Context: an optimization exercise on an open-source flow, tuned for small area. The choices shown serve that exercise and are no tape-out recipe. Function was checked by simulation only, so behaviour that the tests miss may differ from the original. Some runs may be left out. An edit can pass the tests and still lose a function that they never use.

<file path="design/flow/config.mk">
export PLATFORM = sky130hd
export DESIGN_NAME = arp_packet_generator
export DESIGN_NICKNAME = arp_packet_generator
export VERILOG_FILES = /design/flow/design.v
export SDC_FILE = /design/flow/constraint.sdc
export NUM_CORES = 4
export LEC_CHECK = 0
export CAP_MARGIN = 20
export CORE_MARGIN = 2
export CORE_UTILIZATION = 40
export SLEW_MARGIN = 20
</file>
<file path="design/flow/constraint.sdc">
create_clock -name core_clock -period 5.0 [get_ports {clk}]
set_input_delay 1.0000 -clock core_clock [delete_from_list [all_inputs] [get_ports {clk}]]
set_output_delay 1.0000 -clock core_clock [all_outputs]
set_load 0.01 [all_outputs]
</file>
<file path="design/flow/design.v">
package arp_packet_generator_package;
	typedef logic [47:0] mac_address;
	typedef logic [31:0] ip_address;
	typedef logic [15:0] arp_operator;
	typedef logic [543:0] arp_packet;
	localparam [55:0] PREAMBLE = 56'h55555555555555;
	localparam [7:0] SFD = 8'hd5;
	localparam [15:0] ARP_ETHERTYPE = 16'h0806;
	localparam [15:0] HTYPE = 16'd1;
	localparam [15:0] PTYPE = 16'h0800;
	localparam [7:0] HLEN = 8'd6;
	localparam [7:0] PLEN = 8'd4;
	localparam [143:0] PADDING = 144'd0;
endpackage 
package crc_32_byte_package;
	localparam [31:0] CRC_POLY = 32'h04c11db7;
	localparam [31:0] CRC_INITIAL_VALUE = 32'hffffffff;
endpackage
import crc_32_byte_package::*;
module crc_32_byte
(
	input wire clk,
	input wire rst_n,
	input wire [7:0] data_in,
	input wire crc_en,
	input wire clr,
	output logic [31:0] crc_out,
	output logic crc_ready
);
	function automatic logic [7:0] revers_byts(logic [7:0] data_to_revers);
		logic [7:0] reversed;
		for(int i = 0; i < 8; i++) begin
			reversed[i] = data_to_revers[7-i];
		end
		revers_byts = reversed;
	endfunction
	function automatic logic [31:0] not_reverse_4_byts(logic [31:0] data_to_revers_and_not);
		logic [31:0] reversed;
		begin
			for (int i = 0; i < 32; i = i + 1) begin
				reversed[i] = ~data_to_revers_and_not[31-i];
			end
			not_reverse_4_byts = reversed;
		end
	endfunction
	logic [31:0] crc_reg;
	logic [31:0] crc_next;
	logic [31:0] crc_out_reg;
	logic [31:0] crc_out_next;
	logic crc_ready_reg;
	logic crc_ready_next;
	assign crc_out = crc_out_reg;
	assign crc_ready = crc_ready_reg;
	always_comb begin
		crc_next = crc_reg;
		crc_out_next = crc_out_reg;
		crc_ready_next = crc_ready_reg;
		if(clr == 1'b1) begin
			crc_next = CRC_INITIAL_VALUE;
			crc_out_next = 32'd0;
			crc_ready_next = 1'b0;
		end else begin
			if(crc_en == 1'b1) begin
				crc_next = crc_next ^ {revers_byts(data_in), 24'd0};
				for(integer i = 0; i < 8; i++) begin
					if(crc_next[31] == 1'b1) begin
						crc_next = {crc_next[30:0], 1'b0} ^ CRC_POLY;
					end else begin
						crc_next = {crc_next[30:0], 1'b0};
					end
				end
				crc_out_next = not_reverse_4_byts(crc_next);
				crc_ready_next = 1'b1;
			end
		end
	end
	always_ff@(posedge clk or negedge rst_n) begin
		if(rst_n == 1'b0) begin
			crc_reg <= CRC_INITIAL_VALUE;
			crc_out_reg <= 32'd0;
			crc_ready_reg <= 1'b0;
		end else begin
			crc_reg <= crc_next;
			crc_out_reg <= crc_out_next;
			crc_ready_reg <= crc_ready_next;
		end
	end
endmodule 
import arp_packet_generator_package::*;
import crc_32_byte_package::*;
module arp_packet_generator
(
	input wire clk,
	input wire rst_n,
	input wire [47:0] src_mac_add,
	input wire [47:0] des_mac_add,
	input wire [31:0] src_ip_add,
	input wire [31:0] des_ip_add,
	input wire [15:0] operator,
	input wire req,
	output logic gmii_tx_en,
	output logic [7:0] gmii_txd
);
	logic [543:0] packet;
	enum {STATE_IDLE, STATE_PRE_SFD, STATE_DATA, STATE_FCS} state_mashine;
	logic [5:0] cnt;
	logic crc_en;
	logic crc_clr;
	logic crc_ready;
	logic [31:0] crc_out;
	crc_32_byte u0
	(
		.clk(clk),
		.rst_n(rst_n),
		.data_in(packet[543-:8]),
		.crc_en(crc_en),
		.clr(crc_clr),
		.crc_out(crc_out),
		.crc_ready(crc_ready)
	);
	always_ff@(posedge clk or negedge rst_n) begin
		if(rst_n == 1'b0) begin
			packet <= '0;
			gmii_tx_en <= 1'b0;
			gmii_txd <= 8'd0;
			cnt <= 6'd0;
			crc_en <= 1'b0;
			crc_clr <= 1'b0;
			state_mashine <= STATE_IDLE;
		end else begin
			case(state_mashine)
				STATE_IDLE: begin
					crc_clr <= 1'b1;
					gmii_tx_en <= 1'b0;
					gmii_txd <= 8'd0;
					if(req == 1'b1) begin
						packet <= {PREAMBLE, SFD, des_mac_add,
									  src_mac_add, ARP_ETHERTYPE,
									  HTYPE, PTYPE, HLEN, PLEN,
									  operator, src_mac_add,
									  src_ip_add, des_mac_add,
									  des_ip_add, PADDING
									 };
						state_mashine <= STATE_PRE_SFD;
					end
				end
				STATE_PRE_SFD: begin
					crc_clr <= 1'b0;
					gmii_tx_en <= 1'b1;
					gmii_txd <= packet[543-:8];
					packet <= {packet[535:0], 8'd0};
					if(packet[543-:8] == SFD) begin
						crc_en <= 1'b1;
					end
					if(gmii_txd == 8'hd5) begin
						state_mashine <= STATE_DATA;
						cnt <= cnt + 6'd1;
					end
				end
				STATE_DATA: begin
					if(cnt == 6'd60) begin
						gmii_txd <= crc_out[7:0];
						cnt <= 6'd1;
						state_mashine <= STATE_FCS;
					end else begin
						gmii_txd <= packet[543-:8];
						packet <= {packet[535:0], 8'd0};
						cnt <= cnt + 6'd1;
						if(cnt == 6'd59) begin
							crc_en <= 1'b0;
						end
					end
				end
				STATE_FCS: begin
					if(cnt == 6'd3) begin
						gmii_txd <= crc_out[31:24];
						cnt <= 6'd0;
						state_mashine <= STATE_IDLE; 
					end else begin
						cnt <= cnt + 6'd1;
						case(cnt)
							6'd2: begin
								gmii_txd <= crc_out[23:16];
							end
							6'd1: begin
								gmii_txd <= crc_out[15:8];
							end
						endcase
					end
				end
			endcase
		end
	end
endmodule 
</file>
<file path="design/flow/run.sh">
#!/bin/bash
# synth_recipe.tcl (not shown) runs the flow's synth.tcl, then flattens the netlist and writes it again
# the make line also repeats each setting of config.mk as NAME=value (left out here)
make -C /OpenROAD-flow-scripts/flow DESIGN_CONFIG=/design/flow/config.mk WORK_HOME=/design/flow/orfs CLKGATE_MAP_FILE= SYNTH_SCRIPT=/design/flow/synth_recipe.tcl finish
</file>
**Run 1: full-chip view from the flow's report step**

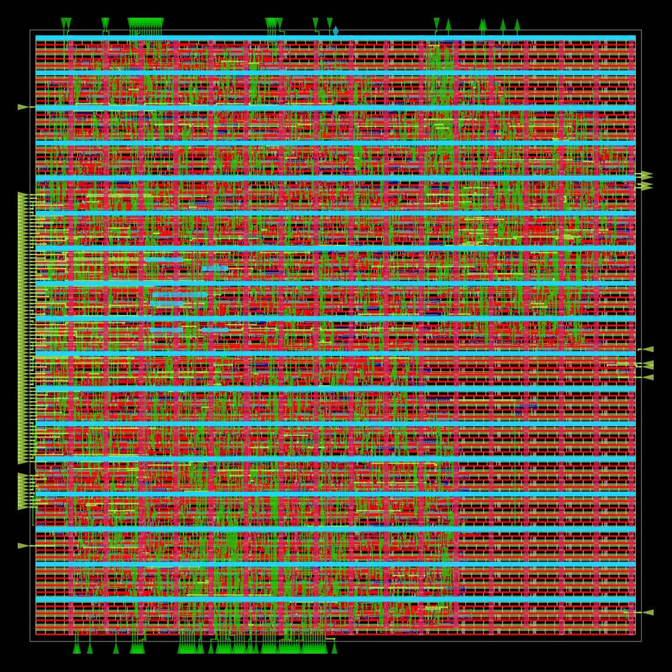
row cnt: 85
Final Non-Filler Cells: 3092
Core Util, Final: 0.482
Top Ports: 188

**Run 1: wires at chosen ports, followed through buffers**

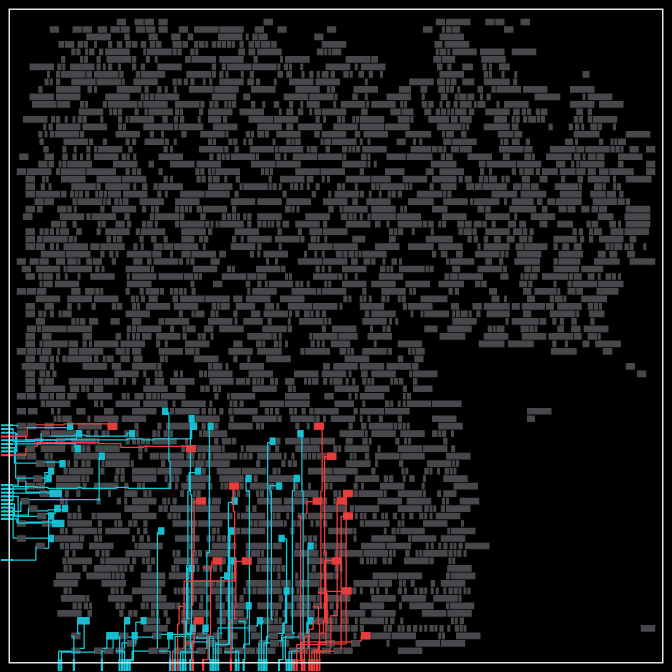
| port | color | bits | direction | end cells | wire |
|---|---|---|---|---|---|
| `operator` | red | 16 | input | 16 | 891 um |
| `src_mac_add` | cyan | 48 | input | 48 | 1820 um |
PortBufs: 187

**Run 1: clock wires, drivers and flops**

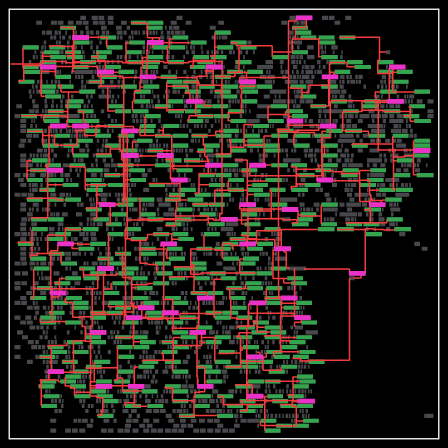
[clock wires] red | length: 6430 um
[flip-flops] green | count: 483
[clock-net drivers] magenta | count: 53
routed clock nets: 54
clk latency of the worst-skew pair: 0.61 ns
Setup Skew: 0.0279 ns

==> flow_summary.yaml, run 1 <==
timing:
  hold_violations: 0
  rsz0062_at_grt: "no"
  setup_tns_ns: 0
  finalCriticalPeriod_ns: 2.75
  timing.hold.ws_ns: 0.402
  drv_slew: 0
  setup_ws_ns: 2.25
  setup_viol: 0
  worstMarginPinSlew_ns: 1.06
  max-slew-margin-rel: 0.290
  post-route-period-util: 0.550
  max_freq_mhz: 364
clock_tree:
  cts.sinks: 483
  clockRootBuffer: "clkbuf_16"
  numCtsBuffers: 53
  path_clk_slew_ns: 0.06
  cts_hold_buf: 0
  cts_htree_levels: 2
  cts_buffer_depth: 3
  cts_resized: 0
  postCtsSetupBuffers: 0
  cts_tree: "yes"
drt:
  drt-initial-drc-count: 1172
  drt_wl_total_um: 53400
  vias: 16000
  vias_per_cell: 5.17
  routedWlPerCell_um: 17.3
  drt-pass1-iter-count: 5
  drc: 0
  ant_nets: 0
die:
  die_h_um: 237
  dieWidth_um: 237
  dieArea_um2: 56100
  core-area_um2: 53700
  start_util: 0.404
synthesis:
  synthCells: 2259
  seq_area_frac_synth: 0.559
  synth_edf_count: 0
  yosysWarnings: 2
  synth.distinct_cells: 54
  synth_seq_cells: 483
  synth_nets: 2446
  synth-async-reset-ratio: 1.00
  synth.avg_cell_area_um2: 9.61
  synthFlopType: "dfrtp_1"
  netlist_area_um2: 21700
placed_design:
  gp_congestion: 0.829
  post-place-cells: 2994
  pre_cts_ws_ns: 1.80
  dpl-instance-area_um2: 24100
  dpl.hpwl_um: 35600
worst_setup_path:
  path_class: "reg2reg"
  startpoint_type: "register"
  crit_fanout: 239
  cp_num_buf_inv: 2
  critical_path.slowest_cell: "buf_12"
  endpoint_kind: "register"
  cpLargestDelayFamily: "buffers and inverters"
  cp_data_arrival_time_ns: 3.18
  crit_path_max_incr_delay_ns: 0.55
  path_cells: "inv_1 > ha_1 > nand4_1 > o311ai_4 > buf_12 > o21ai_0"
  worstPathRequired_ns: 5.43
outcome:
  status: "no timing/DRC/antenna violations"
finish:
  drive_gt1_frac: 0.0689
  finalNetCount: 2540
  regArea_um2: 12100
  largest_reg_flops: 400
  area_delta_synth_final_pct: 19.3
  fillers: 4944
  design_area_um2: 25900
  multi_input_area_um2: 8700
global_routing:
  grt_usage: 0.192
  grt_pass1_vias: 15900
  grt.overflow.total: 0
  antenna_found_initial: 10
  grt_pass1_wl_um: 86300
  grt_start_max_net_pins: 240
hold_path:
  hp-class: "in2async"
run:
  drv_cap: 0
run 1: placed cells by master (no fill, tap or decap), types with 28 or more instances in the layout:
master,netlist,routed
dfstp_2,32,32
dfrtp_1,451,449
clkdlybuf4s50_1,0,186
nor2b_1,98,98
mux2i_1,79,79
nand3_1,99,99
xnor2_1,37,37
inv_1,54,54
a21oi_1,238,238
o21ai_0,304,304
clkbuf_16,0,53
a31oi_1,28,28
nand2_1,453,453
nor2_1,58,58
run 1: cell usage after synthesis, types with 9 or more instances:
| library cell | instances | share of area |
|---|---|---|
| o21ai_0 | 304 | 0.070 |
| a21oi_1 | 238 | 0.055 |
| buf_2 | 46 | 0.011 |
| xnor2_1 | 37 | 0.015 |
| mux2i_1 | 79 | 0.036 |
| nor3b_1 | 14 | 0.0048 |
| a211oi_1 | 16 | 0.0055 |
| nand2_1 | 453 | 0.078 |
| o21a_1 | 17 | 0.0059 |
| inv_1 | 54 | 0.0093 |
| clkbuf_1 | 109 | 0.019 |
| nor2b_1 | 98 | 0.028 |
| dfrtp_1 | 451 | 0.52 |
| nor2_1 | 58 | 0.010 |
| a31oi_1 | 28 | 0.0081 |
| a22o_1 | 12 | 0.0048 |
| dfstp_2 | 32 | 0.039 |
| nand3_1 | 99 | 0.023 |
| xnor2_2 | 9 | 0.0067 |
run 1: per-layer routing:
| layer | routed length [um] | track usage | part of all wire | vias to the layer above |
|---|---|---|---|---|
| met5 | 70 | 0 | 0.0013 | - |
| met4 | 1510 | 0.0644 | 0.028 | 12 |
| met3 | 2940 | 0.0417 | 0.055 | 90 |
| met2 | 24100 | 0.298 | 0.45 | 325 |
| met1 | 24800 | 0.269 | 0.46 | 7734 |
| li1 | - | - | - | 7816 |
run 1: cell families after synthesis:
logic type | synth area share
AO/OA/AOI/OAI | 0.160
multiplexers | 0.0370
XOR/XNOR | 0.0411
flip-flops | 0.559
adder cells (fa/ha/maj) | 0.00461
AND/OR/NAND/NOR | 0.157
buffers and inverters | 0.0421
run 1: final cells by class:
cell class | instances | share of cell area
clock inverter | 12 | 0.00764
clock buffer | 84 | 0.0623
tap | 696 | 0.0336
inverter | 54 | 0.00783
antenna | 2 | 0.000193
multi-input combinational | 1555 | 0.336
sequential | 483 | 0.469
timing repair buffer | 206 | 0.0838
run 1: worst register-to-register path: stages (launching register included):
cell	delay [ns]
dfrtp_1	0.40
inv_1	0.15
ha_1	0.42
nand4_1	0.31
o311ai_4	0.25
buf_12	0.55
o21ai_0	0.50
run 1: path summary, 6_finish.rpt:
kind	startpoint	end	slack, ns	cells after the start
worst max-delay path	state_mashine[0]	packet[269]	2.25	6
worst min-delay path	rst_n	packet[356]	0.40	1
worst max register to register	state_mashine[0]	packet[269]	2.25	6
worst min register to register	packet[325]	packet[325]	0.46	2
max in group asynchronous	rst_n	u0.crc_out_reg[27]	3.33	2
min in group core_clock	packet[325]	packet[325]	0.46	2
## Run 2: what changed since run 1
==> design/flow/design.v (replaced) <==
package arp_packet_generator_package;
	localparam [7:0] PRE_BYTE = 8'h55;
	localparam [7:0] SFD = 8'hd5;
	localparam [15:0] ARP_ETHERTYPE = 16'h0806;
	localparam [15:0] HTYPE = 16'd1;
	localparam [15:0] PTYPE = 16'h0800;
	localparam [7:0] HLEN = 8'd6;
	localparam [7:0] PLEN = 8'd4;
endpackage
package crc_32_byte_package;
	localparam [31:0] CRC_POLY_REFL = 32'hedb88320;
	localparam [31:0] CRC_PRELOAD = 32'hbbb07fe5;  
endpackage
import crc_32_byte_package::*;
module crc_32_byte
(
	input wire [31:0] crc_in,
	input wire [7:0] idx,
	output logic [31:0] crc_next
);
	always_comb begin
		logic [31:0] c;
		c = {24'd0, idx};
		for (int i = 0; i < 8; i++)
			c = c[0] ? ((c >> 1) ^ CRC_POLY_REFL) : (c >> 1);
		crc_next = {8'd0, crc_in[31:8]} ^ c;
	end
endmodule
import arp_packet_generator_package::*;
import crc_32_byte_package::*;
module arp_packet_generator
(
	input wire clk,
	input wire rst_n,
	input wire [47:0] src_mac_add,
	input wire [47:0] des_mac_add,
	input wire [31:0] src_ip_add,
	input wire [31:0] des_ip_add,
	input wire [15:0] operator,
	input wire req,
	output logic gmii_tx_en,
	output logic [7:0] gmii_txd
);
	logic [6:0] st;
	logic [7:0] ring_a [16];
	logic [7:0] ring_b [6];
	logic [31:0] crc;
	logic [31:0] crc_next;
	logic accept;
	logic sel_a, sel_b1, sel_b2, sel_fcs;
	logic [7:0] field_byte;
	logic [7:0] const_byte;
	logic [7:0] preload;
	logic crc_feed;
	logic [7:0] idx;
	assign accept = req && (st == 7'd0 || st == 7'd73);
	always_ff @(posedge clk or negedge rst_n) begin
		if (!rst_n)
			st <= 7'd0;
		else if (st == 7'd0 || st == 7'd73)
			st <= {6'd0, req};
		else
			st <= st + 7'd1;
	end
	always_ff @(posedge clk) begin
		if (accept) begin
			ring_a[9]  <= des_mac_add[47:40];
			ring_a[10] <= des_mac_add[39:32];
			ring_a[11] <= des_mac_add[31:24];
			ring_a[12] <= des_mac_add[23:16];
			ring_a[13] <= des_mac_add[15:8];
			ring_a[14] <= des_mac_add[7:0];
			ring_a[15] <= src_mac_add[47:40];
			ring_a[0]  <= src_mac_add[39:32];
			ring_a[1]  <= src_mac_add[31:24];
			ring_a[2]  <= src_mac_add[23:16];
			ring_a[3]  <= src_mac_add[15:8];
			ring_a[4]  <= src_mac_add[7:0];
			ring_a[5]  <= src_ip_add[31:24];
			ring_a[6]  <= src_ip_add[23:16];
			ring_a[7]  <= src_ip_add[15:8];
			ring_a[8]  <= src_ip_add[7:0];
			ring_b[5] <= operator[15:8];
			ring_b[0] <= operator[7:0];
			ring_b[1] <= des_ip_add[31:24];
			ring_b[2] <= des_ip_add[23:16];
			ring_b[3] <= des_ip_add[15:8];
			ring_b[4] <= des_ip_add[7:0];
		end else begin
			for (int i = 0; i < 16; i++)
				ring_a[i] <= ring_a[(i + 1) % 16];
			for (int i = 0; i < 6; i++)
				ring_b[i] <= ring_b[(i + 1) % 6];
		end
	end
	always_comb begin
		sel_a = (st >= 7'd10 && st <= 7'd21) || (st >= 7'd32 && st <= 7'd47);
		sel_b1 = (st == 7'd30 || st == 7'd31);
		sel_b2 = (st >= 7'd48 && st <= 7'd51);
		sel_fcs = (st >= 7'd70 && st <= 7'd73);
		crc_feed = (st >= 7'd10 && st <= 7'd69);
		case (st)
			7'd2, 7'd3, 7'd4, 7'd5, 7'd6, 7'd7, 7'd8: const_byte = PRE_BYTE;
			7'd9:  const_byte = SFD;
			7'd22: const_byte = ARP_ETHERTYPE[15:8];
			7'd23: const_byte = ARP_ETHERTYPE[7:0];
			7'd24: const_byte = HTYPE[15:8];
			7'd25: const_byte = HTYPE[7:0];
			7'd26: const_byte = PTYPE[15:8];
			7'd27: const_byte = PTYPE[7:0];
			7'd28: const_byte = HLEN;
			7'd29: const_byte = PLEN;
			default: const_byte = 8'd0;
		endcase
		case (st)
			7'd6: preload = CRC_PRELOAD[7:0];
			7'd7: preload = CRC_PRELOAD[15:8];
			7'd8: preload = CRC_PRELOAD[23:16];
			7'd9: preload = CRC_PRELOAD[31:24];
			default: preload = 8'd0;
		endcase
	end
	assign field_byte = ({8{sel_a}} & ring_a[0]) | ({8{sel_b1}} & ring_b[0]) |
	                    ({8{sel_b2}} & ring_b[2]);
	assign idx = ({8{crc_feed}} & (crc[7:0] ^ field_byte)) | preload;
	crc_32_byte u0
	(
		.crc_in(crc),
		.idx(idx),
		.crc_next(crc_next)
	);
	always_ff @(posedge clk)
		crc <= crc_next;
	assign gmii_tx_en = (st >= 7'd2 && st <= 7'd73);
	assign gmii_txd = field_byte | const_byte | ({8{sel_fcs}} & crc[7:0]);
endmodule
**Run 2: clock wires, drivers and flops**

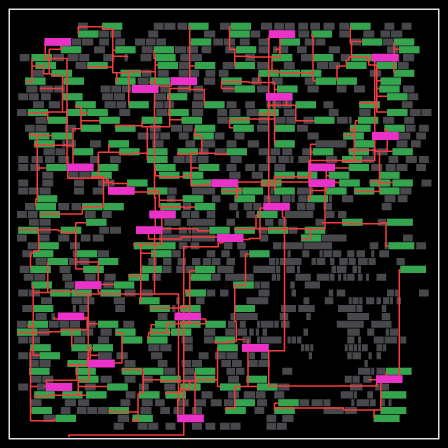
[clock wires] red | length: 2630 um
[clock-net drivers] magenta | count: 24
[flip-flops] green | count: 215
routed clock nets: 25
Setup Skew: 0.00806 ns
clk latency of the worst-skew pair: 0.51 ns

**Run 2: full-chip view from the flow's report step**

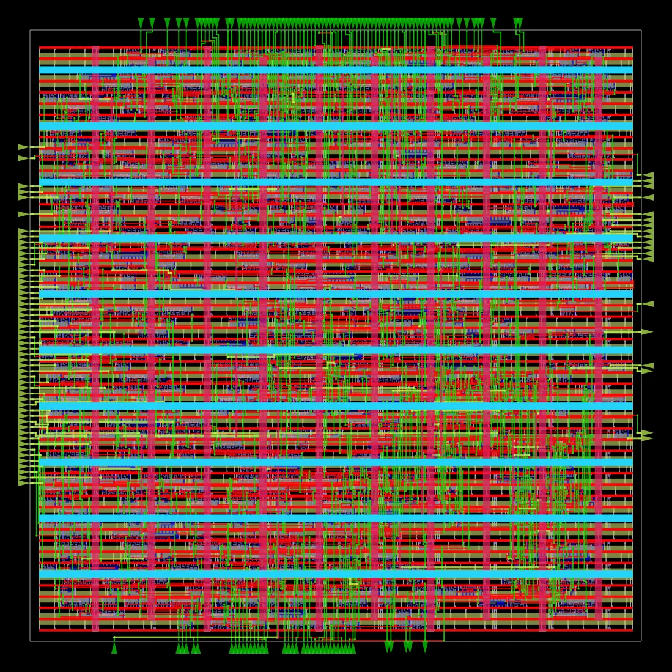
die width: 148 um
Final Non-Filler Cells: 1107

==> flow_summary.yaml, run 2 <==
worst_setup_path:
  endpoint_kind: "output pin"
  worstPathRequired_ns: 4.00
  startpoint_type: "register"
  path_class: "reg2out"
  cp_data_arrival_time_ns: 3.56
  crit_fanout: 12
placed_design:
  dpl.hpwl_um: 14600
  io_buffers: 187
  gp_congestion: 0.810
finish:
  layout_common_cells: "208 x dfxtp_1, 187 x clkdlybuf4s50_1, 176 x mux2_2"
  drive_gt1_frac: 0.305
  multi_input_area_um2: 3770
  largest_reg_flops: 128
  largest_register: "ring_a"
  fillers: 1753
  regArea_um2: 4340
  area_delta_synth_final_pct: 34.2
  final_common_cell: "dfxtp_1"
  antenna_cells: 0
  finalNetCount: 1004
synthesis:
  synth_edf_count: 0
  synth_area_leaders: "dfxtp_1 50%, mux2_2 24%, xnor2_1 4.6%"
  yosysWarnings: 4
  synth_nets: 818
  synth.avg_cell_area_um2: 13.2
  synthCells: 633
  yosysMostFrequentCell: "dfxtp_1"
  synth.distinct_cells: 72
  synth-async-reset-ratio: 0.0326
  seq_area_frac_synth: 0.520
  netlist_area_um2: 8340
  synth_largest_area_cell: "dfxtp_1"
  synthTopCellsByCount: "208 x dfxtp_1, 176 x mux2_2, 44 x xnor2_1"
  synthFlopType: "dfxtp_1"
timing:
  hold_violations: 0
  setup_viol: 0
  drv_slew: 0
  setup_tns_ns: 0
  rsz0062_at_grt: "no"
  max_freq_mhz: 219
  post-route-period-util: 0.912
  max-slew-margin-rel: 0.505
  timing.hold.ws_ns: 0.429
  finalCriticalPeriod_ns: 4.56
  worstMarginPinSlew_ns: 0.743
drt:
  routedWlPerCell_um: 17.8
  drt-initial-drc-count: 184
  drt-pass1-iter-count: 4
  vias_per_cell: 4.75
  vias: 5261
  drt_wl_total_um: 19700
  drc: 0
die:
  start_util: 0.410
  dieArea_um2: 22000
  core-area_um2: 20400
  io_pins: 188
  rows: 52
clock_tree:
  cts.sinks: 215
  cts_htree_levels: 1
  cts_tree: "yes"
  cts_hold_buf: 0
  postCtsSetupBuffers: 0
  path_clk_slew_ns: 0.06
  cts_buffer_depth: 3
  numCtsBuffers: 24
  cts_resized: 0
run:
  drv_cap: 0
global_routing:
  grt.overflow.total: 0
  grt_pass1_vias: 5562
  grt_pass1_wl_um: 30400
  grt_start_max_net_pins: 135
  antenna_found_initial: 0
outcome:
  status: "no timing/DRC/antenna violations"
hold_path:
  hp-class: "reg2reg"
==> run 2: area by class of cell <==
type	instances	share of cell area
flip-flops and latches	215	0.387
multi-input cells	371	0.337
repair buffers	190	0.170
clock buffers	35	0.0609
well taps	270	0.0302
clock inverters	9	0.00860
inverters	17	0.00570
==> run 2: worst max-delay path, stage by stage, from the launching register on <==
cell             delay (ns)
dfrtp_1                0.58
inv_1                  0.15
ha_1                   0.26
o21bai_1               0.22
a22o_1                 0.23
and3_1                 0.30
nand2_1                0.11
o21ai_0                0.08
or4b_2                 0.62
clkdlybuf4s50_1        0.51
==> run 2: logic make-up (layout without fill, tap and decap cells) <==
group,after synthesis,in the layout,synth area share
buf+inv,47,251,0.0286
fa+ha+maj,6,6,0.00900
mux,176,176,0.238
xor+xnor,65,65,0.0859
compound gates,66,66,0.0766
flops,215,215,0.520
simple gates,58,58,0.0423
==> run 2: final timing paths <==
path	start	endpoint	slack (ns)	depth (start not counted)
min in group asynchronous	rst_n	st[5]	0.76	1
setup / recovery	st[1]	gmii_txd[3]	0.44	9
max in group asynchronous	rst_n	st[4]	3.98	1
setup reg to reg	st[1]	crc[20]	1.27	9
hold reg to reg	crc[29]	crc[21]	0.43	1
hold / removal	crc[29]	crc[21]	0.43	1
==> run 2: per-stage QoR <==
stage	cell area, um^2	utilization	setup WS [ns]	instances
5_1_grt	11200	0.550	0.251	1107
6_report	11200	0.550	0.438	1107
3_5_place_dp	10400	0.512	1.00	1063
4_1_cts	11200	0.550	0.439	1107
2_1_floorplan	8340	-	1.74	633
3_3_place_gp	10400	0.512	1.05	1063
==> run 2: routing by layer <==
metal | routed length [um] | track usage | up-vias
met4 | 614 | 0.0586 | 0
li1 | - | - | 2594
met5 | 0 | 0 | -
met2 | 9240 | 0.285 | 141
met3 | 1070 | 0.0383 | 40
met1 | 8740 | 0.235 | 2486
## Run 3: what changed since run 2
==> design/flow/design.v (replaced) <==
package arp_packet_generator_package;
	localparam [7:0] PRE_BYTE = 8'h55;
	localparam [7:0] SFD = 8'hd5;
	localparam [15:0] ARP_ETHERTYPE = 16'h0806;
	localparam [15:0] HTYPE = 16'd1;
	localparam [15:0] PTYPE = 16'h0800;
	localparam [7:0] HLEN = 8'd6;
	localparam [7:0] PLEN = 8'd4;
endpackage
package crc_32_byte_package;
	localparam [31:0] CRC_POLY_REFL = 32'hedb88320;
endpackage
import crc_32_byte_package::*;
module crc_32_byte
(
	input wire [31:0] crc_in,
	input wire [7:0] idx,
	input wire fill,
	output logic [31:0] crc_next
);
	always_comb begin
		logic [31:0] c;
		c = {24'd0, idx};
		for (int i = 0; i < 8; i++)
			c = c[0] ? ((c >> 1) ^ CRC_POLY_REFL) : (c >> 1);
		crc_next = {{8{fill}}, crc_in[31:8]} ^ c;
	end
endmodule
import arp_packet_generator_package::*;
import crc_32_byte_package::*;
module arp_packet_generator
(
	input wire clk,
	input wire rst_n,
	input wire [47:0] src_mac_add,
	input wire [47:0] des_mac_add,
	input wire [31:0] src_ip_add,
	input wire [31:0] des_ip_add,
	input wire [15:0] operator,
	input wire req,
	output logic gmii_tx_en,
	output logic [7:0] gmii_txd
);
	logic [6:0] st;
	logic [7:0] ring_a [16];
	logic [7:0] ring_b [6];
	logic [31:0] crc;
	logic [31:0] crc_next;
	logic accept;
	logic sel_a, sel_b1, sel_b2, sel_fcs;
	logic [7:0] field_byte;
	logic [7:0] const_byte;
	logic crc_feed;
	logic [7:0] idx;
	assign accept = req && (st == 7'd0 || st == 7'd73);
	always_ff @(posedge clk or negedge rst_n) begin
		if (!rst_n)
			st <= 7'd0;
		else if (st == 7'd0 || st == 7'd73)
			st <= {6'd0, req};
		else
			st <= st + 7'd1;
	end
	always_ff @(posedge clk) begin
		if (accept) begin
			ring_a[9]  <= ~des_mac_add[47:40];
			ring_a[10] <= ~des_mac_add[39:32];
			ring_a[11] <= ~des_mac_add[31:24];
			ring_a[12] <= ~des_mac_add[23:16];
			ring_a[13] <= ~des_mac_add[15:8];
			ring_a[14] <= ~des_mac_add[7:0];
			ring_a[15] <= ~src_mac_add[47:40];
			ring_a[0]  <= ~src_mac_add[39:32];
			ring_a[1]  <= ~src_mac_add[31:24];
			ring_a[2]  <= ~src_mac_add[23:16];
			ring_a[3]  <= ~src_mac_add[15:8];
			ring_a[4]  <= ~src_mac_add[7:0];
			ring_a[5]  <= ~src_ip_add[31:24];
			ring_a[6]  <= ~src_ip_add[23:16];
			ring_a[7]  <= ~src_ip_add[15:8];
			ring_a[8]  <= ~src_ip_add[7:0];
			ring_b[5] <= ~operator[15:8];
			ring_b[0] <= ~operator[7:0];
			ring_b[1] <= ~des_ip_add[31:24];
			ring_b[2] <= ~des_ip_add[23:16];
			ring_b[3] <= ~des_ip_add[15:8];
			ring_b[4] <= ~des_ip_add[7:0];
		end else begin
			for (int i = 0; i < 16; i++)
				ring_a[i] <= ~ring_a[(i + 1) % 16];
			for (int i = 0; i < 6; i++)
				ring_b[i] <= ~ring_b[(i + 1) % 6];
		end
	end
	always_comb begin
		sel_a = (st >= 7'd10 && st <= 7'd21) || (st >= 7'd32 && st <= 7'd47);
		sel_b1 = (st == 7'd30 || st == 7'd31);
		sel_b2 = (st >= 7'd48 && st <= 7'd51);
		sel_fcs = (st >= 7'd70 && st <= 7'd73);
		crc_feed = (st >= 7'd10 && st <= 7'd69);
		case (st)
			7'd2, 7'd3, 7'd4, 7'd5, 7'd6, 7'd7, 7'd8: const_byte = PRE_BYTE;
			7'd9:  const_byte = SFD;
			7'd22: const_byte = ARP_ETHERTYPE[15:8];
			7'd23: const_byte = ARP_ETHERTYPE[7:0];
			7'd24: const_byte = HTYPE[15:8];
			7'd25: const_byte = HTYPE[7:0];
			7'd26: const_byte = PTYPE[15:8];
			7'd27: const_byte = PTYPE[7:0];
			7'd28: const_byte = HLEN;
			7'd29: const_byte = PLEN;
			default: const_byte = 8'd0;
		endcase
	end
	logic [7:0] tap_raw;
	assign tap_raw = ({8{sel_a}} & ring_a[0]) | ({8{sel_b1}} & ring_b[0]) |
	                 ({8{sel_b2}} & ring_b[2]);
	assign field_byte = tap_raw ^ {8{st[0] & (sel_a | sel_b1 | sel_b2)}};
	assign idx = {8{crc_feed}} & (crc[7:0] ^ gmii_txd);
	crc_32_byte u0
	(
		.crc_in(crc),
		.idx(idx),
		.fill(!crc_feed),
		.crc_next(crc_next)
	);
	always_ff @(posedge clk)
		crc <= crc_next;
	assign gmii_tx_en = (st >= 7'd2 && st <= 7'd73);
	assign gmii_txd = field_byte | const_byte | ({8{sel_fcs}} & ~crc[7:0]);
endmodule
**Run 3: clock wires, drivers and flops**

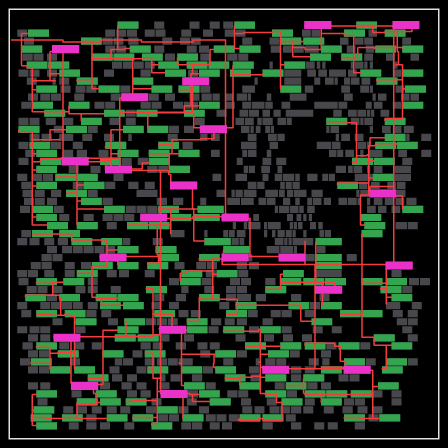
[flip-flops] green | count: 215
[clock-net drivers] magenta | count: 23
[clock wires] red | length: 2600 um
routed clock nets: 24
flops lie: all over the die
Setup Skew: 0.00863 ns

**Run 3: register map, names as in the netlist**

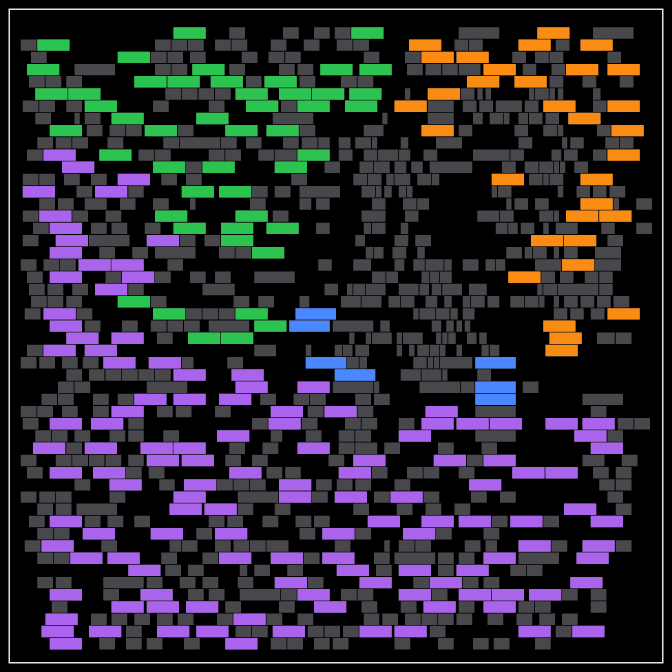
| name in the netlist | color | placed flops |
|---|---|---|
| `st` | blue | 7 |
| `crc` | orange | 32 |
| `ring_b` | green | 48 |
| `ring_a` | purple | 128 |
Seq area share: 0.399
Core Util, Final: 0.556
Reg area: 4340 um^2

==> flow_summary.yaml, run 3 <==
finish:
  antenna_cells: 0
  layout_common_cells: "208 x dfxtp_1, 187 x clkdlybuf4s50_1, 177 x mux2i_1"
  design_area_um2: 10900
  final_common_cell: "dfxtp_1"
  drive_gt1_frac: 0.0816
  largest_reg_flops: 128
  largest_register: "ring_a"
  finalNetCount: 1018
  area_delta_synth_final_pct: 36.2
  fillers: 1717
timing:
  finalCriticalPeriod_ns: 4.51
  rsz0062_at_grt: "no"
  setup_viol: 0
  setup_ws_ns: 0.492
  drv_slew: 0
  max_freq_mhz: 222
  hold_violations: 0
  post-route-period-util: 0.902
  worstMarginPinSlew_ns: 0.966
  max-slew-margin-rel: 0.351
  setup_tns_ns: 0
synthesis:
  yosys.area.top_type_share: 0.522
  synth_largest_area_cell: "dfxtp_1"
  netlist_area_um2: 7970
  synthFlopType: "dfxtp_1"
  synth-async-reset-ratio: 0.0326
  synth.avg_cell_area_um2: 12.4
  synth_edf_count: 0
  seq_area_frac_synth: 0.544
  yosysWarnings: 4
  synth.distinct_cells: 65
  synthTopCellsByCount: "208 x dfxtp_1, 177 x mux2i_1, 42 x xnor2_1"
  synth_seq_cells: 215
  synth_area_leaders: "dfxtp_1 52%, mux2i_1 22%, xnor2_1 4.6%"
  synthCells: 644
  synth_nets: 829
  yosysMostFrequentCell: "dfxtp_1"
placed_design:
  io_buffers: 187
  pre_cts_ws_ns: 1.06
  dpl.hpwl_um: 14200
  dpl-instance-area_um2: 10100
  gp_congestion: 0.860
worst_setup_path:
  crit_fanout: 10
  cpMostUsedCell: "inv_1"
  rr_endpoint: "crc[7]"
  crit_path_max_incr_delay_ns: 0.53
  worstReg2RegStart: "st[1]"
  rr_worst_depth: 12
  path_class: "reg2out"
  rrSetupSlack_ns: 1.24
  path_cells: "inv_1 > ha_1 > o21ba_2 > a21oi_1 > o21ai_1 > o221ai_1 > a211oi_1 > inv_1 > clkdlybuf4s50_1"
  endpoint_kind: "output pin"
  critical_path.slowest_cell: "dfrtp_1"
  startpoint_type: "register"
  cp_data_arrival_time_ns: 3.51
  worstPathRequired_ns: 4.00
drt:
  drt_wl_total_um: 18600
  drc: 0
  vias_per_cell: 4.65
  drt-pass1-iter-count: 4
  routedWlPerCell_um: 16.8
  vias: 5171
  ant_nets: 0
  drt-initial-drc-count: 244
run:
  drv_cap: 0
global_routing:
  antenna_found_initial: 0
  gr-max-usage-layer: "met2"
  grt_usage: 0.176
  grt.overflow.total: 0
  grt_pass1_wl_um: 29600
  met3_usage: 0.0541
  gr-usage-met1: 0.219
  grt_pass1_vias: 5546
  grt_start_max_net_pins: 61
  grt_util_met2: 0.294
die:
  rows: 51
  core-area_um2: 19500
  die_h_um: 145
  dieArea_um2: 21100
  start_util: 0.408
  dieWidth_um: 145
  io_pins: 188
clock_tree:
  clockRootBuffer: "clkbuf_16"
  cts.sinks: 215
  cts_tree: "yes"
  postCtsSetupBuffers: 0
  numCtsBuffers: 23
  cts_htree_levels: 1
  path_clk_slew_ns: 0.06
  cts_buffer_depth: 3
  clk_latency_ns: 0.51
  cts_hold_buf: 0
  cts_resized: 0
hold_path:
  hp-class: "reg2reg"
  hp-start: "ring_a[5][0]"
  hold_depth: 1
  whs_endpoint: "ring_a[4][0]"
outcome:
  status: "no timing/DRC/antenna violations"
## run 3: changes by cell type after synthesis, moves of 4 or more
cell and delta:
a31oi_4 -4, mux2i_1 +177, and2_1 +4, inv_1 -10, clkbuf_1 -11, o221ai_1 +5, mux2_2 -176, buf_1 +14
xor2_1 +15, nand2_1 +9, a211o_1 +4
## run 3: worst max-delay path by stage
stage               startpoint  slack (ns)     endpoint
detailed placement       st[1]        1.06  gmii_txd[2]
finish                   st[1]        0.49  gmii_txd[2]
global placement         st[0]        1.13  gmii_txd[2]
global route             st[1]        0.25  gmii_txd[5]
floorplan                st[0]        1.75      crc[19]
CTS                      st[1]        0.50  gmii_txd[2]
## run 3: routing by layer
metal | share of wire | wire length (um) | vias up
li1 | - | - | 2628
met3 | 0.072 | 1330 | 33
met5 | 0 | 0 | -
met1 | 0.44 | 8180 | 2357
met4 | 0.027 | 507 | 0
met2 | 0.46 | 8600 | 153
## run 3: area by class of cell
class | count | area [um^2] | share of cell area
Timing Repair Buffer | 195 | 1940 | 0.179
Sequential cell | 215 | 4340 | 0.399
Clock buffer | 34 | 718 | 0.0661
Tap cell | 265 | 332 | 0.0305
Inverter | 9 | 33.8 | 0.00311
Multi-Input combinational cell | 389 | 3460 | 0.318
Clock inverter | 4 | 37.5 | 0.00346
## run 3: through the flow
| stage | hold WS [ns] | cells |
|---|---|---|
| final | 0.405 | 1111 |
| after global routing | 0.418 | 1111 |
| after CTS | 0.405 | 1111 |
| after detailed placement | 0.399 | 1073 |
| after global placement | 0.394 | 1073 |
| after floorplan | 0.391 | 644 |
## run 3: cell families (layout without fill, tap and decap cells)
group	count (synthesis)	in the layout	synth area share
AND/OR/NAND/NOR	62	62	0.0392
AO/OA/AOI/OAI	68	68	0.0697
buffers and inverters	40	242	0.0229
flip-flops	215	215	0.544
XOR/XNOR	75	75	0.0907
multiplexers	178	178	0.224
adder cells (fa/ha/maj)	6	6	0.00941
## run 3: critical path: cells and delay by family (launching register included)
family                   cells  cell delay (ns)
AO/OA/AOI/OAI                5             1.55
buffers and inverters        3             0.70
flip-flops                   1             0.53
adder cells (fa/ha/maj)      1             0.23
## Run 4: what changed since run 3
==> design/flow/flow/run.sh (new file) <==
#!/bin/bash
# Layout with the standard ORFS flow (standard.sh), with these changes:
#  - synthesis maps the logic with ABC's area mapper (flow/synth_area.tcl);
#  - the input and output ports get the smallest buffer (buf_1);
#  - clock tree synthesis inserts no dummy loads and uses clkbuf_4.
set -e
export FLOW_WORK=$PWD
sed "s#SYNTH_SCRIPT=[^ ]*#SYNTH_SCRIPT=$PWD/flow/synth_area.tcl#" standard.sh > standard_area.sh
grep -q "SYNTH_SCRIPT=$PWD/flow/synth_area.tcl" standard_area.sh
export BUFFER_PORTS_ARGS="-buffer_cell sky130_fd_sc_hd__buf_1"
export CTS_ARGS="-sink_clustering_enable -repair_clock_nets -dont_use_dummy_load -buf_list {sky130_fd_sc_hd__clkbuf_4}"
bash standard_area.sh > standard.log 2>&1
==> design/flow/flow/area.abc (new file) <==
strash
dch -f
amap
==> design/flow/flow/synth_area.tcl (new file) <==
# The standard synthesis (synth_recipe.tcl, which this sources unchanged),
# except that the technology mapping of the combinational logic uses ABC's
# area-oriented mapper (area.abc) instead of ORFS's delay-oriented script.
set area_abc_script [file join [file dirname [file normalize [info script]]] area.abc]
proc abc {args} {
  set i [lsearch -exact $args -script]
  if { $i >= 0 } {
    lset args [expr { $i + 1 }] $::area_abc_script
  }
  yosys abc {*}$args
}
source $::env(FLOW_WORK)/synth_recipe.tcl
==> design/flow/standard.sh (new file) <==
#!/bin/bash
# synth_recipe.tcl (not shown) runs the flow's synth.tcl, then flattens the netlist and writes it again
# the make line also repeats each setting of config.mk as NAME=value (left out here)
make -C /OpenROAD-flow-scripts/flow DESIGN_CONFIG=/design/flow/config.mk WORK_HOME=/design/flow/orfs CLKGATE_MAP_FILE= SYNTH_SCRIPT=/design/flow/synth_recipe.tcl "${@:-finish}"
removed: design/flow/run.sh
**Run 4: full-chip view from the flow's report step**

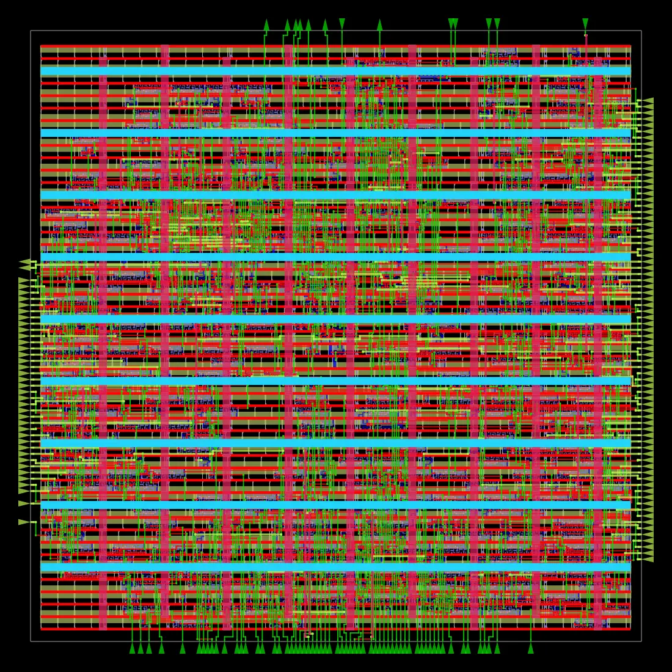
die width: 134 um
Core Util, Final: 0.508
Die Height: 134 um
Final Non-Filler Cells: 1114
row cnt: 47

**Run 4: wires at chosen ports, followed through buffers**

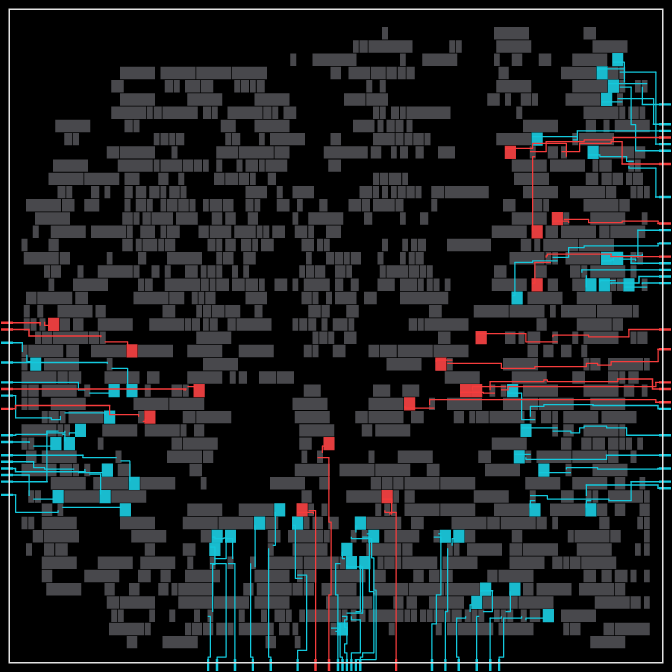
| port | color | bits | direction | end cells | wire |
|---|---|---|---|---|---|
| `operator` | red | 16 | input | 16 | 608 um |
| `src_mac_add` | cyan | 48 | input | 48 | 1120 um |

==> flow_summary.yaml, run 4 <==
outcome:
  status: "no timing/DRC/antenna violations"
synthesis:
  synth.distinct_cells: 27
  synth_area_leaders: "dfxtp_1 62%, o22ai_1 19%, nor2_1 2.9%"
  yosysWarnings: 4
  netlist_area_um2: 6760
  synth_seq_cells: 215
  synth.avg_cell_area_um2: 10.6
  synth_largest_area_cell: "dfxtp_1"
  yosys.area.top_type_share: 0.616
  yosysMostFrequentCell: "dfxtp_1"
  seq_area_frac_synth: 0.642
  synth_edf_count: 0
  synth_nets: 821
  synthCells: 636
  synth-async-reset-ratio: 0.0326
  synthTopCellsByCount: "208 x dfxtp_1, 206 x o22ai_1, 52 x nor2_1"
  synthFlopType: "dfxtp_1"
timing:
  hold_violations: 0
  setup_viol: 0
  setup_ws_ns: 0.460
  max-slew-margin-rel: 0.286
  finalCriticalPeriod_ns: 4.54
  worstMarginPinSlew_ns: 1.07
  drv_slew: 0
  post-route-period-util: 0.908
  max_freq_mhz: 220
  setup_tns_ns: 0
  finalClockSkew_ns: 0.0609
  rsz0062_at_grt: "yes"
drt:
  drc: 0
  drt-pass1-iter-count: 6
  vias_per_cell: 5.35
  ant_nets: 0
  vias: 5962
  routedWlPerCell_um: 16.3
  drt_wl_total_um: 18200
  drt-initial-drc-count: 299
clock_tree:
  path_clk_slew_ns: 0.06
  clockRootBuffer: "clkbuf_4"
  cts_tree: "yes"
  clk_latency_ns: 0.62
  cts.sinks: 215
  numCtsBuffers: 52
  cts_buffer_depth: 3
  cts_hold_buf: 0
  cts_htree_levels: 2
worst_setup_path:
  rr_endpoint: "crc[20]"
  endpoint_kind: "output pin"
  worstPathRequired_ns: 4.00
  cp_num_buf_inv: 3
  path_cells: "clkinv_1 > nor2_1 > nand2_1 > nor2_1 > clkinv_1 > a31oi_1 > o32ai_4 > a222oi_1 > nor2_1 > a221oi_1 > o21ai_0 > buf_1"
  cpLargestDelayFamily: "compound AO/OA/AOI/OAI gates"
  rrSetupSlack_ns: 0.51
  startpoint_type: "register"
  critical_path.slowest_cell: "a222oi_1"
  path_depth: 12
  cpMostUsedCell: "nor2_1"
  worstReg2RegStart: "st[2]"
  crit_fanout: 9
  rr_worst_depth: 19
  crit_path_max_incr_delay_ns: 0.49
  path_class: "reg2out"
  cp_data_arrival_time_ns: 3.54
finish:
  largest_register: "ring_a"
  layout_common_cells: "208 x dfxtp_1, 199 x o22ai_1, 187 x buf_1"
  largest_reg_flops: 128
  drive_gt1_frac: 0.0987
  finalNetCount: 1079
  design_area_um2: 8390
  fillers: 1605
  area_delta_synth_final_pct: 24.1
  final_common_cell: "dfxtp_1"
global_routing:
  grt_pass1_vias: 5906
  grt_start_max_net_pins: 177
  grt_pass1_wl_um: 28500
  antenna_found_initial: 1
  grt.overflow.total: 0
  grt_usage: 0.198
die:
  io_pins: 188
  start_util: 0.409
  dieArea_um2: 18000
  core-area_um2: 16500
run:
  drv_cap: 0
placed_design:
  gp_congestion: 0.927
  dpl.hpwl_um: 12600
  pre_cts_ws_ns: 0.333
  dpl-instance-area_um2: 7900
  io_buffers: 187
hold_path:
  hp-class: "in2async"
==> run 4: cell types whose count changed after synthesis, moves of 16 or more <==
cell      previous run  this run
a21oi_1              7        32
buf_1               19         0
clkinv_1             1        33
mux2i_1            177         0
nor2_1              14        52
o21ai_0              6        22
o22ai_1              2       206
xnor2_1             42         1
xor2_1              25         7
==> run 4: cell type report <==
class,count,area [um^2],share of cell area
antenna,2,5.00,0.000597
clock buffer,52,390,0.0465
multi-input combinational,388,2410,0.287
tap,220,275,0.0328
timing repair buffer,204,842,0.100
sequential,215,4340,0.517
inverter,33,126,0.0151
==> run 4: timing repair <==
item | CTS | global route
endpoints found under the setup margin | 0 | 11
hold endpoints to repair | 0 | 0
resized for setup | 0 | 16
buffers inserted | 0 | 1
==> run 4: metal layers <==
metal / GRT usage / vias to the layer above / part of all wire
met5: 0 / - / 0
met4: 0.0863 / 0 / 0.025
met3: 0.0578 / 38 / 0.082
met2: 0.329 / 244 / 0.47
met1: 0.239 / 2685 / 0.42
li1: - / 2995 / -
==> run 4: worst reg2reg max path, cell delays in order, from the launching register on <==
cell      delay [ns]
dfrtp_1         0.44
clkinv_1        0.19
nor2_1          0.16
nand2_1         0.09
nor2_1          0.17
clkinv_1        0.11
a31oi_1         0.27
o32ai_4         0.20
a222oi_1        0.49
nor2_1          0.08
a221oi_1        0.26
o21ai_0         0.25
a211oi_2        0.32
clkinv_1        0.18
o22ai_1         0.30
clkinv_1        0.17
o22ai_2         0.23
clkinv_1        0.13
o22ai_2         0.21
o21ai_0         0.11
==> run 4: cell families after synthesis <==
| family | count (synthesis) | share of synthesized area |
|---|---|---|
| adder cells (fa/ha/maj) | 6 | 0.0111 |
| flip-flops | 215 | 0.642 |
| XOR/XNOR | 8 | 0.0104 |
| AO/OA/AOI/OAI | 288 | 0.266 |
| buffers and inverters | 33 | 0.0183 |
| AND/OR/NAND/NOR | 86 | 0.0524 |
==> run 4: worst max path at each step <==
stage | start | endpoint | slack [ns]
final | st[2] | gmii_txd[3] | 0.46
after global routing | st[2] | crc[20] | -0.09
after CTS | st[3] | crc[22] | 0.31
after detailed placement | st[3] | crc[19] | 0.33
after global placement | st[3] | crc[19] | 0.48
after floorplan | st[6] | crc[19] | 0.07
==> run 4: per-stage QoR <==
stage	cells	hold WS (ns)
global placement	1059	0.412
CTS	1111	0.292
finish	1114	0.315
floorplan	636	0.407
detailed placement	1059	0.415
global route	1114	0.320
## Run 5: what changed since run 4
==> design/flow/flow/run.sh (replaced) <==
#!/bin/bash
# Layout with the standard ORFS flow (standard.sh), with these changes:
#  - synthesis maps the logic with ABC's area mapper (flow/synth_area.tcl);
#  - the input and output ports get the smallest buffer (buf_1);
#  - clock tree synthesis inserts no dummy loads and uses clkbuf_8 buffers with clusters of at most 16 sinks.
set -e
export FLOW_WORK=$PWD
sed "s#SYNTH_SCRIPT=[^ ]*#SYNTH_SCRIPT=$PWD/flow/synth_area.tcl#" standard.sh > standard_area.sh
grep -q "SYNTH_SCRIPT=$PWD/flow/synth_area.tcl" standard_area.sh
export BUFFER_PORTS_ARGS="-buffer_cell sky130_fd_sc_hd__buf_1"
export CTS_ARGS="-sink_clustering_enable -repair_clock_nets -dont_use_dummy_load -buf_list {sky130_fd_sc_hd__clkbuf_2} -sink_clustering_size 6 -sink_clustering_max_diameter 300"
bash standard_area.sh > standard.log 2>&1
**Run 5: register map, names as in the netlist**

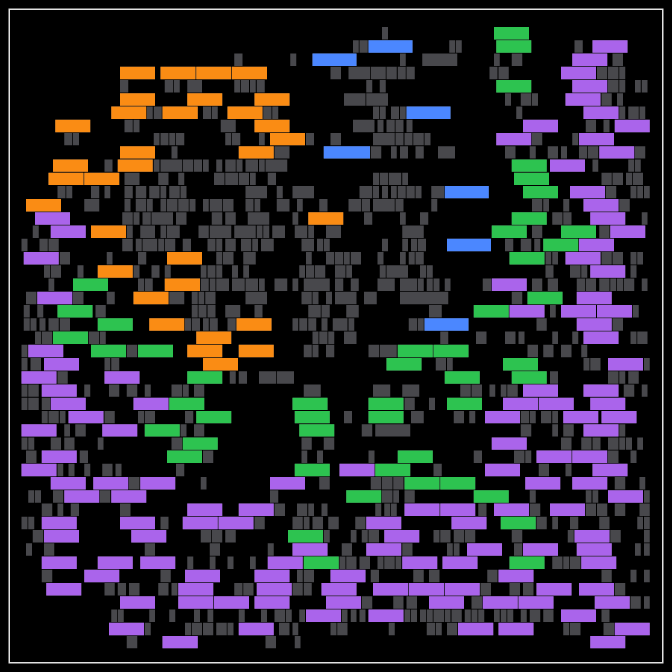
| name in the netlist | color | placed flops |
|---|---|---|
| `ring_a` | purple | 128 |
| `st` | blue | 7 |
| `ring_b` | green | 48 |
| `crc` | orange | 32 |
Reg area: 4340 um^2
Seq area share: 0.529
Core Util, Final: 0.496

**Run 5: full-chip view from the flow's report step**

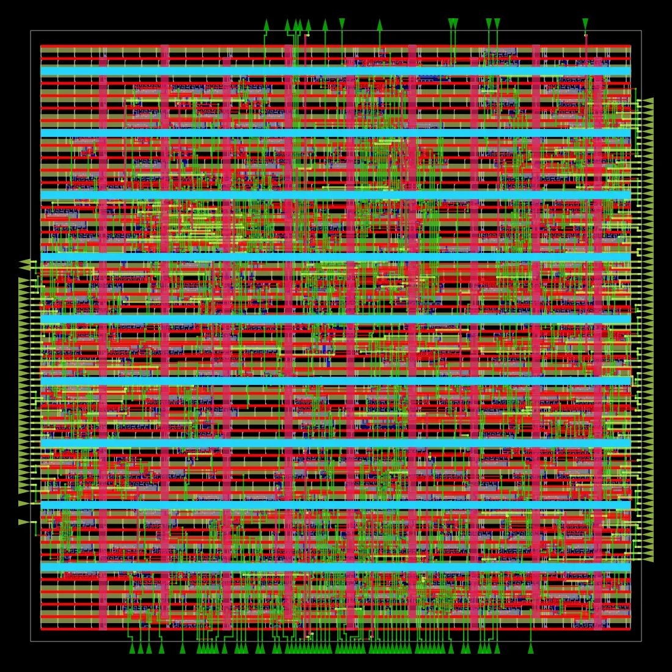
Die ar.: 18000 um^2
Final Non-Filler Cells: 1103

==> flow_summary.yaml, run 5 <==
worst_setup_path:
  critical_path.slowest_cell: "dfrtp_1"
  crit_start: "st[3]"
  cpLargestDelayFamily: "compound AO/OA/AOI/OAI gates"
  crit_path_max_incr_delay_ns: 0.50
  cp_data_arrival_time_ns: 3.56
  startpoint_type: "register"
  cp_num_buf_inv: 3
  path_class: "reg2out"
  path_cells: "clkinv_1 > nor2_1 > nand2_1 > nor3_1 > a31oi_2 > o32ai_4 > a222oi_1 > buf_4 > a221oi_1 > o21ai_1 > buf_1"
  worstPathRequired_ns: 4.00
  crit_fanout: 9
  endpoint_kind: "output pin"
  worstReg2RegStart: "st[1]"
die:
  die_h_um: 134
  core-area_um2: 16500
  io_pins: 188
  start_util: 0.409
  rows: 47
  dieWidth_um: 134
finish:
  finalNetCount: 1068
  area_delta_synth_final_pct: 21.4
  largest_reg_flops: 128
  largest_register: "ring_a"
  layout_common_cells: "208 x dfxtp_1, 200 x o22ai_1, 187 x buf_1"
  drive_gt1_frac: 0.0885
  final_common_cell: "dfxtp_1"
  multi_input_area_um2: 2410
  fillers: 1622
outcome:
  status: "no timing/DRC/antenna violations"
synthesis:
  synthFlopType: "dfxtp_1"
  synth_largest_area_cell: "dfxtp_1"
  synth.avg_cell_area_um2: 10.6
  synth-async-reset-ratio: 0.0326
  yosys.area.top_type_share: 0.616
  synth.distinct_cells: 27
  synthTopCellsByCount: "208 x dfxtp_1, 206 x o22ai_1, 52 x nor2_1"
  synth_nets: 821
  synth_edf_count: 0
  seq_area_frac_synth: 0.642
  yosysMostFrequentCell: "dfxtp_1"
  netlist_area_um2: 6760
  synthCells: 636
  synth_seq_cells: 215
  synth_area_leaders: "dfxtp_1 62%, o22ai_1 19%, nor2_1 2.9%"
  yosysWarnings: 4
timing:
  hold_violations: 0
  max_freq_mhz: 219
  drv_slew: 0
  setup_viol: 0
  finalCriticalPeriod_ns: 4.56
  finalClockSkew_ns: 0.0918
  worstMarginPinSlew_ns: 1.07
  post-route-period-util: 0.913
  setup_tns_ns: 0
  max-slew-margin-rel: 0.287
placed_design:
  dpl.hpwl_um: 12600
  io_buffers: 187
  gp_congestion: 0.927
  post-place-cells: 1059
clock_tree:
  numCtsBuffers: 41
  cts_htree_levels: 2
  clockRootBuffer: "clkbuf_2"
  path_clk_slew_ns: 0.12
  cts.sinks: 215
  cts_hold_buf: 0
  clk_latency_ns: 0.73
  cts_buffer_depth: 3
  cts_tree: "yes"
hold_path:
  hp-class: "in2async"
global_routing:
  grt.overflow.total: 0
  grt_start_max_net_pins: 177
  grt_pass1_vias: 5831
  antenna_found_initial: 1
  grt_pass1_wl_um: 28400
  grt_usage: 0.198
drt:
  vias_per_cell: 5.37
  drt_wl_total_um: 18200
  drc: 0
  drt-initial-drc-count: 311
  vias: 5924
  ant_nets: 0
  routedWlPerCell_um: 16.5
  drt-pass1-iter-count: 5
run:
  drv_cap: 0
run 5: cell counts after synthesis:
Identical to the previous run, type by type.
run 5: stage by stage:
stage	setup slack [ns]	area (um^2)	hold WS [ns]
finish	0.437	8200	0.207
global route	-0.00989	8200	0.167
CTS	0.289	8100	0.147
detailed placement	0.333	7900	0.415
global placement	0.481	7900	0.412
floorplan	0.0734	6770	0.407
run 5: final timing paths:
| kind | end | slack [ns] | cells after the start |
|---|---|---|---|
| max in group asynchronous | st[5] | 4.44 | 1 |
| min in group core_clock | ring_b[4][7] | 0.37 | 1 |
| worst min register to register | ring_b[4][7] | 0.37 | 1 |
| worst max-delay path | gmii_txd[3] | 0.44 | 11 |
| worst max register to register | crc[17] | 0.51 | 22 |
| worst min-delay path | st[3] | 0.21 | 1 |
run 5: final cells by class:
| class | count | share of cell area |
|---|---|---|
| tap | 220 | 0.0336 |
| clock buffer | 41 | 0.0250 |
| timing repair buffer | 204 | 0.103 |
| inverter | 33 | 0.0154 |
| multi-input combinational | 388 | 0.294 |
| antenna | 2 | 0.000610 |
| sequential | 215 | 0.529 |
run 5: logic make-up (layout without fill, tap and decap cells):
group	after synthesis	after routing	synth area share
AO/OA/AOI/OAI	288	288	0.266
XOR/XNOR	8	8	0.0104
adder cells (fa/ha/maj)	6	6	0.0111
buffers and inverters	33	278	0.0183
flip-flops	215	215	0.642
other	0	2	0
AND/OR/NAND/NOR	86	86	0.0524
run 5: repair_timing:
item / 4_1_cts / 5_1_grt
resized for setup: 0 / 18
setup buffers: 0 / 1
endpoints found under the setup margin: 0 / 13
run 5: routing by layer:
layer / GRT usage / part of all wire / up-vias
met5: 0 / 0 / -
met4: 0.0863 / 0.033 / 0
met3: 0.0593 / 0.084 / 51
met2: 0.322 / 0.45 / 257
met1: 0.243 / 0.43 / 2642
li1: - / - / 2974
run 5: worst reg2reg max path: stages (launching register included):
cell and delay, ns:
dfrtp_1 0.42, clkinv_1 0.20, nor2_1 0.17, nand2_1 0.09
nor2_1 0.17, clkinv_1 0.13, a31oi_2 0.27, o32ai_4 0.18
o31ai_2 0.27, buf_4 0.21, nor2_1 0.05, a21oi_1 0.13
nor2_1 0.08, o21ai_0 0.16, nor2_1 0.09, a211oi_2 0.25
clkinv_1 0.24, o22ai_1 0.33, clkinv_1 0.14, o22ai_1 0.31
clkinv_1 0.16, o22ai_1 0.23, xor2_1 0.15
## Run 6: what changed since run 5
--- a/design/flow/flow/run.sh
+++ b/design/flow/flow/run.sh
@@ -8,5 +8,5 @@
 sed "s#SYNTH_SCRIPT=[^ ]*#SYNTH_SCRIPT=$PWD/flow/synth_area.tcl#" standard.sh > standard_area.sh
 grep -q "SYNTH_SCRIPT=$PWD/flow/synth_area.tcl" standard_area.sh
 export BUFFER_PORTS_ARGS="-buffer_cell sky130_fd_sc_hd__buf_1"
-export CTS_ARGS="-sink_clustering_enable -repair_clock_nets -dont_use_dummy_load -buf_list {sky130_fd_sc_hd__clkbuf_2} -sink_clustering_size 6 -sink_clustering_max_diameter 300"
+export CTS_ARGS="-sink_clustering_enable -repair_clock_nets -dont_use_dummy_load -buf_list {sky130_fd_sc_hd__clkbuf_8} -sink_clustering_size 16 -sink_clustering_max_diameter 300"
 bash standard_area.sh > standard.log 2>&1
**Run 6: placed cells, one color a class**

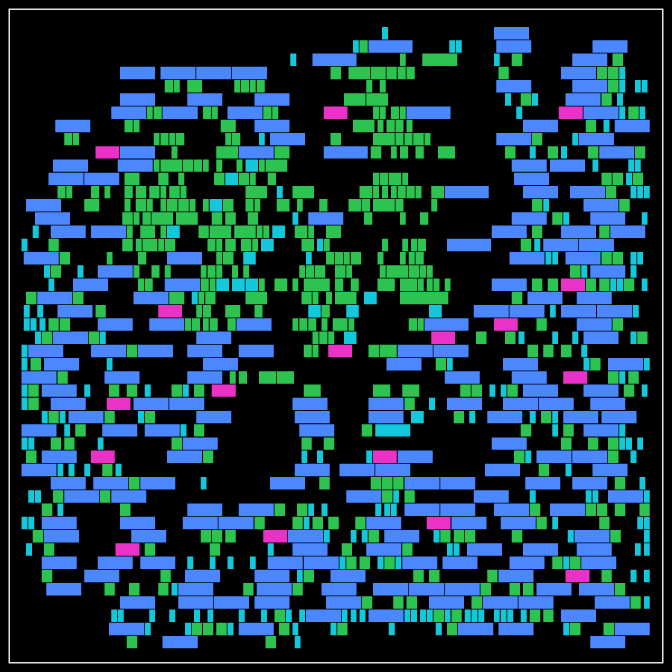
| class | color | cells |
|---|---|---|
| remaining buffers and delay cells | cyan | 204 |
| remaining logic cells | green | 421 |
| clock-net drivers | magenta | 17 |
| registers | blue | 215 |
fin area: 8230 um^2
Seq area share: 0.528
core area: 16500 um^2
Core Util, Final: 0.498

**Run 6: wires at chosen ports, followed through buffers**

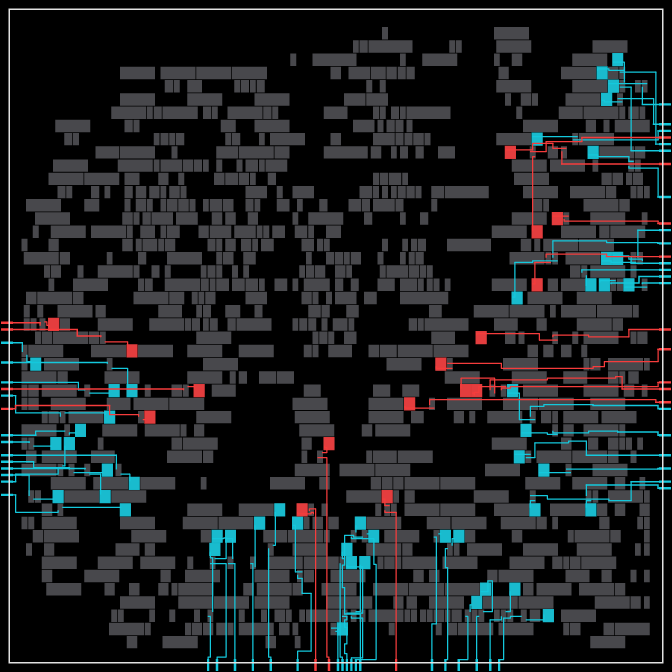
| port | color | bits | direction | end cells | wire |
|---|---|---|---|---|---|
| `src_mac_add` | cyan | 48 | input | 48 | 1120 um |
| `operator` | red | 16 | input | 16 | 604 um |

==> flow_summary.yaml, run 6 <==
hold_path:
  hp-class: "in2async"
outcome:
  status: "no timing/DRC/antenna violations"
clock_tree:
  path_clk_slew_ns: 0.10
  cts_hold_buf: 0
  cts_buffer_depth: 3
  cts.sinks: 215
  cts_tree: "yes"
  numCtsBuffers: 17
  cts_htree_levels: 1
  clockRootBuffer: "clkbuf_8"
  clk_latency_ns: 0.50
synthesis:
  synthCells: 636
  synth_seq_cells: 215
  synth_edf_count: 0
  yosys.area_share.simple: 0.0524
  synthFlopType: "dfxtp_1"
  synth.avg_cell_area_um2: 10.6
  yosys.area.top_type_share: 0.616
  synthMuxAreaShare: 0
  seq_area_frac_synth: 0.642
  synth_nets: 821
  synth_area_leaders: "dfxtp_1 62%, o22ai_1 19%, nor2_1 2.9%"
  synth_largest_area_cell: "dfxtp_1"
  synthTopCellsByCount: "208 x dfxtp_1, 206 x o22ai_1, 52 x nor2_1"
  synth.distinct_cells: 27
  yosysWarnings: 4
  yosys.area_share.adder: 0.0111
  synth_top_family_by_area: "compound AO/OA/AOI/OAI gates"
  synth-xor-area-share: 0.0104
  synth-async-reset-ratio: 0.0326
  yosysMostFrequentCell: "dfxtp_1"
worst_setup_path:
  worstReg2RegStart: "st[2]"
  endpoint_kind: "register"
  startpoint_type: "register"
  cp_data_arrival_time_ns: 4.88
  worstPathRequired_ns: 5.38
  rr_worst_depth: 19
  path_class: "reg2reg"
  crit_fanout: 9
  crit_start: "st[2]"
die:
  die_h_um: 134
  rows: 47
  start_util: 0.409
  dieWidth_um: 134
  dieArea_um2: 18000
global_routing:
  grt.overflow.total: 0
  antenna_found_initial: 0
  grt_usage: 0.191
  grt_pass1_vias: 5622
  grt_start_max_net_pins: 177
  grt_pass1_wl_um: 27800
finish:
  largest_reg_flops: 128
  largest_register: "ring_a"
  antenna_cells: 0
  finalNetCount: 1044
  layout_common_cells: "208 x dfxtp_1, 199 x o22ai_1, 187 x buf_1"
  drive_gt1_frac: 0.0618
  fillers: 1594
  multi_input_area_um2: 2410
  final_common_cell: "dfxtp_1"
  regArea_um2: 4340
  area_delta_synth_final_pct: 21.7
run:
  drv_cap: 0
timing:
  setup_tns_ns: 0
  max_freq_mhz: 222
  timing.hold.ws_ns: 0.396
  finalClockSkew_ns: 0.0438
  drv_slew: 0
  setup_viol: 0
  hold_violations: 0
  max-slew-margin-rel: 0.292
  finalCriticalPeriod_ns: 4.50
drt:
  ant_nets: 0
  drt_wl_total_um: 17800
  routedWlPerCell_um: 16.5
  vias: 5733
  drt-initial-drc-count: 331
  vias_per_cell: 5.32
  drc: 0
  drt-pass1-iter-count: 7
placed_design:
  io_buffers: 187
  gp_congestion: 0.927
  pre_cts_ws_ns: 0.333
  dpl.hpwl_um: 12600
[run 6: path summary, 6_finish.rpt]
check	slack, ns	endpoint
min	0.40	st[2]
max	0.50	crc[20]
min in group core_clock	0.40	ring_a[1][2]
max in group asynchronous	4.29	st[4]
min reg2reg	0.40	ring_a[1][2]
max reg2reg	0.50	crc[20]
[run 6: logic make-up after synthesis]
kind of cell | after synthesis
compound gates | 288
flops | 215
simple gates | 86
buf+inv | 33
xor+xnor | 8
fa+ha+maj | 6
[run 6: metrics by stage]
step	utilization	area, um^2	std cells
finish	0.498	8230	1077
global route	0.498	8230	1077
CTS	0.492	8130	1076
detailed placement	0.478	7900	1059
global placement	0.478	7900	1059
floorplan	-	6770	636
[run 6: area by class of cell]
type                    instances  share of cell area
clock buffers                  17              0.0284
inverters                      33              0.0154
flip-flops and latches        215               0.528
well taps                     220              0.0335
repair buffers                204               0.102
multi-input cells             388               0.293
[run 6: worst max-delay path, cell delays in order (launching register included)]
cell and delay [ns]:
dfrtp_1 0.46, clkinv_1 0.19, nor2_1 0.16, nand2_1 0.09
nor2_1 0.17, clkinv_1 0.11, a31oi_1 0.27, o32ai_4 0.20
a222oi_1 0.49, nor2_1 0.08, a221oi_1 0.26, o21ai_0 0.25
a211oi_2 0.32, clkinv_1 0.18, o22ai_1 0.29, clkinv_1 0.17
o22ai_2 0.23, clkinv_1 0.13, o22ai_2 0.21, o21ai_0 0.11
[run 6: timing repair]
item,4_1_cts,5_1_grt
resized for setup,0,16
endpoints found under the setup margin,0,12
buffers inserted,0,1
[run 6: per-layer routing]
layer / wire length (um) / global-route usage / share of wire / vias to the layer above
li1: - / - / - / 2909
met1: 7820 / 0.243 / 0.44 / 2573
met2: 8190 / 0.324 / 0.46 / 215
met3: 1310 / 0.0450 / 0.074 / 36
met4: 486 / 0.0591 / 0.027 / 0
met5: 0 / 0 / 0 / -
## Run 7: what changed since run 6
--- a/design/flow/flow/run.sh
+++ b/design/flow/flow/run.sh
@@ -8,5 +8,5 @@
 sed "s#SYNTH_SCRIPT=[^ ]*#SYNTH_SCRIPT=$PWD/flow/synth_area.tcl#" standard.sh > standard_area.sh
 grep -q "SYNTH_SCRIPT=$PWD/flow/synth_area.tcl" standard_area.sh
 export BUFFER_PORTS_ARGS="-buffer_cell sky130_fd_sc_hd__buf_1"
-export CTS_ARGS="-sink_clustering_enable -repair_clock_nets -dont_use_dummy_load -buf_list {sky130_fd_sc_hd__clkbuf_8} -sink_clustering_size 16 -sink_clustering_max_diameter 300"
+export CTS_ARGS="-sink_clustering_enable -repair_clock_nets -dont_use_dummy_load -buf_list {sky130_fd_sc_hd__clkbuf_4} -sink_clustering_size 10 -sink_clustering_max_diameter 300"
 bash standard_area.sh > standard.log 2>&1
**Run 7: clock wires, drivers and flops**

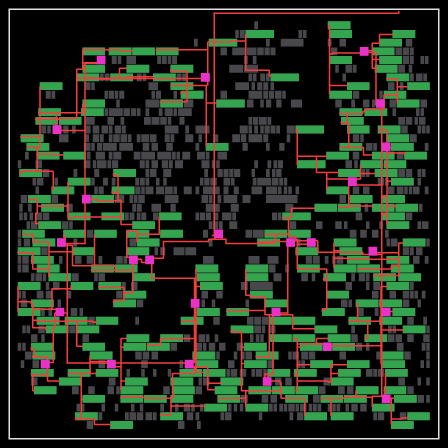
[clock wires] red | length: 2260 um
[flip-flops] green | count: 215
[clock-net drivers] magenta | count: 25
flops lie: all over the die
routed clock nets: 26
Setup Skew: 0.0443 ns
clk latency of the worst-skew pair: 0.62 ns

**Run 7: register map, names as in the netlist**

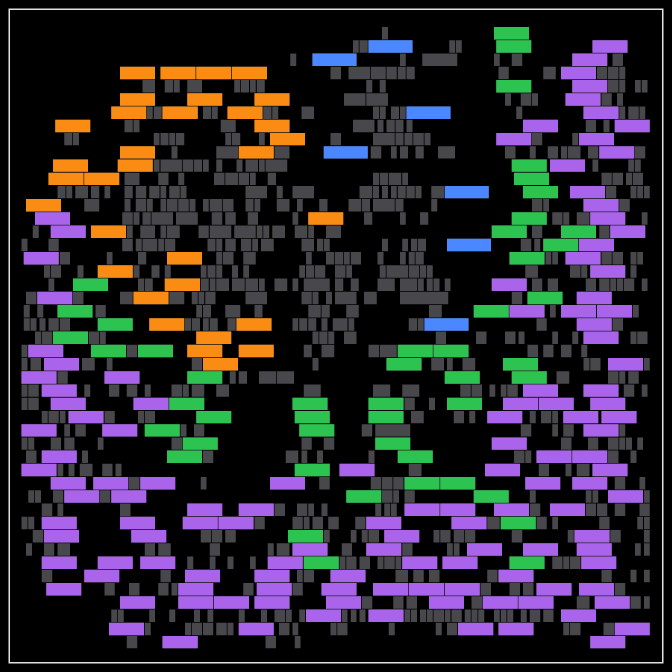
| name in the netlist | color | placed flops |
|---|---|---|
| `ring_a` | purple | 128 |
| `ring_b` | green | 48 |
| `crc` | orange | 32 |
| `st` | blue | 7 |
Reg area: 4340 um^2
Core Util, Final: 0.495
Seq area share: 0.530

==> flow_summary.yaml, run 7 <==
finish:
  largest_register: "ring_a"
  final_common_cell: "dfxtp_1"
  finalNetCount: 1052
  drive_gt1_frac: 0.0705
  fin_cells: 1087
  area_delta_synth_final_pct: 21.1
  layout_common_cells: "208 x dfxtp_1, 199 x o22ai_1, 187 x buf_1"
  design_area_um2: 8180
  largest_reg_flops: 128
synthesis:
  synth_seq_cells: 215
  synth_area_leaders: "dfxtp_1 62%, o22ai_1 19%, nor2_1 2.9%"
  netlist_area_um2: 6760
  synth.distinct_cells: 27
  yosysMostFrequentCell: "dfxtp_1"
  synthTopCellsByCount: "208 x dfxtp_1, 206 x o22ai_1, 52 x nor2_1"
  synth_edf_count: 0
  synth-async-reset-ratio: 0.0326
  synth_nets: 821
  yosys.area.top_type_share: 0.616
  synth.avg_cell_area_um2: 10.6
  yosysWarnings: 4
  seq_area_frac_synth: 0.642
  synth_largest_area_cell: "dfxtp_1"
  synthCells: 636
  synthFlopType: "dfxtp_1"
clock_tree:
  cts_htree_levels: 1
  cts_buffer_depth: 3
  path_clk_slew_ns: 0.11
  cts.sinks: 215
  cts_hold_buf: 0
  cts_tree: "yes"
  clockRootBuffer: "clkbuf_4"
  numCtsBuffers: 25
global_routing:
  grt_pass1_wl_um: 27900
  grt_start_max_net_pins: 177
  grt_usage: 0.192
  grt.overflow.total: 0
  antenna_found_initial: 1
  grt_pass1_vias: 5677
placed_design:
  dpl.hpwl_um: 12600
  io_buffers: 187
  gp_congestion: 0.927
  dpl-instance-area_um2: 7900
  post-place-cells: 1059
timing:
  max-slew-margin-rel: 0.290
  setup_viol: 0
  drv_slew: 0
  timing.hold.ws_ns: 0.277
  finalCriticalPeriod_ns: 4.47
  worstMarginPinSlew_ns: 1.07
  post-route-period-util: 0.894
  hold_violations: 0
  max_freq_mhz: 224
worst_setup_path:
  crit_fanout: 9
  rrSetupSlack_ns: 0.56
  startpoint_type: "register"
  worstPathRequired_ns: 4.00
  path_class: "reg2out"
  endpoint_kind: "output pin"
  cp_data_arrival_time_ns: 3.47
run:
  drv_cap: 0
drt:
  ant_nets: 0
  vias: 5843
  drt-pass1-iter-count: 5
  drt-initial-drc-count: 369
  vias_per_cell: 5.38
  drt_wl_total_um: 17900
  drc: 0
  routedWlPerCell_um: 16.5
die:
  die_h_um: 134
  dieArea_um2: 18000
  core-area_um2: 16500
  io_pins: 188
  start_util: 0.409
  rows: 47
  dieWidth_um: 134
outcome:
  status: "no timing/DRC/antenna violations"
hold_path:
  hp-class: "in2async"
==> run 7: final cells by class <==
| class | instances | area (um^2) |
|---|---|---|
| Clock buffer | 25 | 188 |
| Timing Repair Buffer | 204 | 842 |
| Fill cell | 1617 | 8340 |
| Inverter | 33 | 126 |
| Tap cell | 220 | 275 |
| Multi-Input combinational cell | 388 | 2410 |
| Antenna cell | 2 | 5.00 |
| Sequential cell | 215 | 4340 |
==> run 7: critical path: stages (launching register included) <==
cell and delay, ns:
dfrtp_1 0.46, clkinv_1 0.18, nor2_1 0.16, nand2_1 0.08, nor2_1 0.16, clkinv_1 0.11, a31oi_1 0.27, o32ai_4 0.19
a222oi_1 0.49, nor2_1 0.08, a221oi_1 0.27, o21ai_1 0.19, buf_1 0.21
==> run 7: cell families (layout without fill, tap and decap cells) <==
| group | count (synthesis) | in the layout | synth area share |
|---|---|---|---|
| AOI/OAI and AO/OA | 288 | 288 | 0.266 |
| xor gates and xnor gates | 8 | 8 | 0.0104 |
| adders and majority gates | 6 | 6 | 0.0111 |
| buffers and inverters | 33 | 262 | 0.0183 |
| DFF | 215 | 215 | 0.642 |
| other | 0 | 2 | 0 |
| and+or+nand+nor | 86 | 86 | 0.0524 |
==> run 7: routing by layer <==
metal  GRT usage  share of wire  vias to the layer above  wire length, um
met5           0              0                        -                0
li1            -              -                     2933                -
met1       0.245           0.43                     2637             7660
met3      0.0469          0.079                       39             1410
met2       0.319           0.46                      234             8290
met4      0.0632          0.031                        0              548
==> run 7: stage by stage <==
step / utilization / setup TNS (ns) / setup WS (ns)
3_3_place_gp: 0.478 / 0 / 0.481
4_1_cts: 0.489 / 0 / 0.292
2_1_floorplan: - / 0 / 0.0734
3_5_place_dp: 0.478 / 0 / 0.333
6_report: 0.495 / 0 / 0.528
5_1_grt: 0.495 / -0.0630 / -0.0465
==> run 7: worst paths after layout <==
| path | depth (start not counted) | start | endpoint |
|---|---|---|---|
| setup / recovery | 12 | st[2] | gmii_txd[3] |
| hold / removal | 1 | rst_n | st[0] |
| setup reg to reg | 22 | st[2] | crc[20] |
| hold reg to reg | 1 | ring_a[10][0] | ring_a[9][0] |
| max in group asynchronous | 1 | rst_n | st[5] |
| min in group core_clock | 1 | ring_a[10][0] | ring_a[9][0] |
==> run 7: what timing repair did <==
action | 4_1_cts | 5_1_grt
endpoints found under the setup margin | 0 | 13
setup buffers | 0 | 1
resized for setup | 0 | 18
## Run 8: what changed since run 7
--- a/design/flow/config.mk
+++ b/design/flow/config.mk
@@ -8,4 +8,5 @@
 export CAP_MARGIN = 20
 export CORE_MARGIN = 2
 export CORE_UTILIZATION = 40
+export GPL_TIMING_DRIVEN = 0
 export SLEW_MARGIN = 20
**Run 8: full-chip view from the flow's report step**

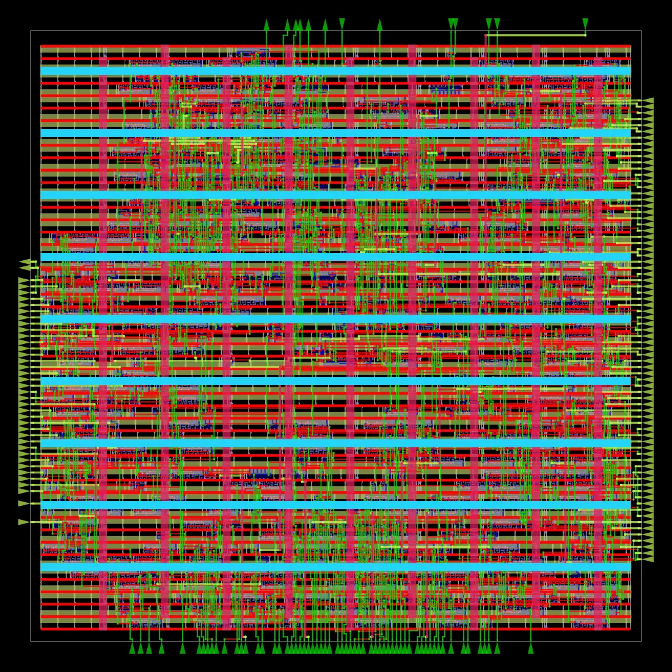
fin area: 8390 um^2
Final Non-Filler Cells: 1091
Core Util, Final: 0.508

**Run 8: register map, names as in the netlist**

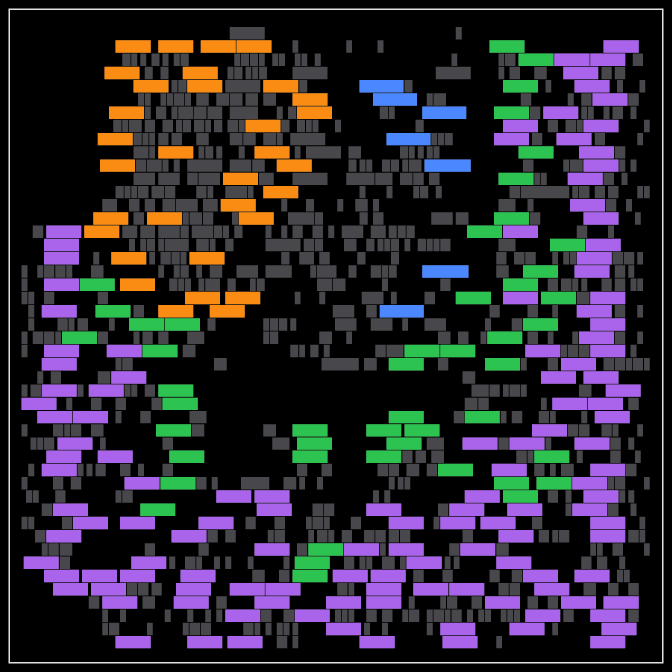
| name in the netlist | color | placed flops |
|---|---|---|
| `crc` | orange | 32 |
| `ring_a` | purple | 128 |
| `st` | blue | 7 |
| `ring_b` | green | 48 |
Seq area share: 0.517
Reg area: 4340 um^2

==> flow_summary.yaml, run 8 <==
die:
  core-area_um2: 16500
  dieWidth_um: 134
  start_util: 0.409
  die_h_um: 134
  io_pins: 188
  dieArea_um2: 18000
  rows: 47
global_routing:
  grt_pass1_wl_um: 28300
  grt_util_met2: 0.323
  met3_usage: 0.0416
  grt_usage: 0.192
  grt_start_max_net_pins: 177
  gr-max-usage-layer: "met2"
  grt_pass1_vias: 5809
  grt.overflow.total: 0
  gr-usage-met1: 0.245
  antenna_found_initial: 1
synthesis:
  yosysMostFrequentCell: "dfxtp_1"
  synth_area_leaders: "dfxtp_1 62%, o22ai_1 19%, nor2_1 2.9%"
  synth.distinct_cells: 27
  synth_compound_area_frac: 0.266
  yosys.area_share.simple: 0.0524
  synth-async-reset-ratio: 0.0326
  synthMuxAreaShare: 0
  synthFlopType: "dfxtp_1"
  synth.avg_cell_area_um2: 10.6
  synthTopCellsByCount: "208 x dfxtp_1, 206 x o22ai_1, 52 x nor2_1"
  synth_seq_cells: 215
  yosys.area.top_type_share: 0.616
  synth-xor-area-share: 0.0104
  synth_nets: 821
  synthCells: 636
  yosys.area_share.adder: 0.0111
  seq_area_frac_synth: 0.642
  synth_top_family_by_area: "compound AO/OA/AOI/OAI gates"
  synth_edf_count: 0
  netlist_area_um2: 6760
  synth_largest_area_cell: "dfxtp_1"
  yosysWarnings: 4
drt:
  drt-initial-drc-count: 264
  drt-pass1-iter-count: 5
  routedWlPerCell_um: 16.4
  drt_wl_total_um: 17900
  ant_nets: 0
  vias: 5878
  drc: 0
  vias_per_cell: 5.39
worst_setup_path:
  startpoint_type: "register"
  path_class: "reg2reg"
  crit_fanout: 7
  cp_data_arrival_time_ns: 5.20
  worstPathRequired_ns: 5.49
  endpoint_kind: "register"
clock_tree:
  cts_buffer_depth: 3
  numCtsBuffers: 25
  cts_htree_levels: 1
  clockRootBuffer: "clkbuf_4"
  cts_hold_buf: 0
  path_clk_slew_ns: 0.12
  clk_latency_ns: 0.64
  cts.sinks: 215
  cts_tree: "yes"
finish:
  largest_register: "ring_a"
  finalNetCount: 1057
  largest_reg_flops: 128
  fillers: 1619
  layout_common_cells: "208 x dfxtp_1, 196 x o22ai_1, 187 x buf_1"
  area_delta_synth_final_pct: 24.2
  drive_gt1_frac: 0.103
  final_common_cell: "dfxtp_1"
timing:
  drv_slew: 0
  finalCriticalPeriod_ns: 4.71
  finalClockSkew_ns: 0.0867
  hold_violations: 0
  max_freq_mhz: 212
  setup_viol: 0
  timing.hold.ws_ns: 0.243
  post-route-period-util: 0.943
  worstMarginPinSlew_ns: 1.12
  max-slew-margin-rel: 0.246
placed_design:
  io_buffers: 187
  dpl.hpwl_um: 12100
  gp_congestion: 0.827
outcome:
  status: "no timing/DRC/antenna violations"
hold_path:
  hp-class: "in2async"
run:
  drv_cap: 0
## run 8: metal layers
metal  part of all wire  up-vias
li1                   -     2931
met1               0.44     2687
met2               0.46      219
met3              0.066       41
met4              0.029        0
met5                  0        -
## run 8: worst max-delay path: stages (launching register included)
cell	delay, ns
dfrtp_1	0.48
nor2_2	0.32
clkinv_1	0.19
nor2_1	0.18
o21ai_0	0.15
clkinv_1	0.08
o32ai_2	0.11
buf_4	0.22
a222oi_1	0.34
buf_4	0.18
nor2_1	0.04
a21oi_1	0.16
nor2_1	0.09
o21ai_0	0.20
nor2_1	0.14
a211oi_4	0.29
clkinv_2	0.18
o22ai_2	0.27
clkinv_1	0.15
o22ai_2	0.24
clkinv_1	0.16
o22ai_2	0.26
o21ai_0	0.11
## run 8: what timing repair did
| action | CTS | global route |
|---|---|---|
| buffers inserted | 2 | 16 |
| cloned | 0 | 0 |
| resized for setup | 26 | 27 |
| setup endpoints to repair | 35 | 22 |
| pin swaps | 5 | 13 |
## run 8: final timing paths
path	depth (start not counted)	slack (ns)	start	end
worst max-delay path	22	0.29	st[6]	crc[23]
worst min-delay path	1	0.24	rst_n	st[6]
worst max register to register	22	0.29	st[6]	crc[23]
worst min register to register	1	0.40	ring_a[2][0]	ring_a[1][0]
max in group asynchronous	1	4.42	rst_n	st[2]
min in group core_clock	1	0.40	ring_a[2][0]	ring_a[1][0]
## run 8: final cells by class
| cell class | count | area (um^2) | share of cell area |
|---|---|---|---|
| flip-flops and latches | 215 | 4340 | 0.517 |
| multi-input cells | 388 | 2550 | 0.304 |
| repair buffers | 209 | 887 | 0.106 |
| well taps | 220 | 275 | 0.0328 |
| clock buffers | 25 | 188 | 0.0224 |
| inverters | 33 | 146 | 0.0174 |
| diodes | 1 | 2.50 | 0.000298 |
## run 8: kinds of logic after synthesis
group	Yosys count
AND/OR/NAND/NOR	86
buffers and inverters	33
XOR/XNOR	8
adder cells (fa/ha/maj)	6
flip-flops	215
AO/OA/AOI/OAI	288
## run 8: through the flow
stage	cell area, um^2	worst slack, ns	setup TNS [ns]	cells
6_report	8390	0.287	0	1091
2_1_floorplan	6770	0.0734	0	636
4_1_cts	8150	0.00289	0	1074
3_5_place_dp	7830	-1.34	-19.45	1047
3_3_place_gp	7740	-1.79	-161.45	1043
5_1_grt	8390	-0.0318	-0.0632	1091
## Run 9: what changed since run 8
--- a/design/flow/config.mk
+++ b/design/flow/config.mk
@@ -5,8 +5,7 @@
 export SDC_FILE = /design/flow/constraint.sdc
 export NUM_CORES = 4
 export LEC_CHECK = 0
-export CAP_MARGIN = 20
+export CAP_MARGIN = 0
 export CORE_MARGIN = 2
 export CORE_UTILIZATION = 40
-export GPL_TIMING_DRIVEN = 0
-export SLEW_MARGIN = 20
+export SLEW_MARGIN = 0
**Run 9: wires at chosen ports, followed through buffers**

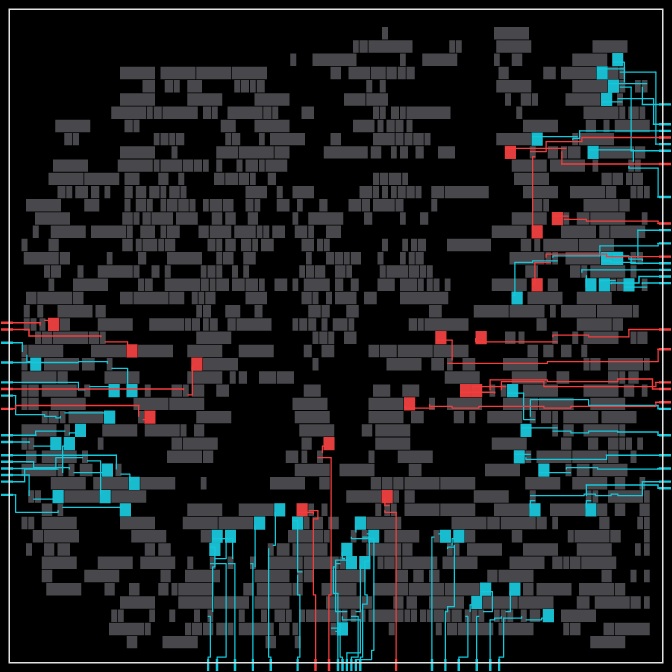
| port | color | bits | direction | end cells | wire |
|---|---|---|---|---|---|
| `operator` | red | 16 | input | 16 | 605 um |
| `src_mac_add` | cyan | 48 | input | 48 | 1120 um |

**Run 9: full-chip view from the flow's report step**

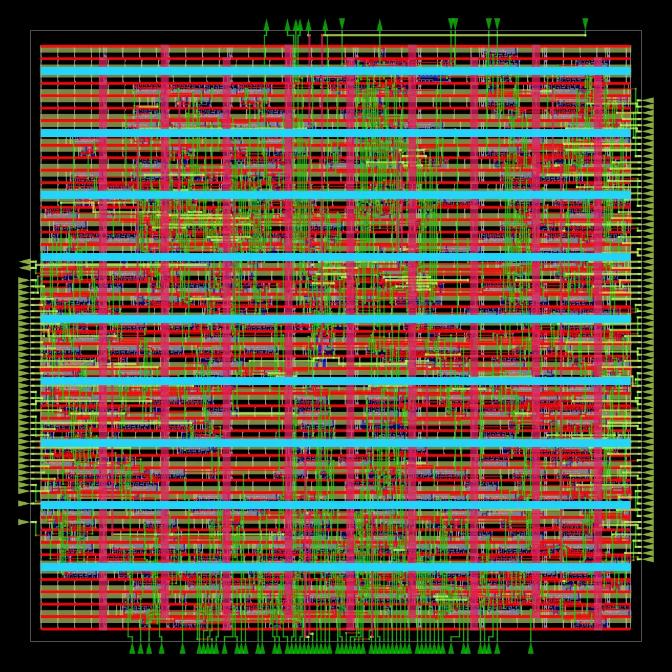
fin area: 8180 um^2
Post-Route WL: 17900 um

==> flow_summary.yaml, run 9 <==
outcome:
  status: "no timing/DRC/antenna violations"
synthesis:
  netlist_area_um2: 6760
  synth_seq_cells: 215
  synth_nets: 821
  seq_area_frac_synth: 0.642
  synth-async-reset-ratio: 0.0326
  synth_edf_count: 0
  synthTopCellsByCount: "208 x dfxtp_1, 206 x o22ai_1, 52 x nor2_1"
  yosys.area.top_type_share: 0.616
  synth.distinct_cells: 27
  yosysMostFrequentCell: "dfxtp_1"
  yosysWarnings: 4
  synthCells: 636
  synthFlopType: "dfxtp_1"
  synth.avg_cell_area_um2: 10.6
  synth_area_leaders: "dfxtp_1 62%, o22ai_1 19%, nor2_1 2.9%"
  synth_largest_area_cell: "dfxtp_1"
finish:
  area_delta_synth_final_pct: 21.1
  final_common_cell: "dfxtp_1"
  largest_register: "ring_a"
  layout_common_cells: "208 x dfxtp_1, 199 x o22ai_1, 187 x buf_1"
  drive_gt1_frac: 0.0705
  largest_reg_flops: 128
  finalNetCount: 1052
clock_tree:
  cts_buffer_depth: 3
  cts.sinks: 215
  cts_tree: "yes"
  cts_hold_buf: 0
  cts_htree_levels: 1
  clk_latency_ns: 0.62
  numCtsBuffers: 25
  clockRootBuffer: "clkbuf_4"
  path_clk_slew_ns: 0.11
drt:
  vias: 5843
  drt-pass1-iter-count: 5
  drc: 0
  routedWlPerCell_um: 16.5
  ant_nets: 0
  drt-initial-drc-count: 369
  vias_per_cell: 5.38
worst_setup_path:
  cp_data_arrival_time_ns: 3.47
  path_cells: "clkinv_1 > nor2_1 > nand2_1 > nor2_1 > clkinv_1 > a31oi_1 > o32ai_4 > a222oi_1 > nor2_1 > a221oi_1 > o21ai_1 > buf_1"
  startpoint_type: "register"
  cpMostUsedCell: "nor2_1"
  endpoint_kind: "output pin"
  critical_path.slowest_cell: "a222oi_1"
  worstPathRequired_ns: 4.00
  crit_fanout: 9
  crit_path_max_incr_delay_ns: 0.49
  path_class: "reg2out"
global_routing:
  gr-usage-met1: 0.245
  grt_start_max_net_pins: 177
  met3_usage: 0.0469
  grt_usage: 0.192
  antenna_found_initial: 1
  grt_pass1_wl_um: 27900
  grt_util_met2: 0.319
  gr-max-usage-layer: "met2"
  grt.overflow.total: 0
  grt_pass1_vias: 5677
timing:
  setup_viol: 0
  hold_violations: 0
  timing.hold.ws_ns: 0.277
  post-route-period-util: 0.894
  max_freq_mhz: 224
  max-slew-margin-rel: 0.290
  finalCriticalPeriod_ns: 4.47
  worstMarginPinSlew_ns: 1.07
  finalClockSkew_ns: 0.0443
  drv_slew: 0
die:
  dieArea_um2: 18000
  die_h_um: 134
  core-area_um2: 16500
  rows: 47
  start_util: 0.409
  io_pins: 188
  dieWidth_um: 134
hold_path:
  hp-class: "in2async"
placed_design:
  gp_congestion: 0.927
  io_buffers: 187
  dpl.hpwl_um: 12600
run:
  drv_cap: 0
## run 9: cell count changes in the layout (fill, tap and decap cells not counted), moves of 3 or more
cell,before,now
a211oi_4,6,0
buf_4,21,16
inv_2,5,2
o22ai_1,196,199
nor2_1,49,52
clkinv_1,23,30
a211oi_1,3,7
## run 9: logic make-up after synthesis
| family | after synthesis | synth area share |
|---|---|---|
| AOI/OAI and AO/OA | 288 | 0.266 |
| buffers and inverters | 33 | 0.0183 |
| and+or+nand+nor | 86 | 0.0524 |
| DFF | 215 | 0.642 |
| adders and majority gates | 6 | 0.0111 |
| xor gates and xnor gates | 8 | 0.0104 |
## run 9: through the flow
step	area, um^2	util	worst slack (ns)	setup TNS (ns)	cells
final	8180	0.495	0.528	0	1087
after global routing	8180	0.495	-0.0465	-0.0630	1087
after CTS	8090	0.489	0.292	0	1084
after detailed placement	7900	0.478	0.333	0	1059
after global placement	7900	0.478	0.481	0	1059
after floorplan	6770	-	0.0734	0	636
## run 9: final timing paths
| check | startpoint | to | slack, ns | cells past startpoint |
|---|---|---|---|---|
| setup / recovery | st[2] | gmii_txd[3] | 0.53 | 12 |
| hold / removal | rst_n | st[0] | 0.28 | 1 |
| setup reg to reg | st[2] | crc[20] | 0.56 | 22 |
| hold reg to reg | ring_a[10][0] | ring_a[9][0] | 0.39 | 1 |
| max in group asynchronous | rst_n | st[5] | 4.39 | 1 |
| min in group core_clock | ring_a[10][0] | ring_a[9][0] | 0.39 | 1 |
## run 9: cell type report
cell class | instances | area [um^2]
inverter | 33 | 126
sequential | 215 | 4340
timing repair buffer | 204 | 842
clock buffer | 25 | 188
multi-input combinational | 388 | 2410
antenna | 2 | 5.00
fill | 1617 | 8340
tap | 220 | 275
## run 9: critical path: cells and delay by family (launching register included)
family / cells / cell delay [ns]
AOI/OAI and AO/OA: 5 / 1.41
buffers and inverters: 3 / 0.50
DFF: 1 / 0.46
and+or+nand+nor: 4 / 0.48
## run 9: repair_timing
item                                    4_1_cts  5_1_grt
buffers inserted                              0        1
endpoints found under the setup margin        0       13
gates resized for setup                       0       18
## run 9: per-layer routing
layer  part of all wire  up-vias
met5                  0        -
met4              0.031        0
met3              0.079       39
met2               0.46      234
met1               0.43     2637
li1                   -     2933
## Run 10: what changed since run 9
--- a/design/flow/config.mk
+++ b/design/flow/config.mk
@@ -5,7 +5,7 @@
 export SDC_FILE = /design/flow/constraint.sdc
 export NUM_CORES = 4
 export LEC_CHECK = 0
-export CAP_MARGIN = 0
+export CAP_MARGIN = 20
 export CORE_MARGIN = 2
-export CORE_UTILIZATION = 40
-export SLEW_MARGIN = 0
+export CORE_UTILIZATION = 65
+export SLEW_MARGIN = 20
**Run 10: wires at chosen ports, followed through buffers**

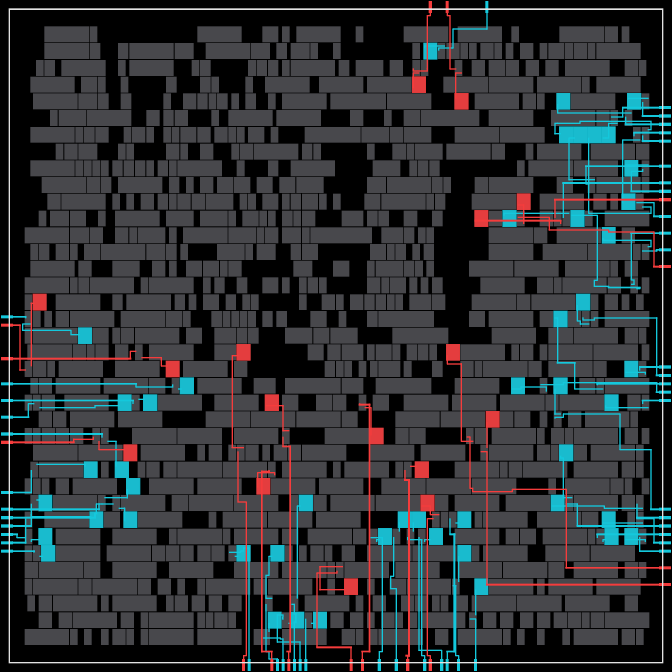
| port | color | bits | direction | end cells | wire |
|---|---|---|---|---|---|
| `operator` | red | 16 | input | 16 | 576 um |
| `src_mac_add` | cyan | 48 | input | 48 | 909 um |

**Run 10: register map, names as in the netlist**

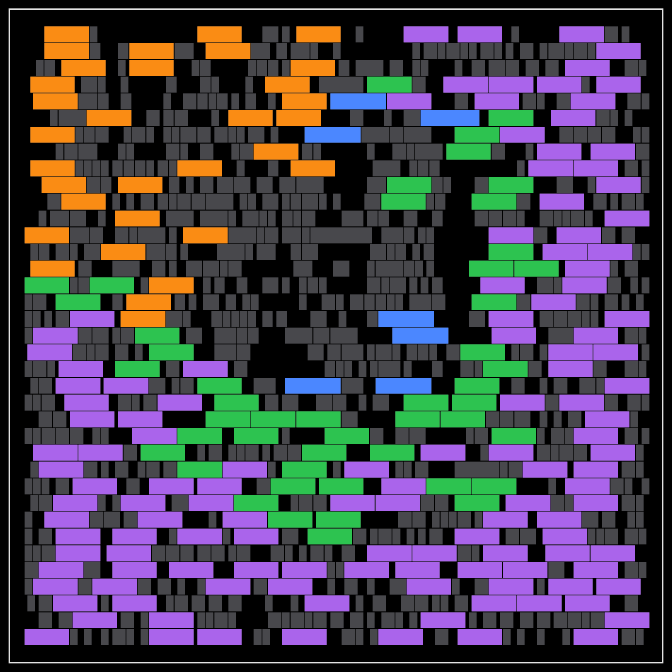
| name in the netlist | color | placed flops |
|---|---|---|
| `st` | blue | 7 |
| `ring_b` | green | 48 |
| `ring_a` | purple | 128 |
| `crc` | orange | 32 |
Core Util, Final: 0.790
Seq area share: 0.537
Reg area: 4340 um^2

==> flow_summary.yaml, run 10 <==
outcome:
  status: "no timing/DRC/antenna violations"
timing:
  hold_violations: 0
  worstMarginPinSlew_ns: 0.934
  max_freq_mhz: 213
  setup_tns_ns: 0
  post-route-period-util: 0.941
  drv_slew: 0
  finalClockSkew_ns: 0.0304
  max-slew-margin-rel: 0.371
  setup_viol: 0
  finalCriticalPeriod_ns: 4.70
placed_design:
  gp_congestion: 0.914
  post-place-cells: 976
  io_buffers: 187
  dpl.hpwl_um: 12200
die:
  core-area_um2: 10200
  start_util: 0.661
  rows: 37
  dieArea_um2: 11200
  die_h_um: 106
  dieWidth_um: 106
  io_pins: 188
synthesis:
  seq_area_frac_synth: 0.642
  synth.distinct_cells: 27
  synth_largest_area_cell: "dfxtp_1"
  synthFlopType: "dfxtp_1"
  synth.avg_cell_area_um2: 10.6
  synthTopCellsByCount: "208 x dfxtp_1, 206 x o22ai_1, 52 x nor2_1"
  yosys.area.top_type_share: 0.616
  synth_edf_count: 0
  yosysWarnings: 4
  synthCells: 636
  synth-async-reset-ratio: 0.0326
  synth_seq_cells: 215
  synth_nets: 821
  yosysMostFrequentCell: "dfxtp_1"
  netlist_area_um2: 6760
  synth_area_leaders: "dfxtp_1 62%, o22ai_1 19%, nor2_1 2.9%"
worst_setup_path:
  crit_fanout: 9
  rrSetupSlack_ns: 0.30
  rr_endpoint: "crc[23]"
  worstReg2RegStart: "st[1]"
  startpoint_type: "register"
  path_class: "reg2reg"
  endpoint_kind: "register"
  crit_start: "st[1]"
  cp_data_arrival_time_ns: 5.21
  worstPathRequired_ns: 5.50
  rr_worst_depth: 23
drt:
  wl_met3_um: 1310
  vias: 6078
  routedWlPerCell_um: 17.3
  drt-initial-drc-count: 559
  vias_per_cell: 6.06
  highest_layer: "met4"
  ant_nets: 0
  drc: 0
  wl_met2_um: 8330
  drt_wl_total_um: 17400
  wl_met1_um: 7120
clock_tree:
  path_clk_slew_ns: 0.10
  clk_latency_ns: 0.60
  cts_hold_buf: 0
  cts_tree: "yes"
  cts_htree_levels: 1
  clockRootBuffer: "clkbuf_4"
  cts_buffer_depth: 3
  numCtsBuffers: 25
hold_path:
  hp-class: "in2async"
finish:
  largest_register: "ring_a"
  largest_reg_flops: 128
  final_common_cell: "dfxtp_1"
  antenna_cells: 0
  finalNetCount: 1054
  drive_gt1_frac: 0.0715
  fin_cells: 1003
  layout_common_cells: "208 x dfxtp_1, 199 x o22ai_1, 187 x buf_1"
  area_delta_synth_final_pct: 19.6
global_routing:
  grt.overflow.total: 0
  grt_pass1_wl_um: 27100
  grt_usage: 0.298
  antenna_found_initial: 0
  grt_start_max_net_pins: 132
  grt_pass1_vias: 5867
run:
  drv_cap: 0
==> run 10: cell counts after synthesis <==
Identical to the previous run, type by type.
==> run 10: logic make-up after synthesis <==
logic type                 synth area share
buffers and inverters                0.0183
adders and majority gates            0.0111
DFF                                   0.642
AOI/OAI and AO/OA                     0.266
xor gates and xnor gates             0.0104
and+or+nand+nor                      0.0524
==> run 10: per-stage QoR <==
step | area, um^2 | setup WS, ns | hold WS, ns
2_1_floorplan | 6770 | 0.0734 | 0.407
3_3_place_gp | 7800 | 0.496 | 0.411
3_5_place_dp | 7800 | 0.185 | 0.416
4_1_cts | 7990 | 0.131 | 0.287
5_1_grt | 8080 | -0.0592 | 0.293
6_report | 8080 | 0.296 | 0.317
==> run 10: worst max-delay path: stages, from the launching register on <==
cell	delay (ns)
dfrtp_1	0.41
clkinv_1	0.21
nor2_1	0.18
nand2_1	0.09
nor2_1	0.16
clkinv_1	0.11
a31oi_1	0.31
o32ai_4	0.22
a222oi_1	0.36
buf_4	0.18
nor2_1	0.04
a21oi_1	0.11
a21oi_1	0.07
o21ai_0	0.23
nor2_1	0.13
a211oi_2	0.42
nor2_1	0.08
a21oi_1	0.20
clkinv_1	0.24
o22ai_1	0.33
clkinv_1	0.18
o22ai_2	0.21
nand2_1	0.09
o21ai_0	0.08
==> run 10: timing repair <==
action	in CTS	in global routing
resized for setup	0	15
endpoints found under the setup margin	0	14
buffers inserted	0	2
==> run 10: final cells by class <==
type	count	area (um^2)
flip-flops and latches	215	4340
repair buffers	206	861
multi-input cells	388	2400
clock buffers	25	188
well taps	136	170
fillers	720	2150
inverters	33	126
==> run 10: worst max-delay path by stage <==
stage,end,slack (ns)
after CTS,crc[23],0.13
after global placement,crc[21],0.50
after floorplan,crc[19],0.07
after detailed placement,crc[23],0.18
final,crc[23],0.30
after global routing,crc[20],-0.06
==> run 10: metal layers <==
layer	vias to the layer above	GRT usage
met5	-	0
met4	0	0.128
met3	59	0.0619
met2	288	0.509
met1	2799	0.366
li1	2932	-
## Run 11: what changed since run 10
--- a/design/flow/flow/run.sh
+++ b/design/flow/flow/run.sh
@@ -2,7 +2,7 @@
 # Layout with the standard ORFS flow (standard.sh), with these changes:
 #  - synthesis maps the logic with ABC's area mapper (flow/synth_area.tcl);
 #  - the input and output ports get the smallest buffer (buf_1);
-#  - clock tree synthesis inserts no dummy loads and uses clkbuf_8 buffers with clusters of at most 16 sinks.
+#  - clock tree synthesis inserts no dummy loads and uses clkbuf_4 buffers with clusters of at most 10 sinks.
 set -e
 export FLOW_WORK=$PWD
 sed "s#SYNTH_SCRIPT=[^ ]*#SYNTH_SCRIPT=$PWD/flow/synth_area.tcl#" standard.sh > standard_area.sh
--- a/design/flow/config.mk
+++ b/design/flow/config.mk
@@ -7,5 +7,6 @@
 export LEC_CHECK = 0
 export CAP_MARGIN = 20
 export CORE_MARGIN = 2
-export CORE_UTILIZATION = 65
+export CORE_UTILIZATION = 40
+export SETUP_SLACK_MARGIN = -0.3
 export SLEW_MARGIN = 20
**Run 11: full-chip view from the flow's report step**

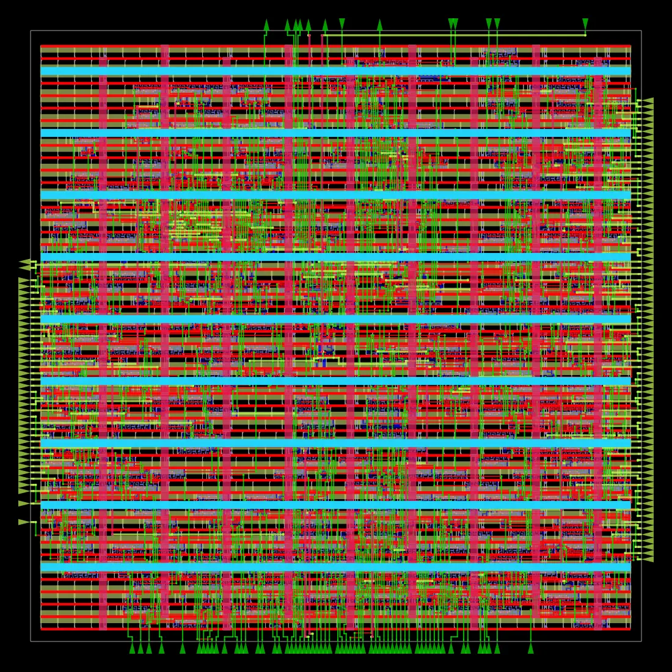
Core Util, Final: 0.492
Final Non-Filler Cells: 1086
fin area: 8130 um^2

**Run 11: placed cells, one color a class**

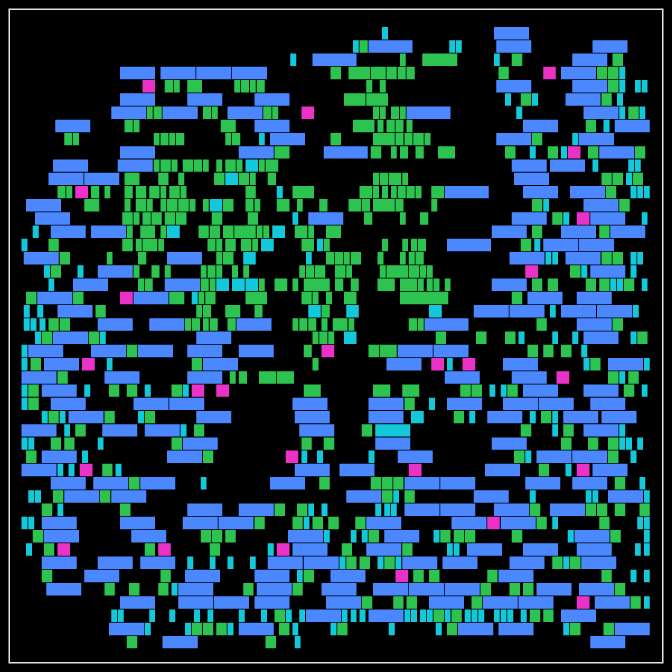
| class | color | cells |
|---|---|---|
| registers | blue | 215 |
| clock-net drivers | magenta | 25 |
| remaining logic cells | green | 421 |
| remaining buffers and delay cells | cyan | 203 |
Seq area share: 0.534

==> flow_summary.yaml, run 11 <==
worst_setup_path:
  worstPathRequired_ns: 5.54
  path_class: "reg2reg"
  worstReg2RegStart: "st[2]"
  crit_fanout: 9
  startpoint_type: "register"
synthesis:
  synthCells: 636
  netlist_area_um2: 6760
  synth.distinct_cells: 27
  synth.avg_cell_area_um2: 10.6
  synth_area_leaders: "dfxtp_1 62%, o22ai_1 19%, nor2_1 2.9%"
  synth_edf_count: 0
  synth-async-reset-ratio: 0.0326
  yosys.area.top_type_share: 0.616
  synthFlopType: "dfxtp_1"
  synthTopCellsByCount: "208 x dfxtp_1, 206 x o22ai_1, 52 x nor2_1"
  synth_largest_area_cell: "dfxtp_1"
  synth_nets: 821
  synth_seq_cells: 215
placed_design:
  dpl.hpwl_um: 12600
  gp_congestion: 0.927
  post-place-cells: 1059
  io_buffers: 187
die:
  rows: 47
  die_h_um: 134
  io_pins: 188
  dieWidth_um: 134
  start_util: 0.409
  core-area_um2: 16500
  dieArea_um2: 18000
finish:
  finalNetCount: 1051
  fillers: 1620
  area_delta_synth_final_pct: 20.3
  final_common_cell: "dfxtp_1"
  largest_reg_flops: 128
  drive_gt1_frac: 0.0579
  layout_common_cells: "208 x dfxtp_1, 205 x o22ai_1, 187 x buf_1"
clock_tree:
  path_clk_slew_ns: 0.11
  postCtsSetupBuffers: 0
  cts_hold_buf: 0
  cts_buffer_depth: 3
  clk_latency_ns: 0.62
  numCtsBuffers: 25
  cts_htree_levels: 1
  cts_resized: 0
timing:
  finalClockSkew_ns: 0.0444
  post-route-period-util: 0.930
  hold_violations: 0
  setup_tns_ns: 0
  drv_slew: 0
  max_freq_mhz: 215
  max-slew-margin-rel: 0.278
  worstMarginPinSlew_ns: 1.08
  setup_viol: 0
  finalCriticalPeriod_ns: 4.65
outcome:
  status: "no timing/DRC/antenna violations"
drt:
  drt_wl_total_um: 17900
  drt-initial-drc-count: 324
  vias: 5831
  vias_per_cell: 5.37
  drc: 0
  ant_nets: 0
run:
  drv_cap: 0
global_routing:
  grt_pass1_wl_um: 27900
  grt.overflow.total: 0
  grt_start_max_net_pins: 177
  grt_usage: 0.192
hold_path:
  hp-class: "in2async"
==> run 11: metrics by stage <==
stage	hold WS (ns)	instance area [um^2]	util	setup WS (ns)
detailed placement	0.415	7900	0.478	0.333
floorplan	0.407	6770	-	0.0734
finish	0.276	8130	0.492	0.348
CTS	0.256	8090	0.489	0.292
global route	0.269	8130	0.492	-0.267
global placement	0.412	7900	0.478	0.481
==> run 11: cells by family (layout without fill, tap and decap cells) <==
logic type,count (synthesis),in the layout,synth area share
fa+ha+maj,6,6,0.0111
buf+inv,33,261,0.0183
xor+xnor,8,8,0.0104
simple gates,86,86,0.0524
flops,215,215,0.642
compound gates,288,288,0.266
other cells,0,2,0
==> run 11: metal layers <==
| layer | share of wire | up-vias | global-route usage |
|---|---|---|---|
| li1 | - | 2943 | - |
| met1 | 0.43 | 2604 | 0.245 |
| met2 | 0.46 | 245 | 0.319 |
| met3 | 0.079 | 39 | 0.0469 |
| met4 | 0.031 | 0 | 0.0632 |
| met5 | 0 | - | 0 |
==> run 11: worst paths after layout <==
path,endpoint,slack [ns],depth (start not counted)
max,crc[18],0.35,19
min,st[0],0.28,1
max reg2reg,crc[18],0.35,19
min reg2reg,ring_a[9][0],0.39,1
max in group asynchronous,st[5],4.39,1
min in group core_clock,ring_a[9][0],0.39,1
==> run 11: area by class of cell <==
class | instances | area, um^2 | area share
Antenna cell | 2 | 5.00 | 0.000616
Clock buffer | 25 | 188 | 0.0231
Inverter | 33 | 126 | 0.0155
Multi-Input combinational cell | 388 | 2360 | 0.290
Sequential cell | 215 | 4340 | 0.534
Tap cell | 220 | 275 | 0.0339
Timing Repair Buffer | 203 | 835 | 0.103
==> run 11: critical path, stage by stage, from the launching register on <==
cell and delay (ns):
dfrtp_1 0.46, clkinv_1 0.18, nor2_1 0.16, nand2_1 0.09, nor2_1 0.17, clkinv_1 0.11
a31oi_1 0.27, o32ai_4 0.19, o31ai_1 0.32, clkinv_1 0.25, o21ai_0 0.36, nor2_1 0.07
a211oi_1 0.35, clkinv_1 0.15, o22ai_1 0.39, clkinv_1 0.21, a21oi_1 0.32, clkinv_1 0.18
o22ai_1 0.18, xor2_1 0.17
## Run 12: what changed since run 11
--- a/design/flow/flow/run.sh
+++ b/design/flow/flow/run.sh
@@ -7,6 +7,7 @@
 export FLOW_WORK=$PWD
 sed "s#SYNTH_SCRIPT=[^ ]*#SYNTH_SCRIPT=$PWD/flow/synth_area.tcl#" standard.sh > standard_area.sh
 grep -q "SYNTH_SCRIPT=$PWD/flow/synth_area.tcl" standard_area.sh
+export RECOVER_POWER=100
 export BUFFER_PORTS_ARGS="-buffer_cell sky130_fd_sc_hd__buf_1"
 export CTS_ARGS="-sink_clustering_enable -repair_clock_nets -dont_use_dummy_load -buf_list {sky130_fd_sc_hd__clkbuf_4} -sink_clustering_size 10 -sink_clustering_max_diameter 300"
 bash standard_area.sh > standard.log 2>&1
--- a/design/flow/config.mk
+++ b/design/flow/config.mk
@@ -8,5 +8,4 @@
 export CAP_MARGIN = 20
 export CORE_MARGIN = 2
 export CORE_UTILIZATION = 40
-export SETUP_SLACK_MARGIN = -0.3
 export SLEW_MARGIN = 20
**Run 12: placed cells, one color a class**

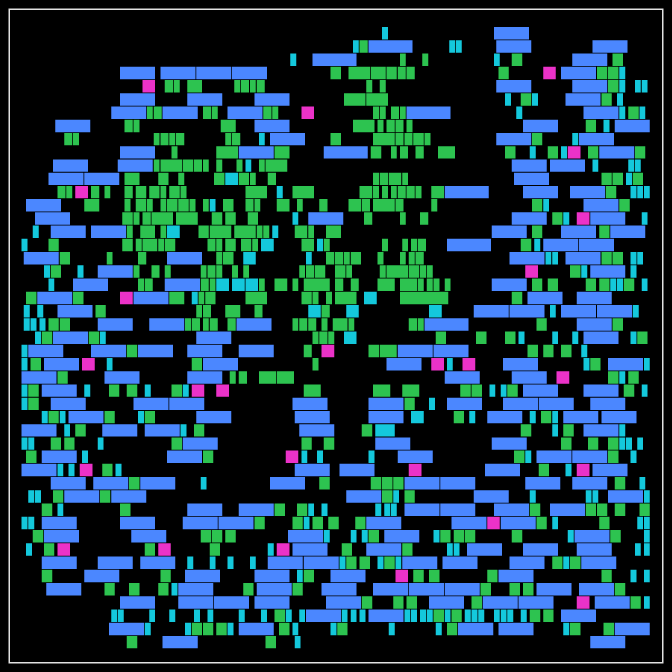
| class | color | cells |
|---|---|---|
| clock-net drivers | magenta | 25 |
| remaining logic cells | green | 421 |
| remaining buffers and delay cells | cyan | 204 |
| registers | blue | 215 |
Seq area share: 0.533
fin area: 8150 um^2
Core Util, Final: 0.493

**Run 12: clock wires, drivers and flops**

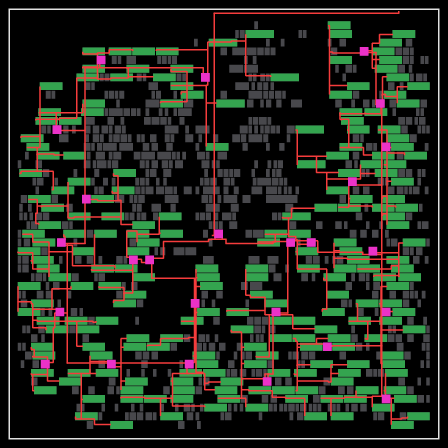
[flip-flops] green | count: 215
[clock wires] red | length: 2250 um
[clock-net drivers] magenta | count: 25
flops lie: all over the die
Setup Skew: 0.0442 ns
clk latency of the worst-skew pair: 0.61 ns

==> flow_summary.yaml, run 12 <==
worst_setup_path:
  crit_start: "st[1]"
  cp_data_arrival_time_ns: 4.90
  crit_path_max_incr_delay_ns: 1.27
  rr_worst_depth: 9
  worstReg2RegStart: "st[1]"
  rr_endpoint: "ring_a[0][6]"
  crit_fanout: 176
  worstPathRequired_ns: 5.36
  path_class: "reg2reg"
  path_cells: "clkinv_1 > ha_1 > nand3_1 > nor3_1 > a31o_1 > nand2_1 > inv_4 > buf_6 > o22ai_1"
  endpoint_kind: "register"
  rrSetupSlack_ns: 0.46
  crit_end: "ring_a[0][6]"
  startpoint_type: "register"
  critical_path.slowest_cell: "nand2_1"
placed_design:
  post-place-cells: 1059
  gp_congestion: 0.927
  io_buffers: 187
  dpl-instance-area_um2: 7900
  dpl.hpwl_um: 12600
outcome:
  violations: "max-capacitance violations, max-slew violations"
  status: "complete, but fails checks"
synthesis:
  netlist_area_um2: 6760
  synth_largest_area_cell: "dfxtp_1"
  synthTopCellsByCount: "208 x dfxtp_1, 206 x o22ai_1, 52 x nor2_1"
  synthCells: 636
  synth_edf_count: 0
  synth_seq_cells: 215
  synth.distinct_cells: 27
  synth_nets: 821
  yosysWarnings: 4
  synth.avg_cell_area_um2: 10.6
  yosysMostFrequentCell: "dfxtp_1"
  synthFlopType: "dfxtp_1"
  seq_area_frac_synth: 0.642
  synth_area_leaders: "dfxtp_1 62%, o22ai_1 19%, nor2_1 2.9%"
  yosys.area.top_type_share: 0.616
  synth-async-reset-ratio: 0.0326
timing:
  max_freq_mhz: 220
  finalCriticalPeriod_ns: 4.54
  hold_violations: 0
  post-route-period-util: 0.908
  max-slew-margin-rel: -0.497
  setup_viol: 0
  drv_slew: 70
  worstMarginPinSlew_ns: 2.24
  timing.hold.ws_ns: 0.279
global_routing:
  grt.overflow.total: 0
  grt_usage: 0.192
  grt_start_max_net_pins: 177
  grt_pass1_vias: 5677
  grt_pass1_wl_um: 27900
  antenna_found_initial: 1
finish:
  finalNetCount: 1052
  drive_gt1_frac: 0.0659
  largest_register: "ring_a"
  fin_cells: 1087
  layout_common_cells: "208 x dfxtp_1, 199 x o22ai_1, 186 x buf_1"
  final_common_cell: "dfxtp_1"
  area_delta_synth_final_pct: 20.6
  largest_reg_flops: 128
  fillers: 1624
die:
  dieWidth_um: 134
  die_h_um: 134
  io_pins: 188
  core-area_um2: 16500
  dieArea_um2: 18000
  start_util: 0.409
  rows: 47
clock_tree:
  numCtsBuffers: 25
  cts_hold_buf: 0
  clockRootBuffer: "clkbuf_4"
  path_clk_slew_ns: 0.11
  cts_htree_levels: 1
  cts_buffer_depth: 3
  cts.sinks: 215
drt:
  drt-pass1-iter-count: 5
  wl_met1_um: 7720
  highest_layer: "met4"
  wl_met2_um: 8240
  drc: 0
  wl_met3_um: 1410
  vias_per_cell: 5.37
  vias: 5842
  drt-initial-drc-count: 333
  ant_nets: 0
  drt_wl_total_um: 17900
hold_path:
  hp-class: "in2async"
run:
  drv_cap: 1
-- run 12: cell counts after synthesis --
Identical to the previous run, type by type.
-- run 12: cell families after synthesis --
group | after synthesis | share of synthesized area
flip-flops | 215 | 0.642
XOR/XNOR | 8 | 0.0104
adder cells (fa/ha/maj) | 6 | 0.0111
AO/OA/AOI/OAI | 288 | 0.266
buffers and inverters | 33 | 0.0183
AND/OR/NAND/NOR | 86 | 0.0524
-- run 12: cell type report --
cell class | count | area (um^2) | share of cell area
antenna | 2 | 5.00 | 0.000614
timing repair buffer | 204 | 822 | 0.101
tap | 220 | 275 | 0.0338
clock buffer | 25 | 188 | 0.0230
inverter | 33 | 126 | 0.0155
multi-input combinational | 388 | 2390 | 0.294
sequential | 215 | 4340 | 0.533
-- run 12: how the worst min path moves through the flow --
stage	startpoint	endpoint	slack (ns)	cells after the start
detailed placement	crc[8]	crc[0]	0.42	1
floorplan	crc[30]	crc[22]	0.41	1
CTS	rst_n	st[0]	0.26	1
finish	rst_n	st[0]	0.28	1
global placement	ring_a[13][3]	ring_a[12][3]	0.41	1
global route	rst_n	st[0]	0.27	1
-- run 12: per-stage QoR --
step                setup slack, ns  setup TNS, ns
global placement              0.481              0
finish                        0.461              0
detailed placement            0.333              0
floorplan                    0.0734              0
CTS                           0.292              0
global route                -0.0465        -0.0630
-- run 12: metal layers --
layer,up-vias,GRT usage
li1,2936,-
met1,2631,0.245
met2,235,0.319
met3,40,0.0469
met4,0,0.0632
met5,-,0
-- run 12: critical path, delay by kind of cell, from the launching register on --
kind | cells | cell delay (ns)
adders and majority gates | 1 | 0.18
AOI/OAI and AO/OA | 2 | 0.47
and+or+nand+nor | 3 | 1.68
DFF | 1 | 0.43
buffers and inverters | 3 | 1.37
-- run 12: what timing repair did --
action                                  4_1_cts  5_1_grt
gates resized for setup                       0       18
buffers inserted                              0        1
endpoints found under the setup margin        0       13
hold endpoints to repair                      0        0

## Gallery

Register map, names as in the netlist.
Plate I
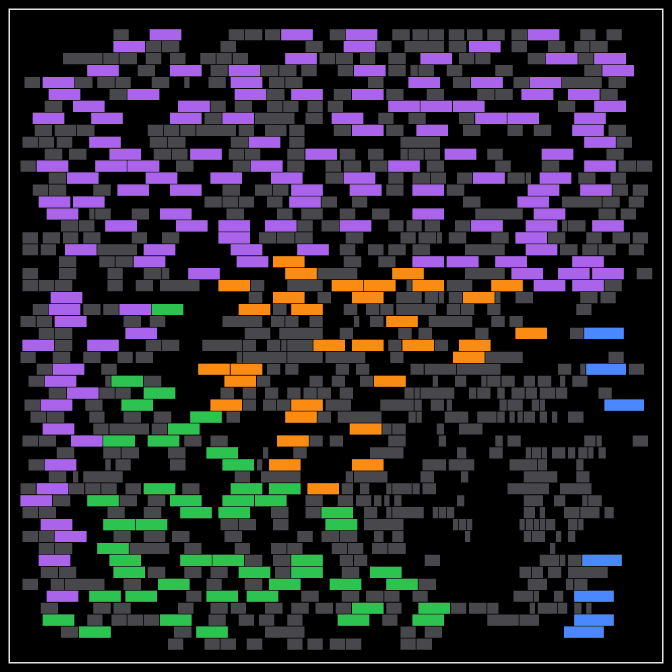
Plate II
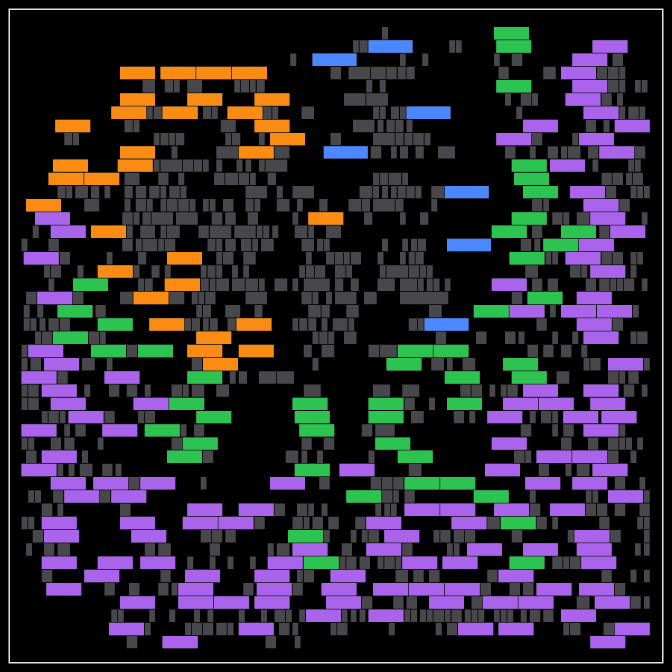
Plate III
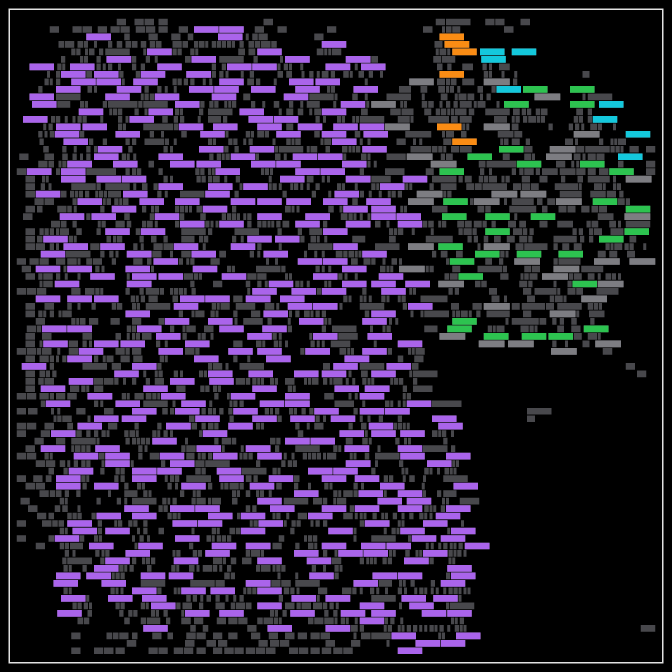
Plate III is run 1.
Plate I is run 2.
Plate II is run 12.
The one with the most cells is Plate III.


==> screenshots <==
Clock wires, drivers and flops.
picture 1
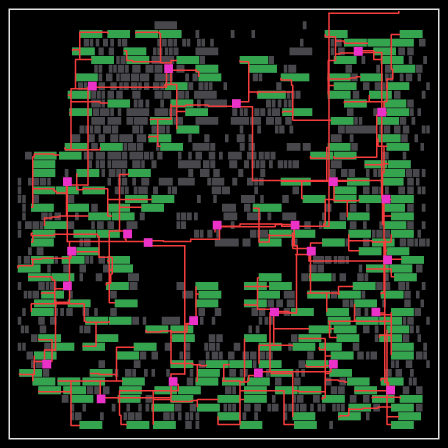
picture 2
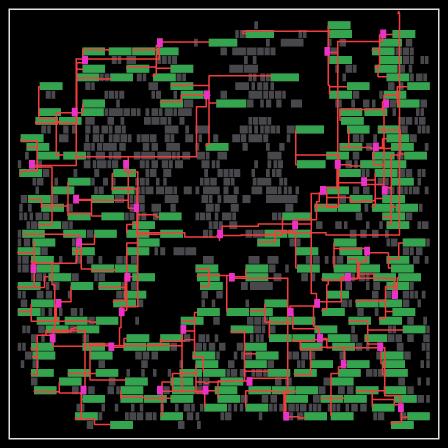
picture 3
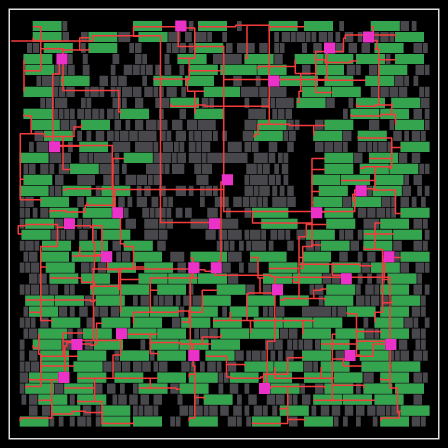
picture 1: run 8
picture 3: run 10
picture 2: run 5

Key to picture 2:
[flip-flops] green | count: 215
[clock wires] red | length: 2520 um
[clock-net drivers] magenta | count: 41
routed clock nets: 42
flops lie: all over the die

## separate check: timing with driven ports
Ports are ideal in the flow. The routed layouts listed here were re-timed in OpenROAD. Step 1: set_driving_cell puts a clkbuf_16 on clk and a buf_2 on each other input, an assumption about the parent block. Step 2, shift: input delay + t, output delay - t, t = (earliest + latest rising clock arrival at the registers) / 2. This alone moves slack from input paths to output paths. Slacks: ideal ports / drivers / drivers and shift; pairs: ideal ports / drivers.
| run | shift t [ns] | setup WS [ns] | latest minus earliest clock arrival (ns) | slew at the worst register clock pin (ns) | worst slew at a driven data input, ns |
|---|---|---|---|---|---|
| run 1 | 0.655 | 2.252 / 2.252 / 1.805 | 0.034 / 0.034 | 0.06 / 0.06 | 0.10 |
| run 2 | 0.549 | 0.438 / 0.396 / 0.945 | 0.009 / 0.010 | 0.06 / 0.06 | 0.07 |
| run 3 | 0.550 | 0.492 / 0.447 / 0.998 | 0.009 / 0.009 | 0.06 / 0.06 | 0.07 |
| run 4 | 0.629 | 0.460 / 0.419 / 0.505 | 0.070 / 0.070 | 0.07 / 0.07 | 0.06 |
| run 5 | 0.725 | 0.437 / 0.396 / 0.505 | 0.101 / 0.100 | 0.12 / 0.12 | 0.06 |
| run 6 | 0.517 | 0.501 / 0.492 / 0.501 | 0.044 / 0.044 | 0.11 / 0.11 | 0.07 |
| run 7 | 0.630 | 0.528 / 0.491 / 0.555 | 0.045 / 0.044 | 0.11 / 0.11 | 0.06 |
| run 8 | 0.639 | 0.287 / 0.287 / 0.287 | 0.087 / 0.087 | 0.12 / 0.12 | 0.05 |
| run 9 | 0.630 | 0.528 / 0.491 / 0.555 | 0.045 / 0.044 | 0.11 / 0.11 | 0.06 |
| run 10 | 0.614 | 0.296 / 0.296 / 0.296 | 0.031 / 0.032 | 0.12 / 0.12 | 0.06 |
| run 11 | 0.631 | 0.348 / 0.319 / 0.348 | 0.044 / 0.045 | 0.11 / 0.11 | 0.06 |
| run 12 | 0.626 | 0.461 / 0.461 / 0.461 | 0.044 / 0.044 | 0.11 / 0.11 | 0.06 |
For run 1, which loses most, drivers alone change the setup slack by 0.000 ns; drivers and shift together by -0.447 ns.
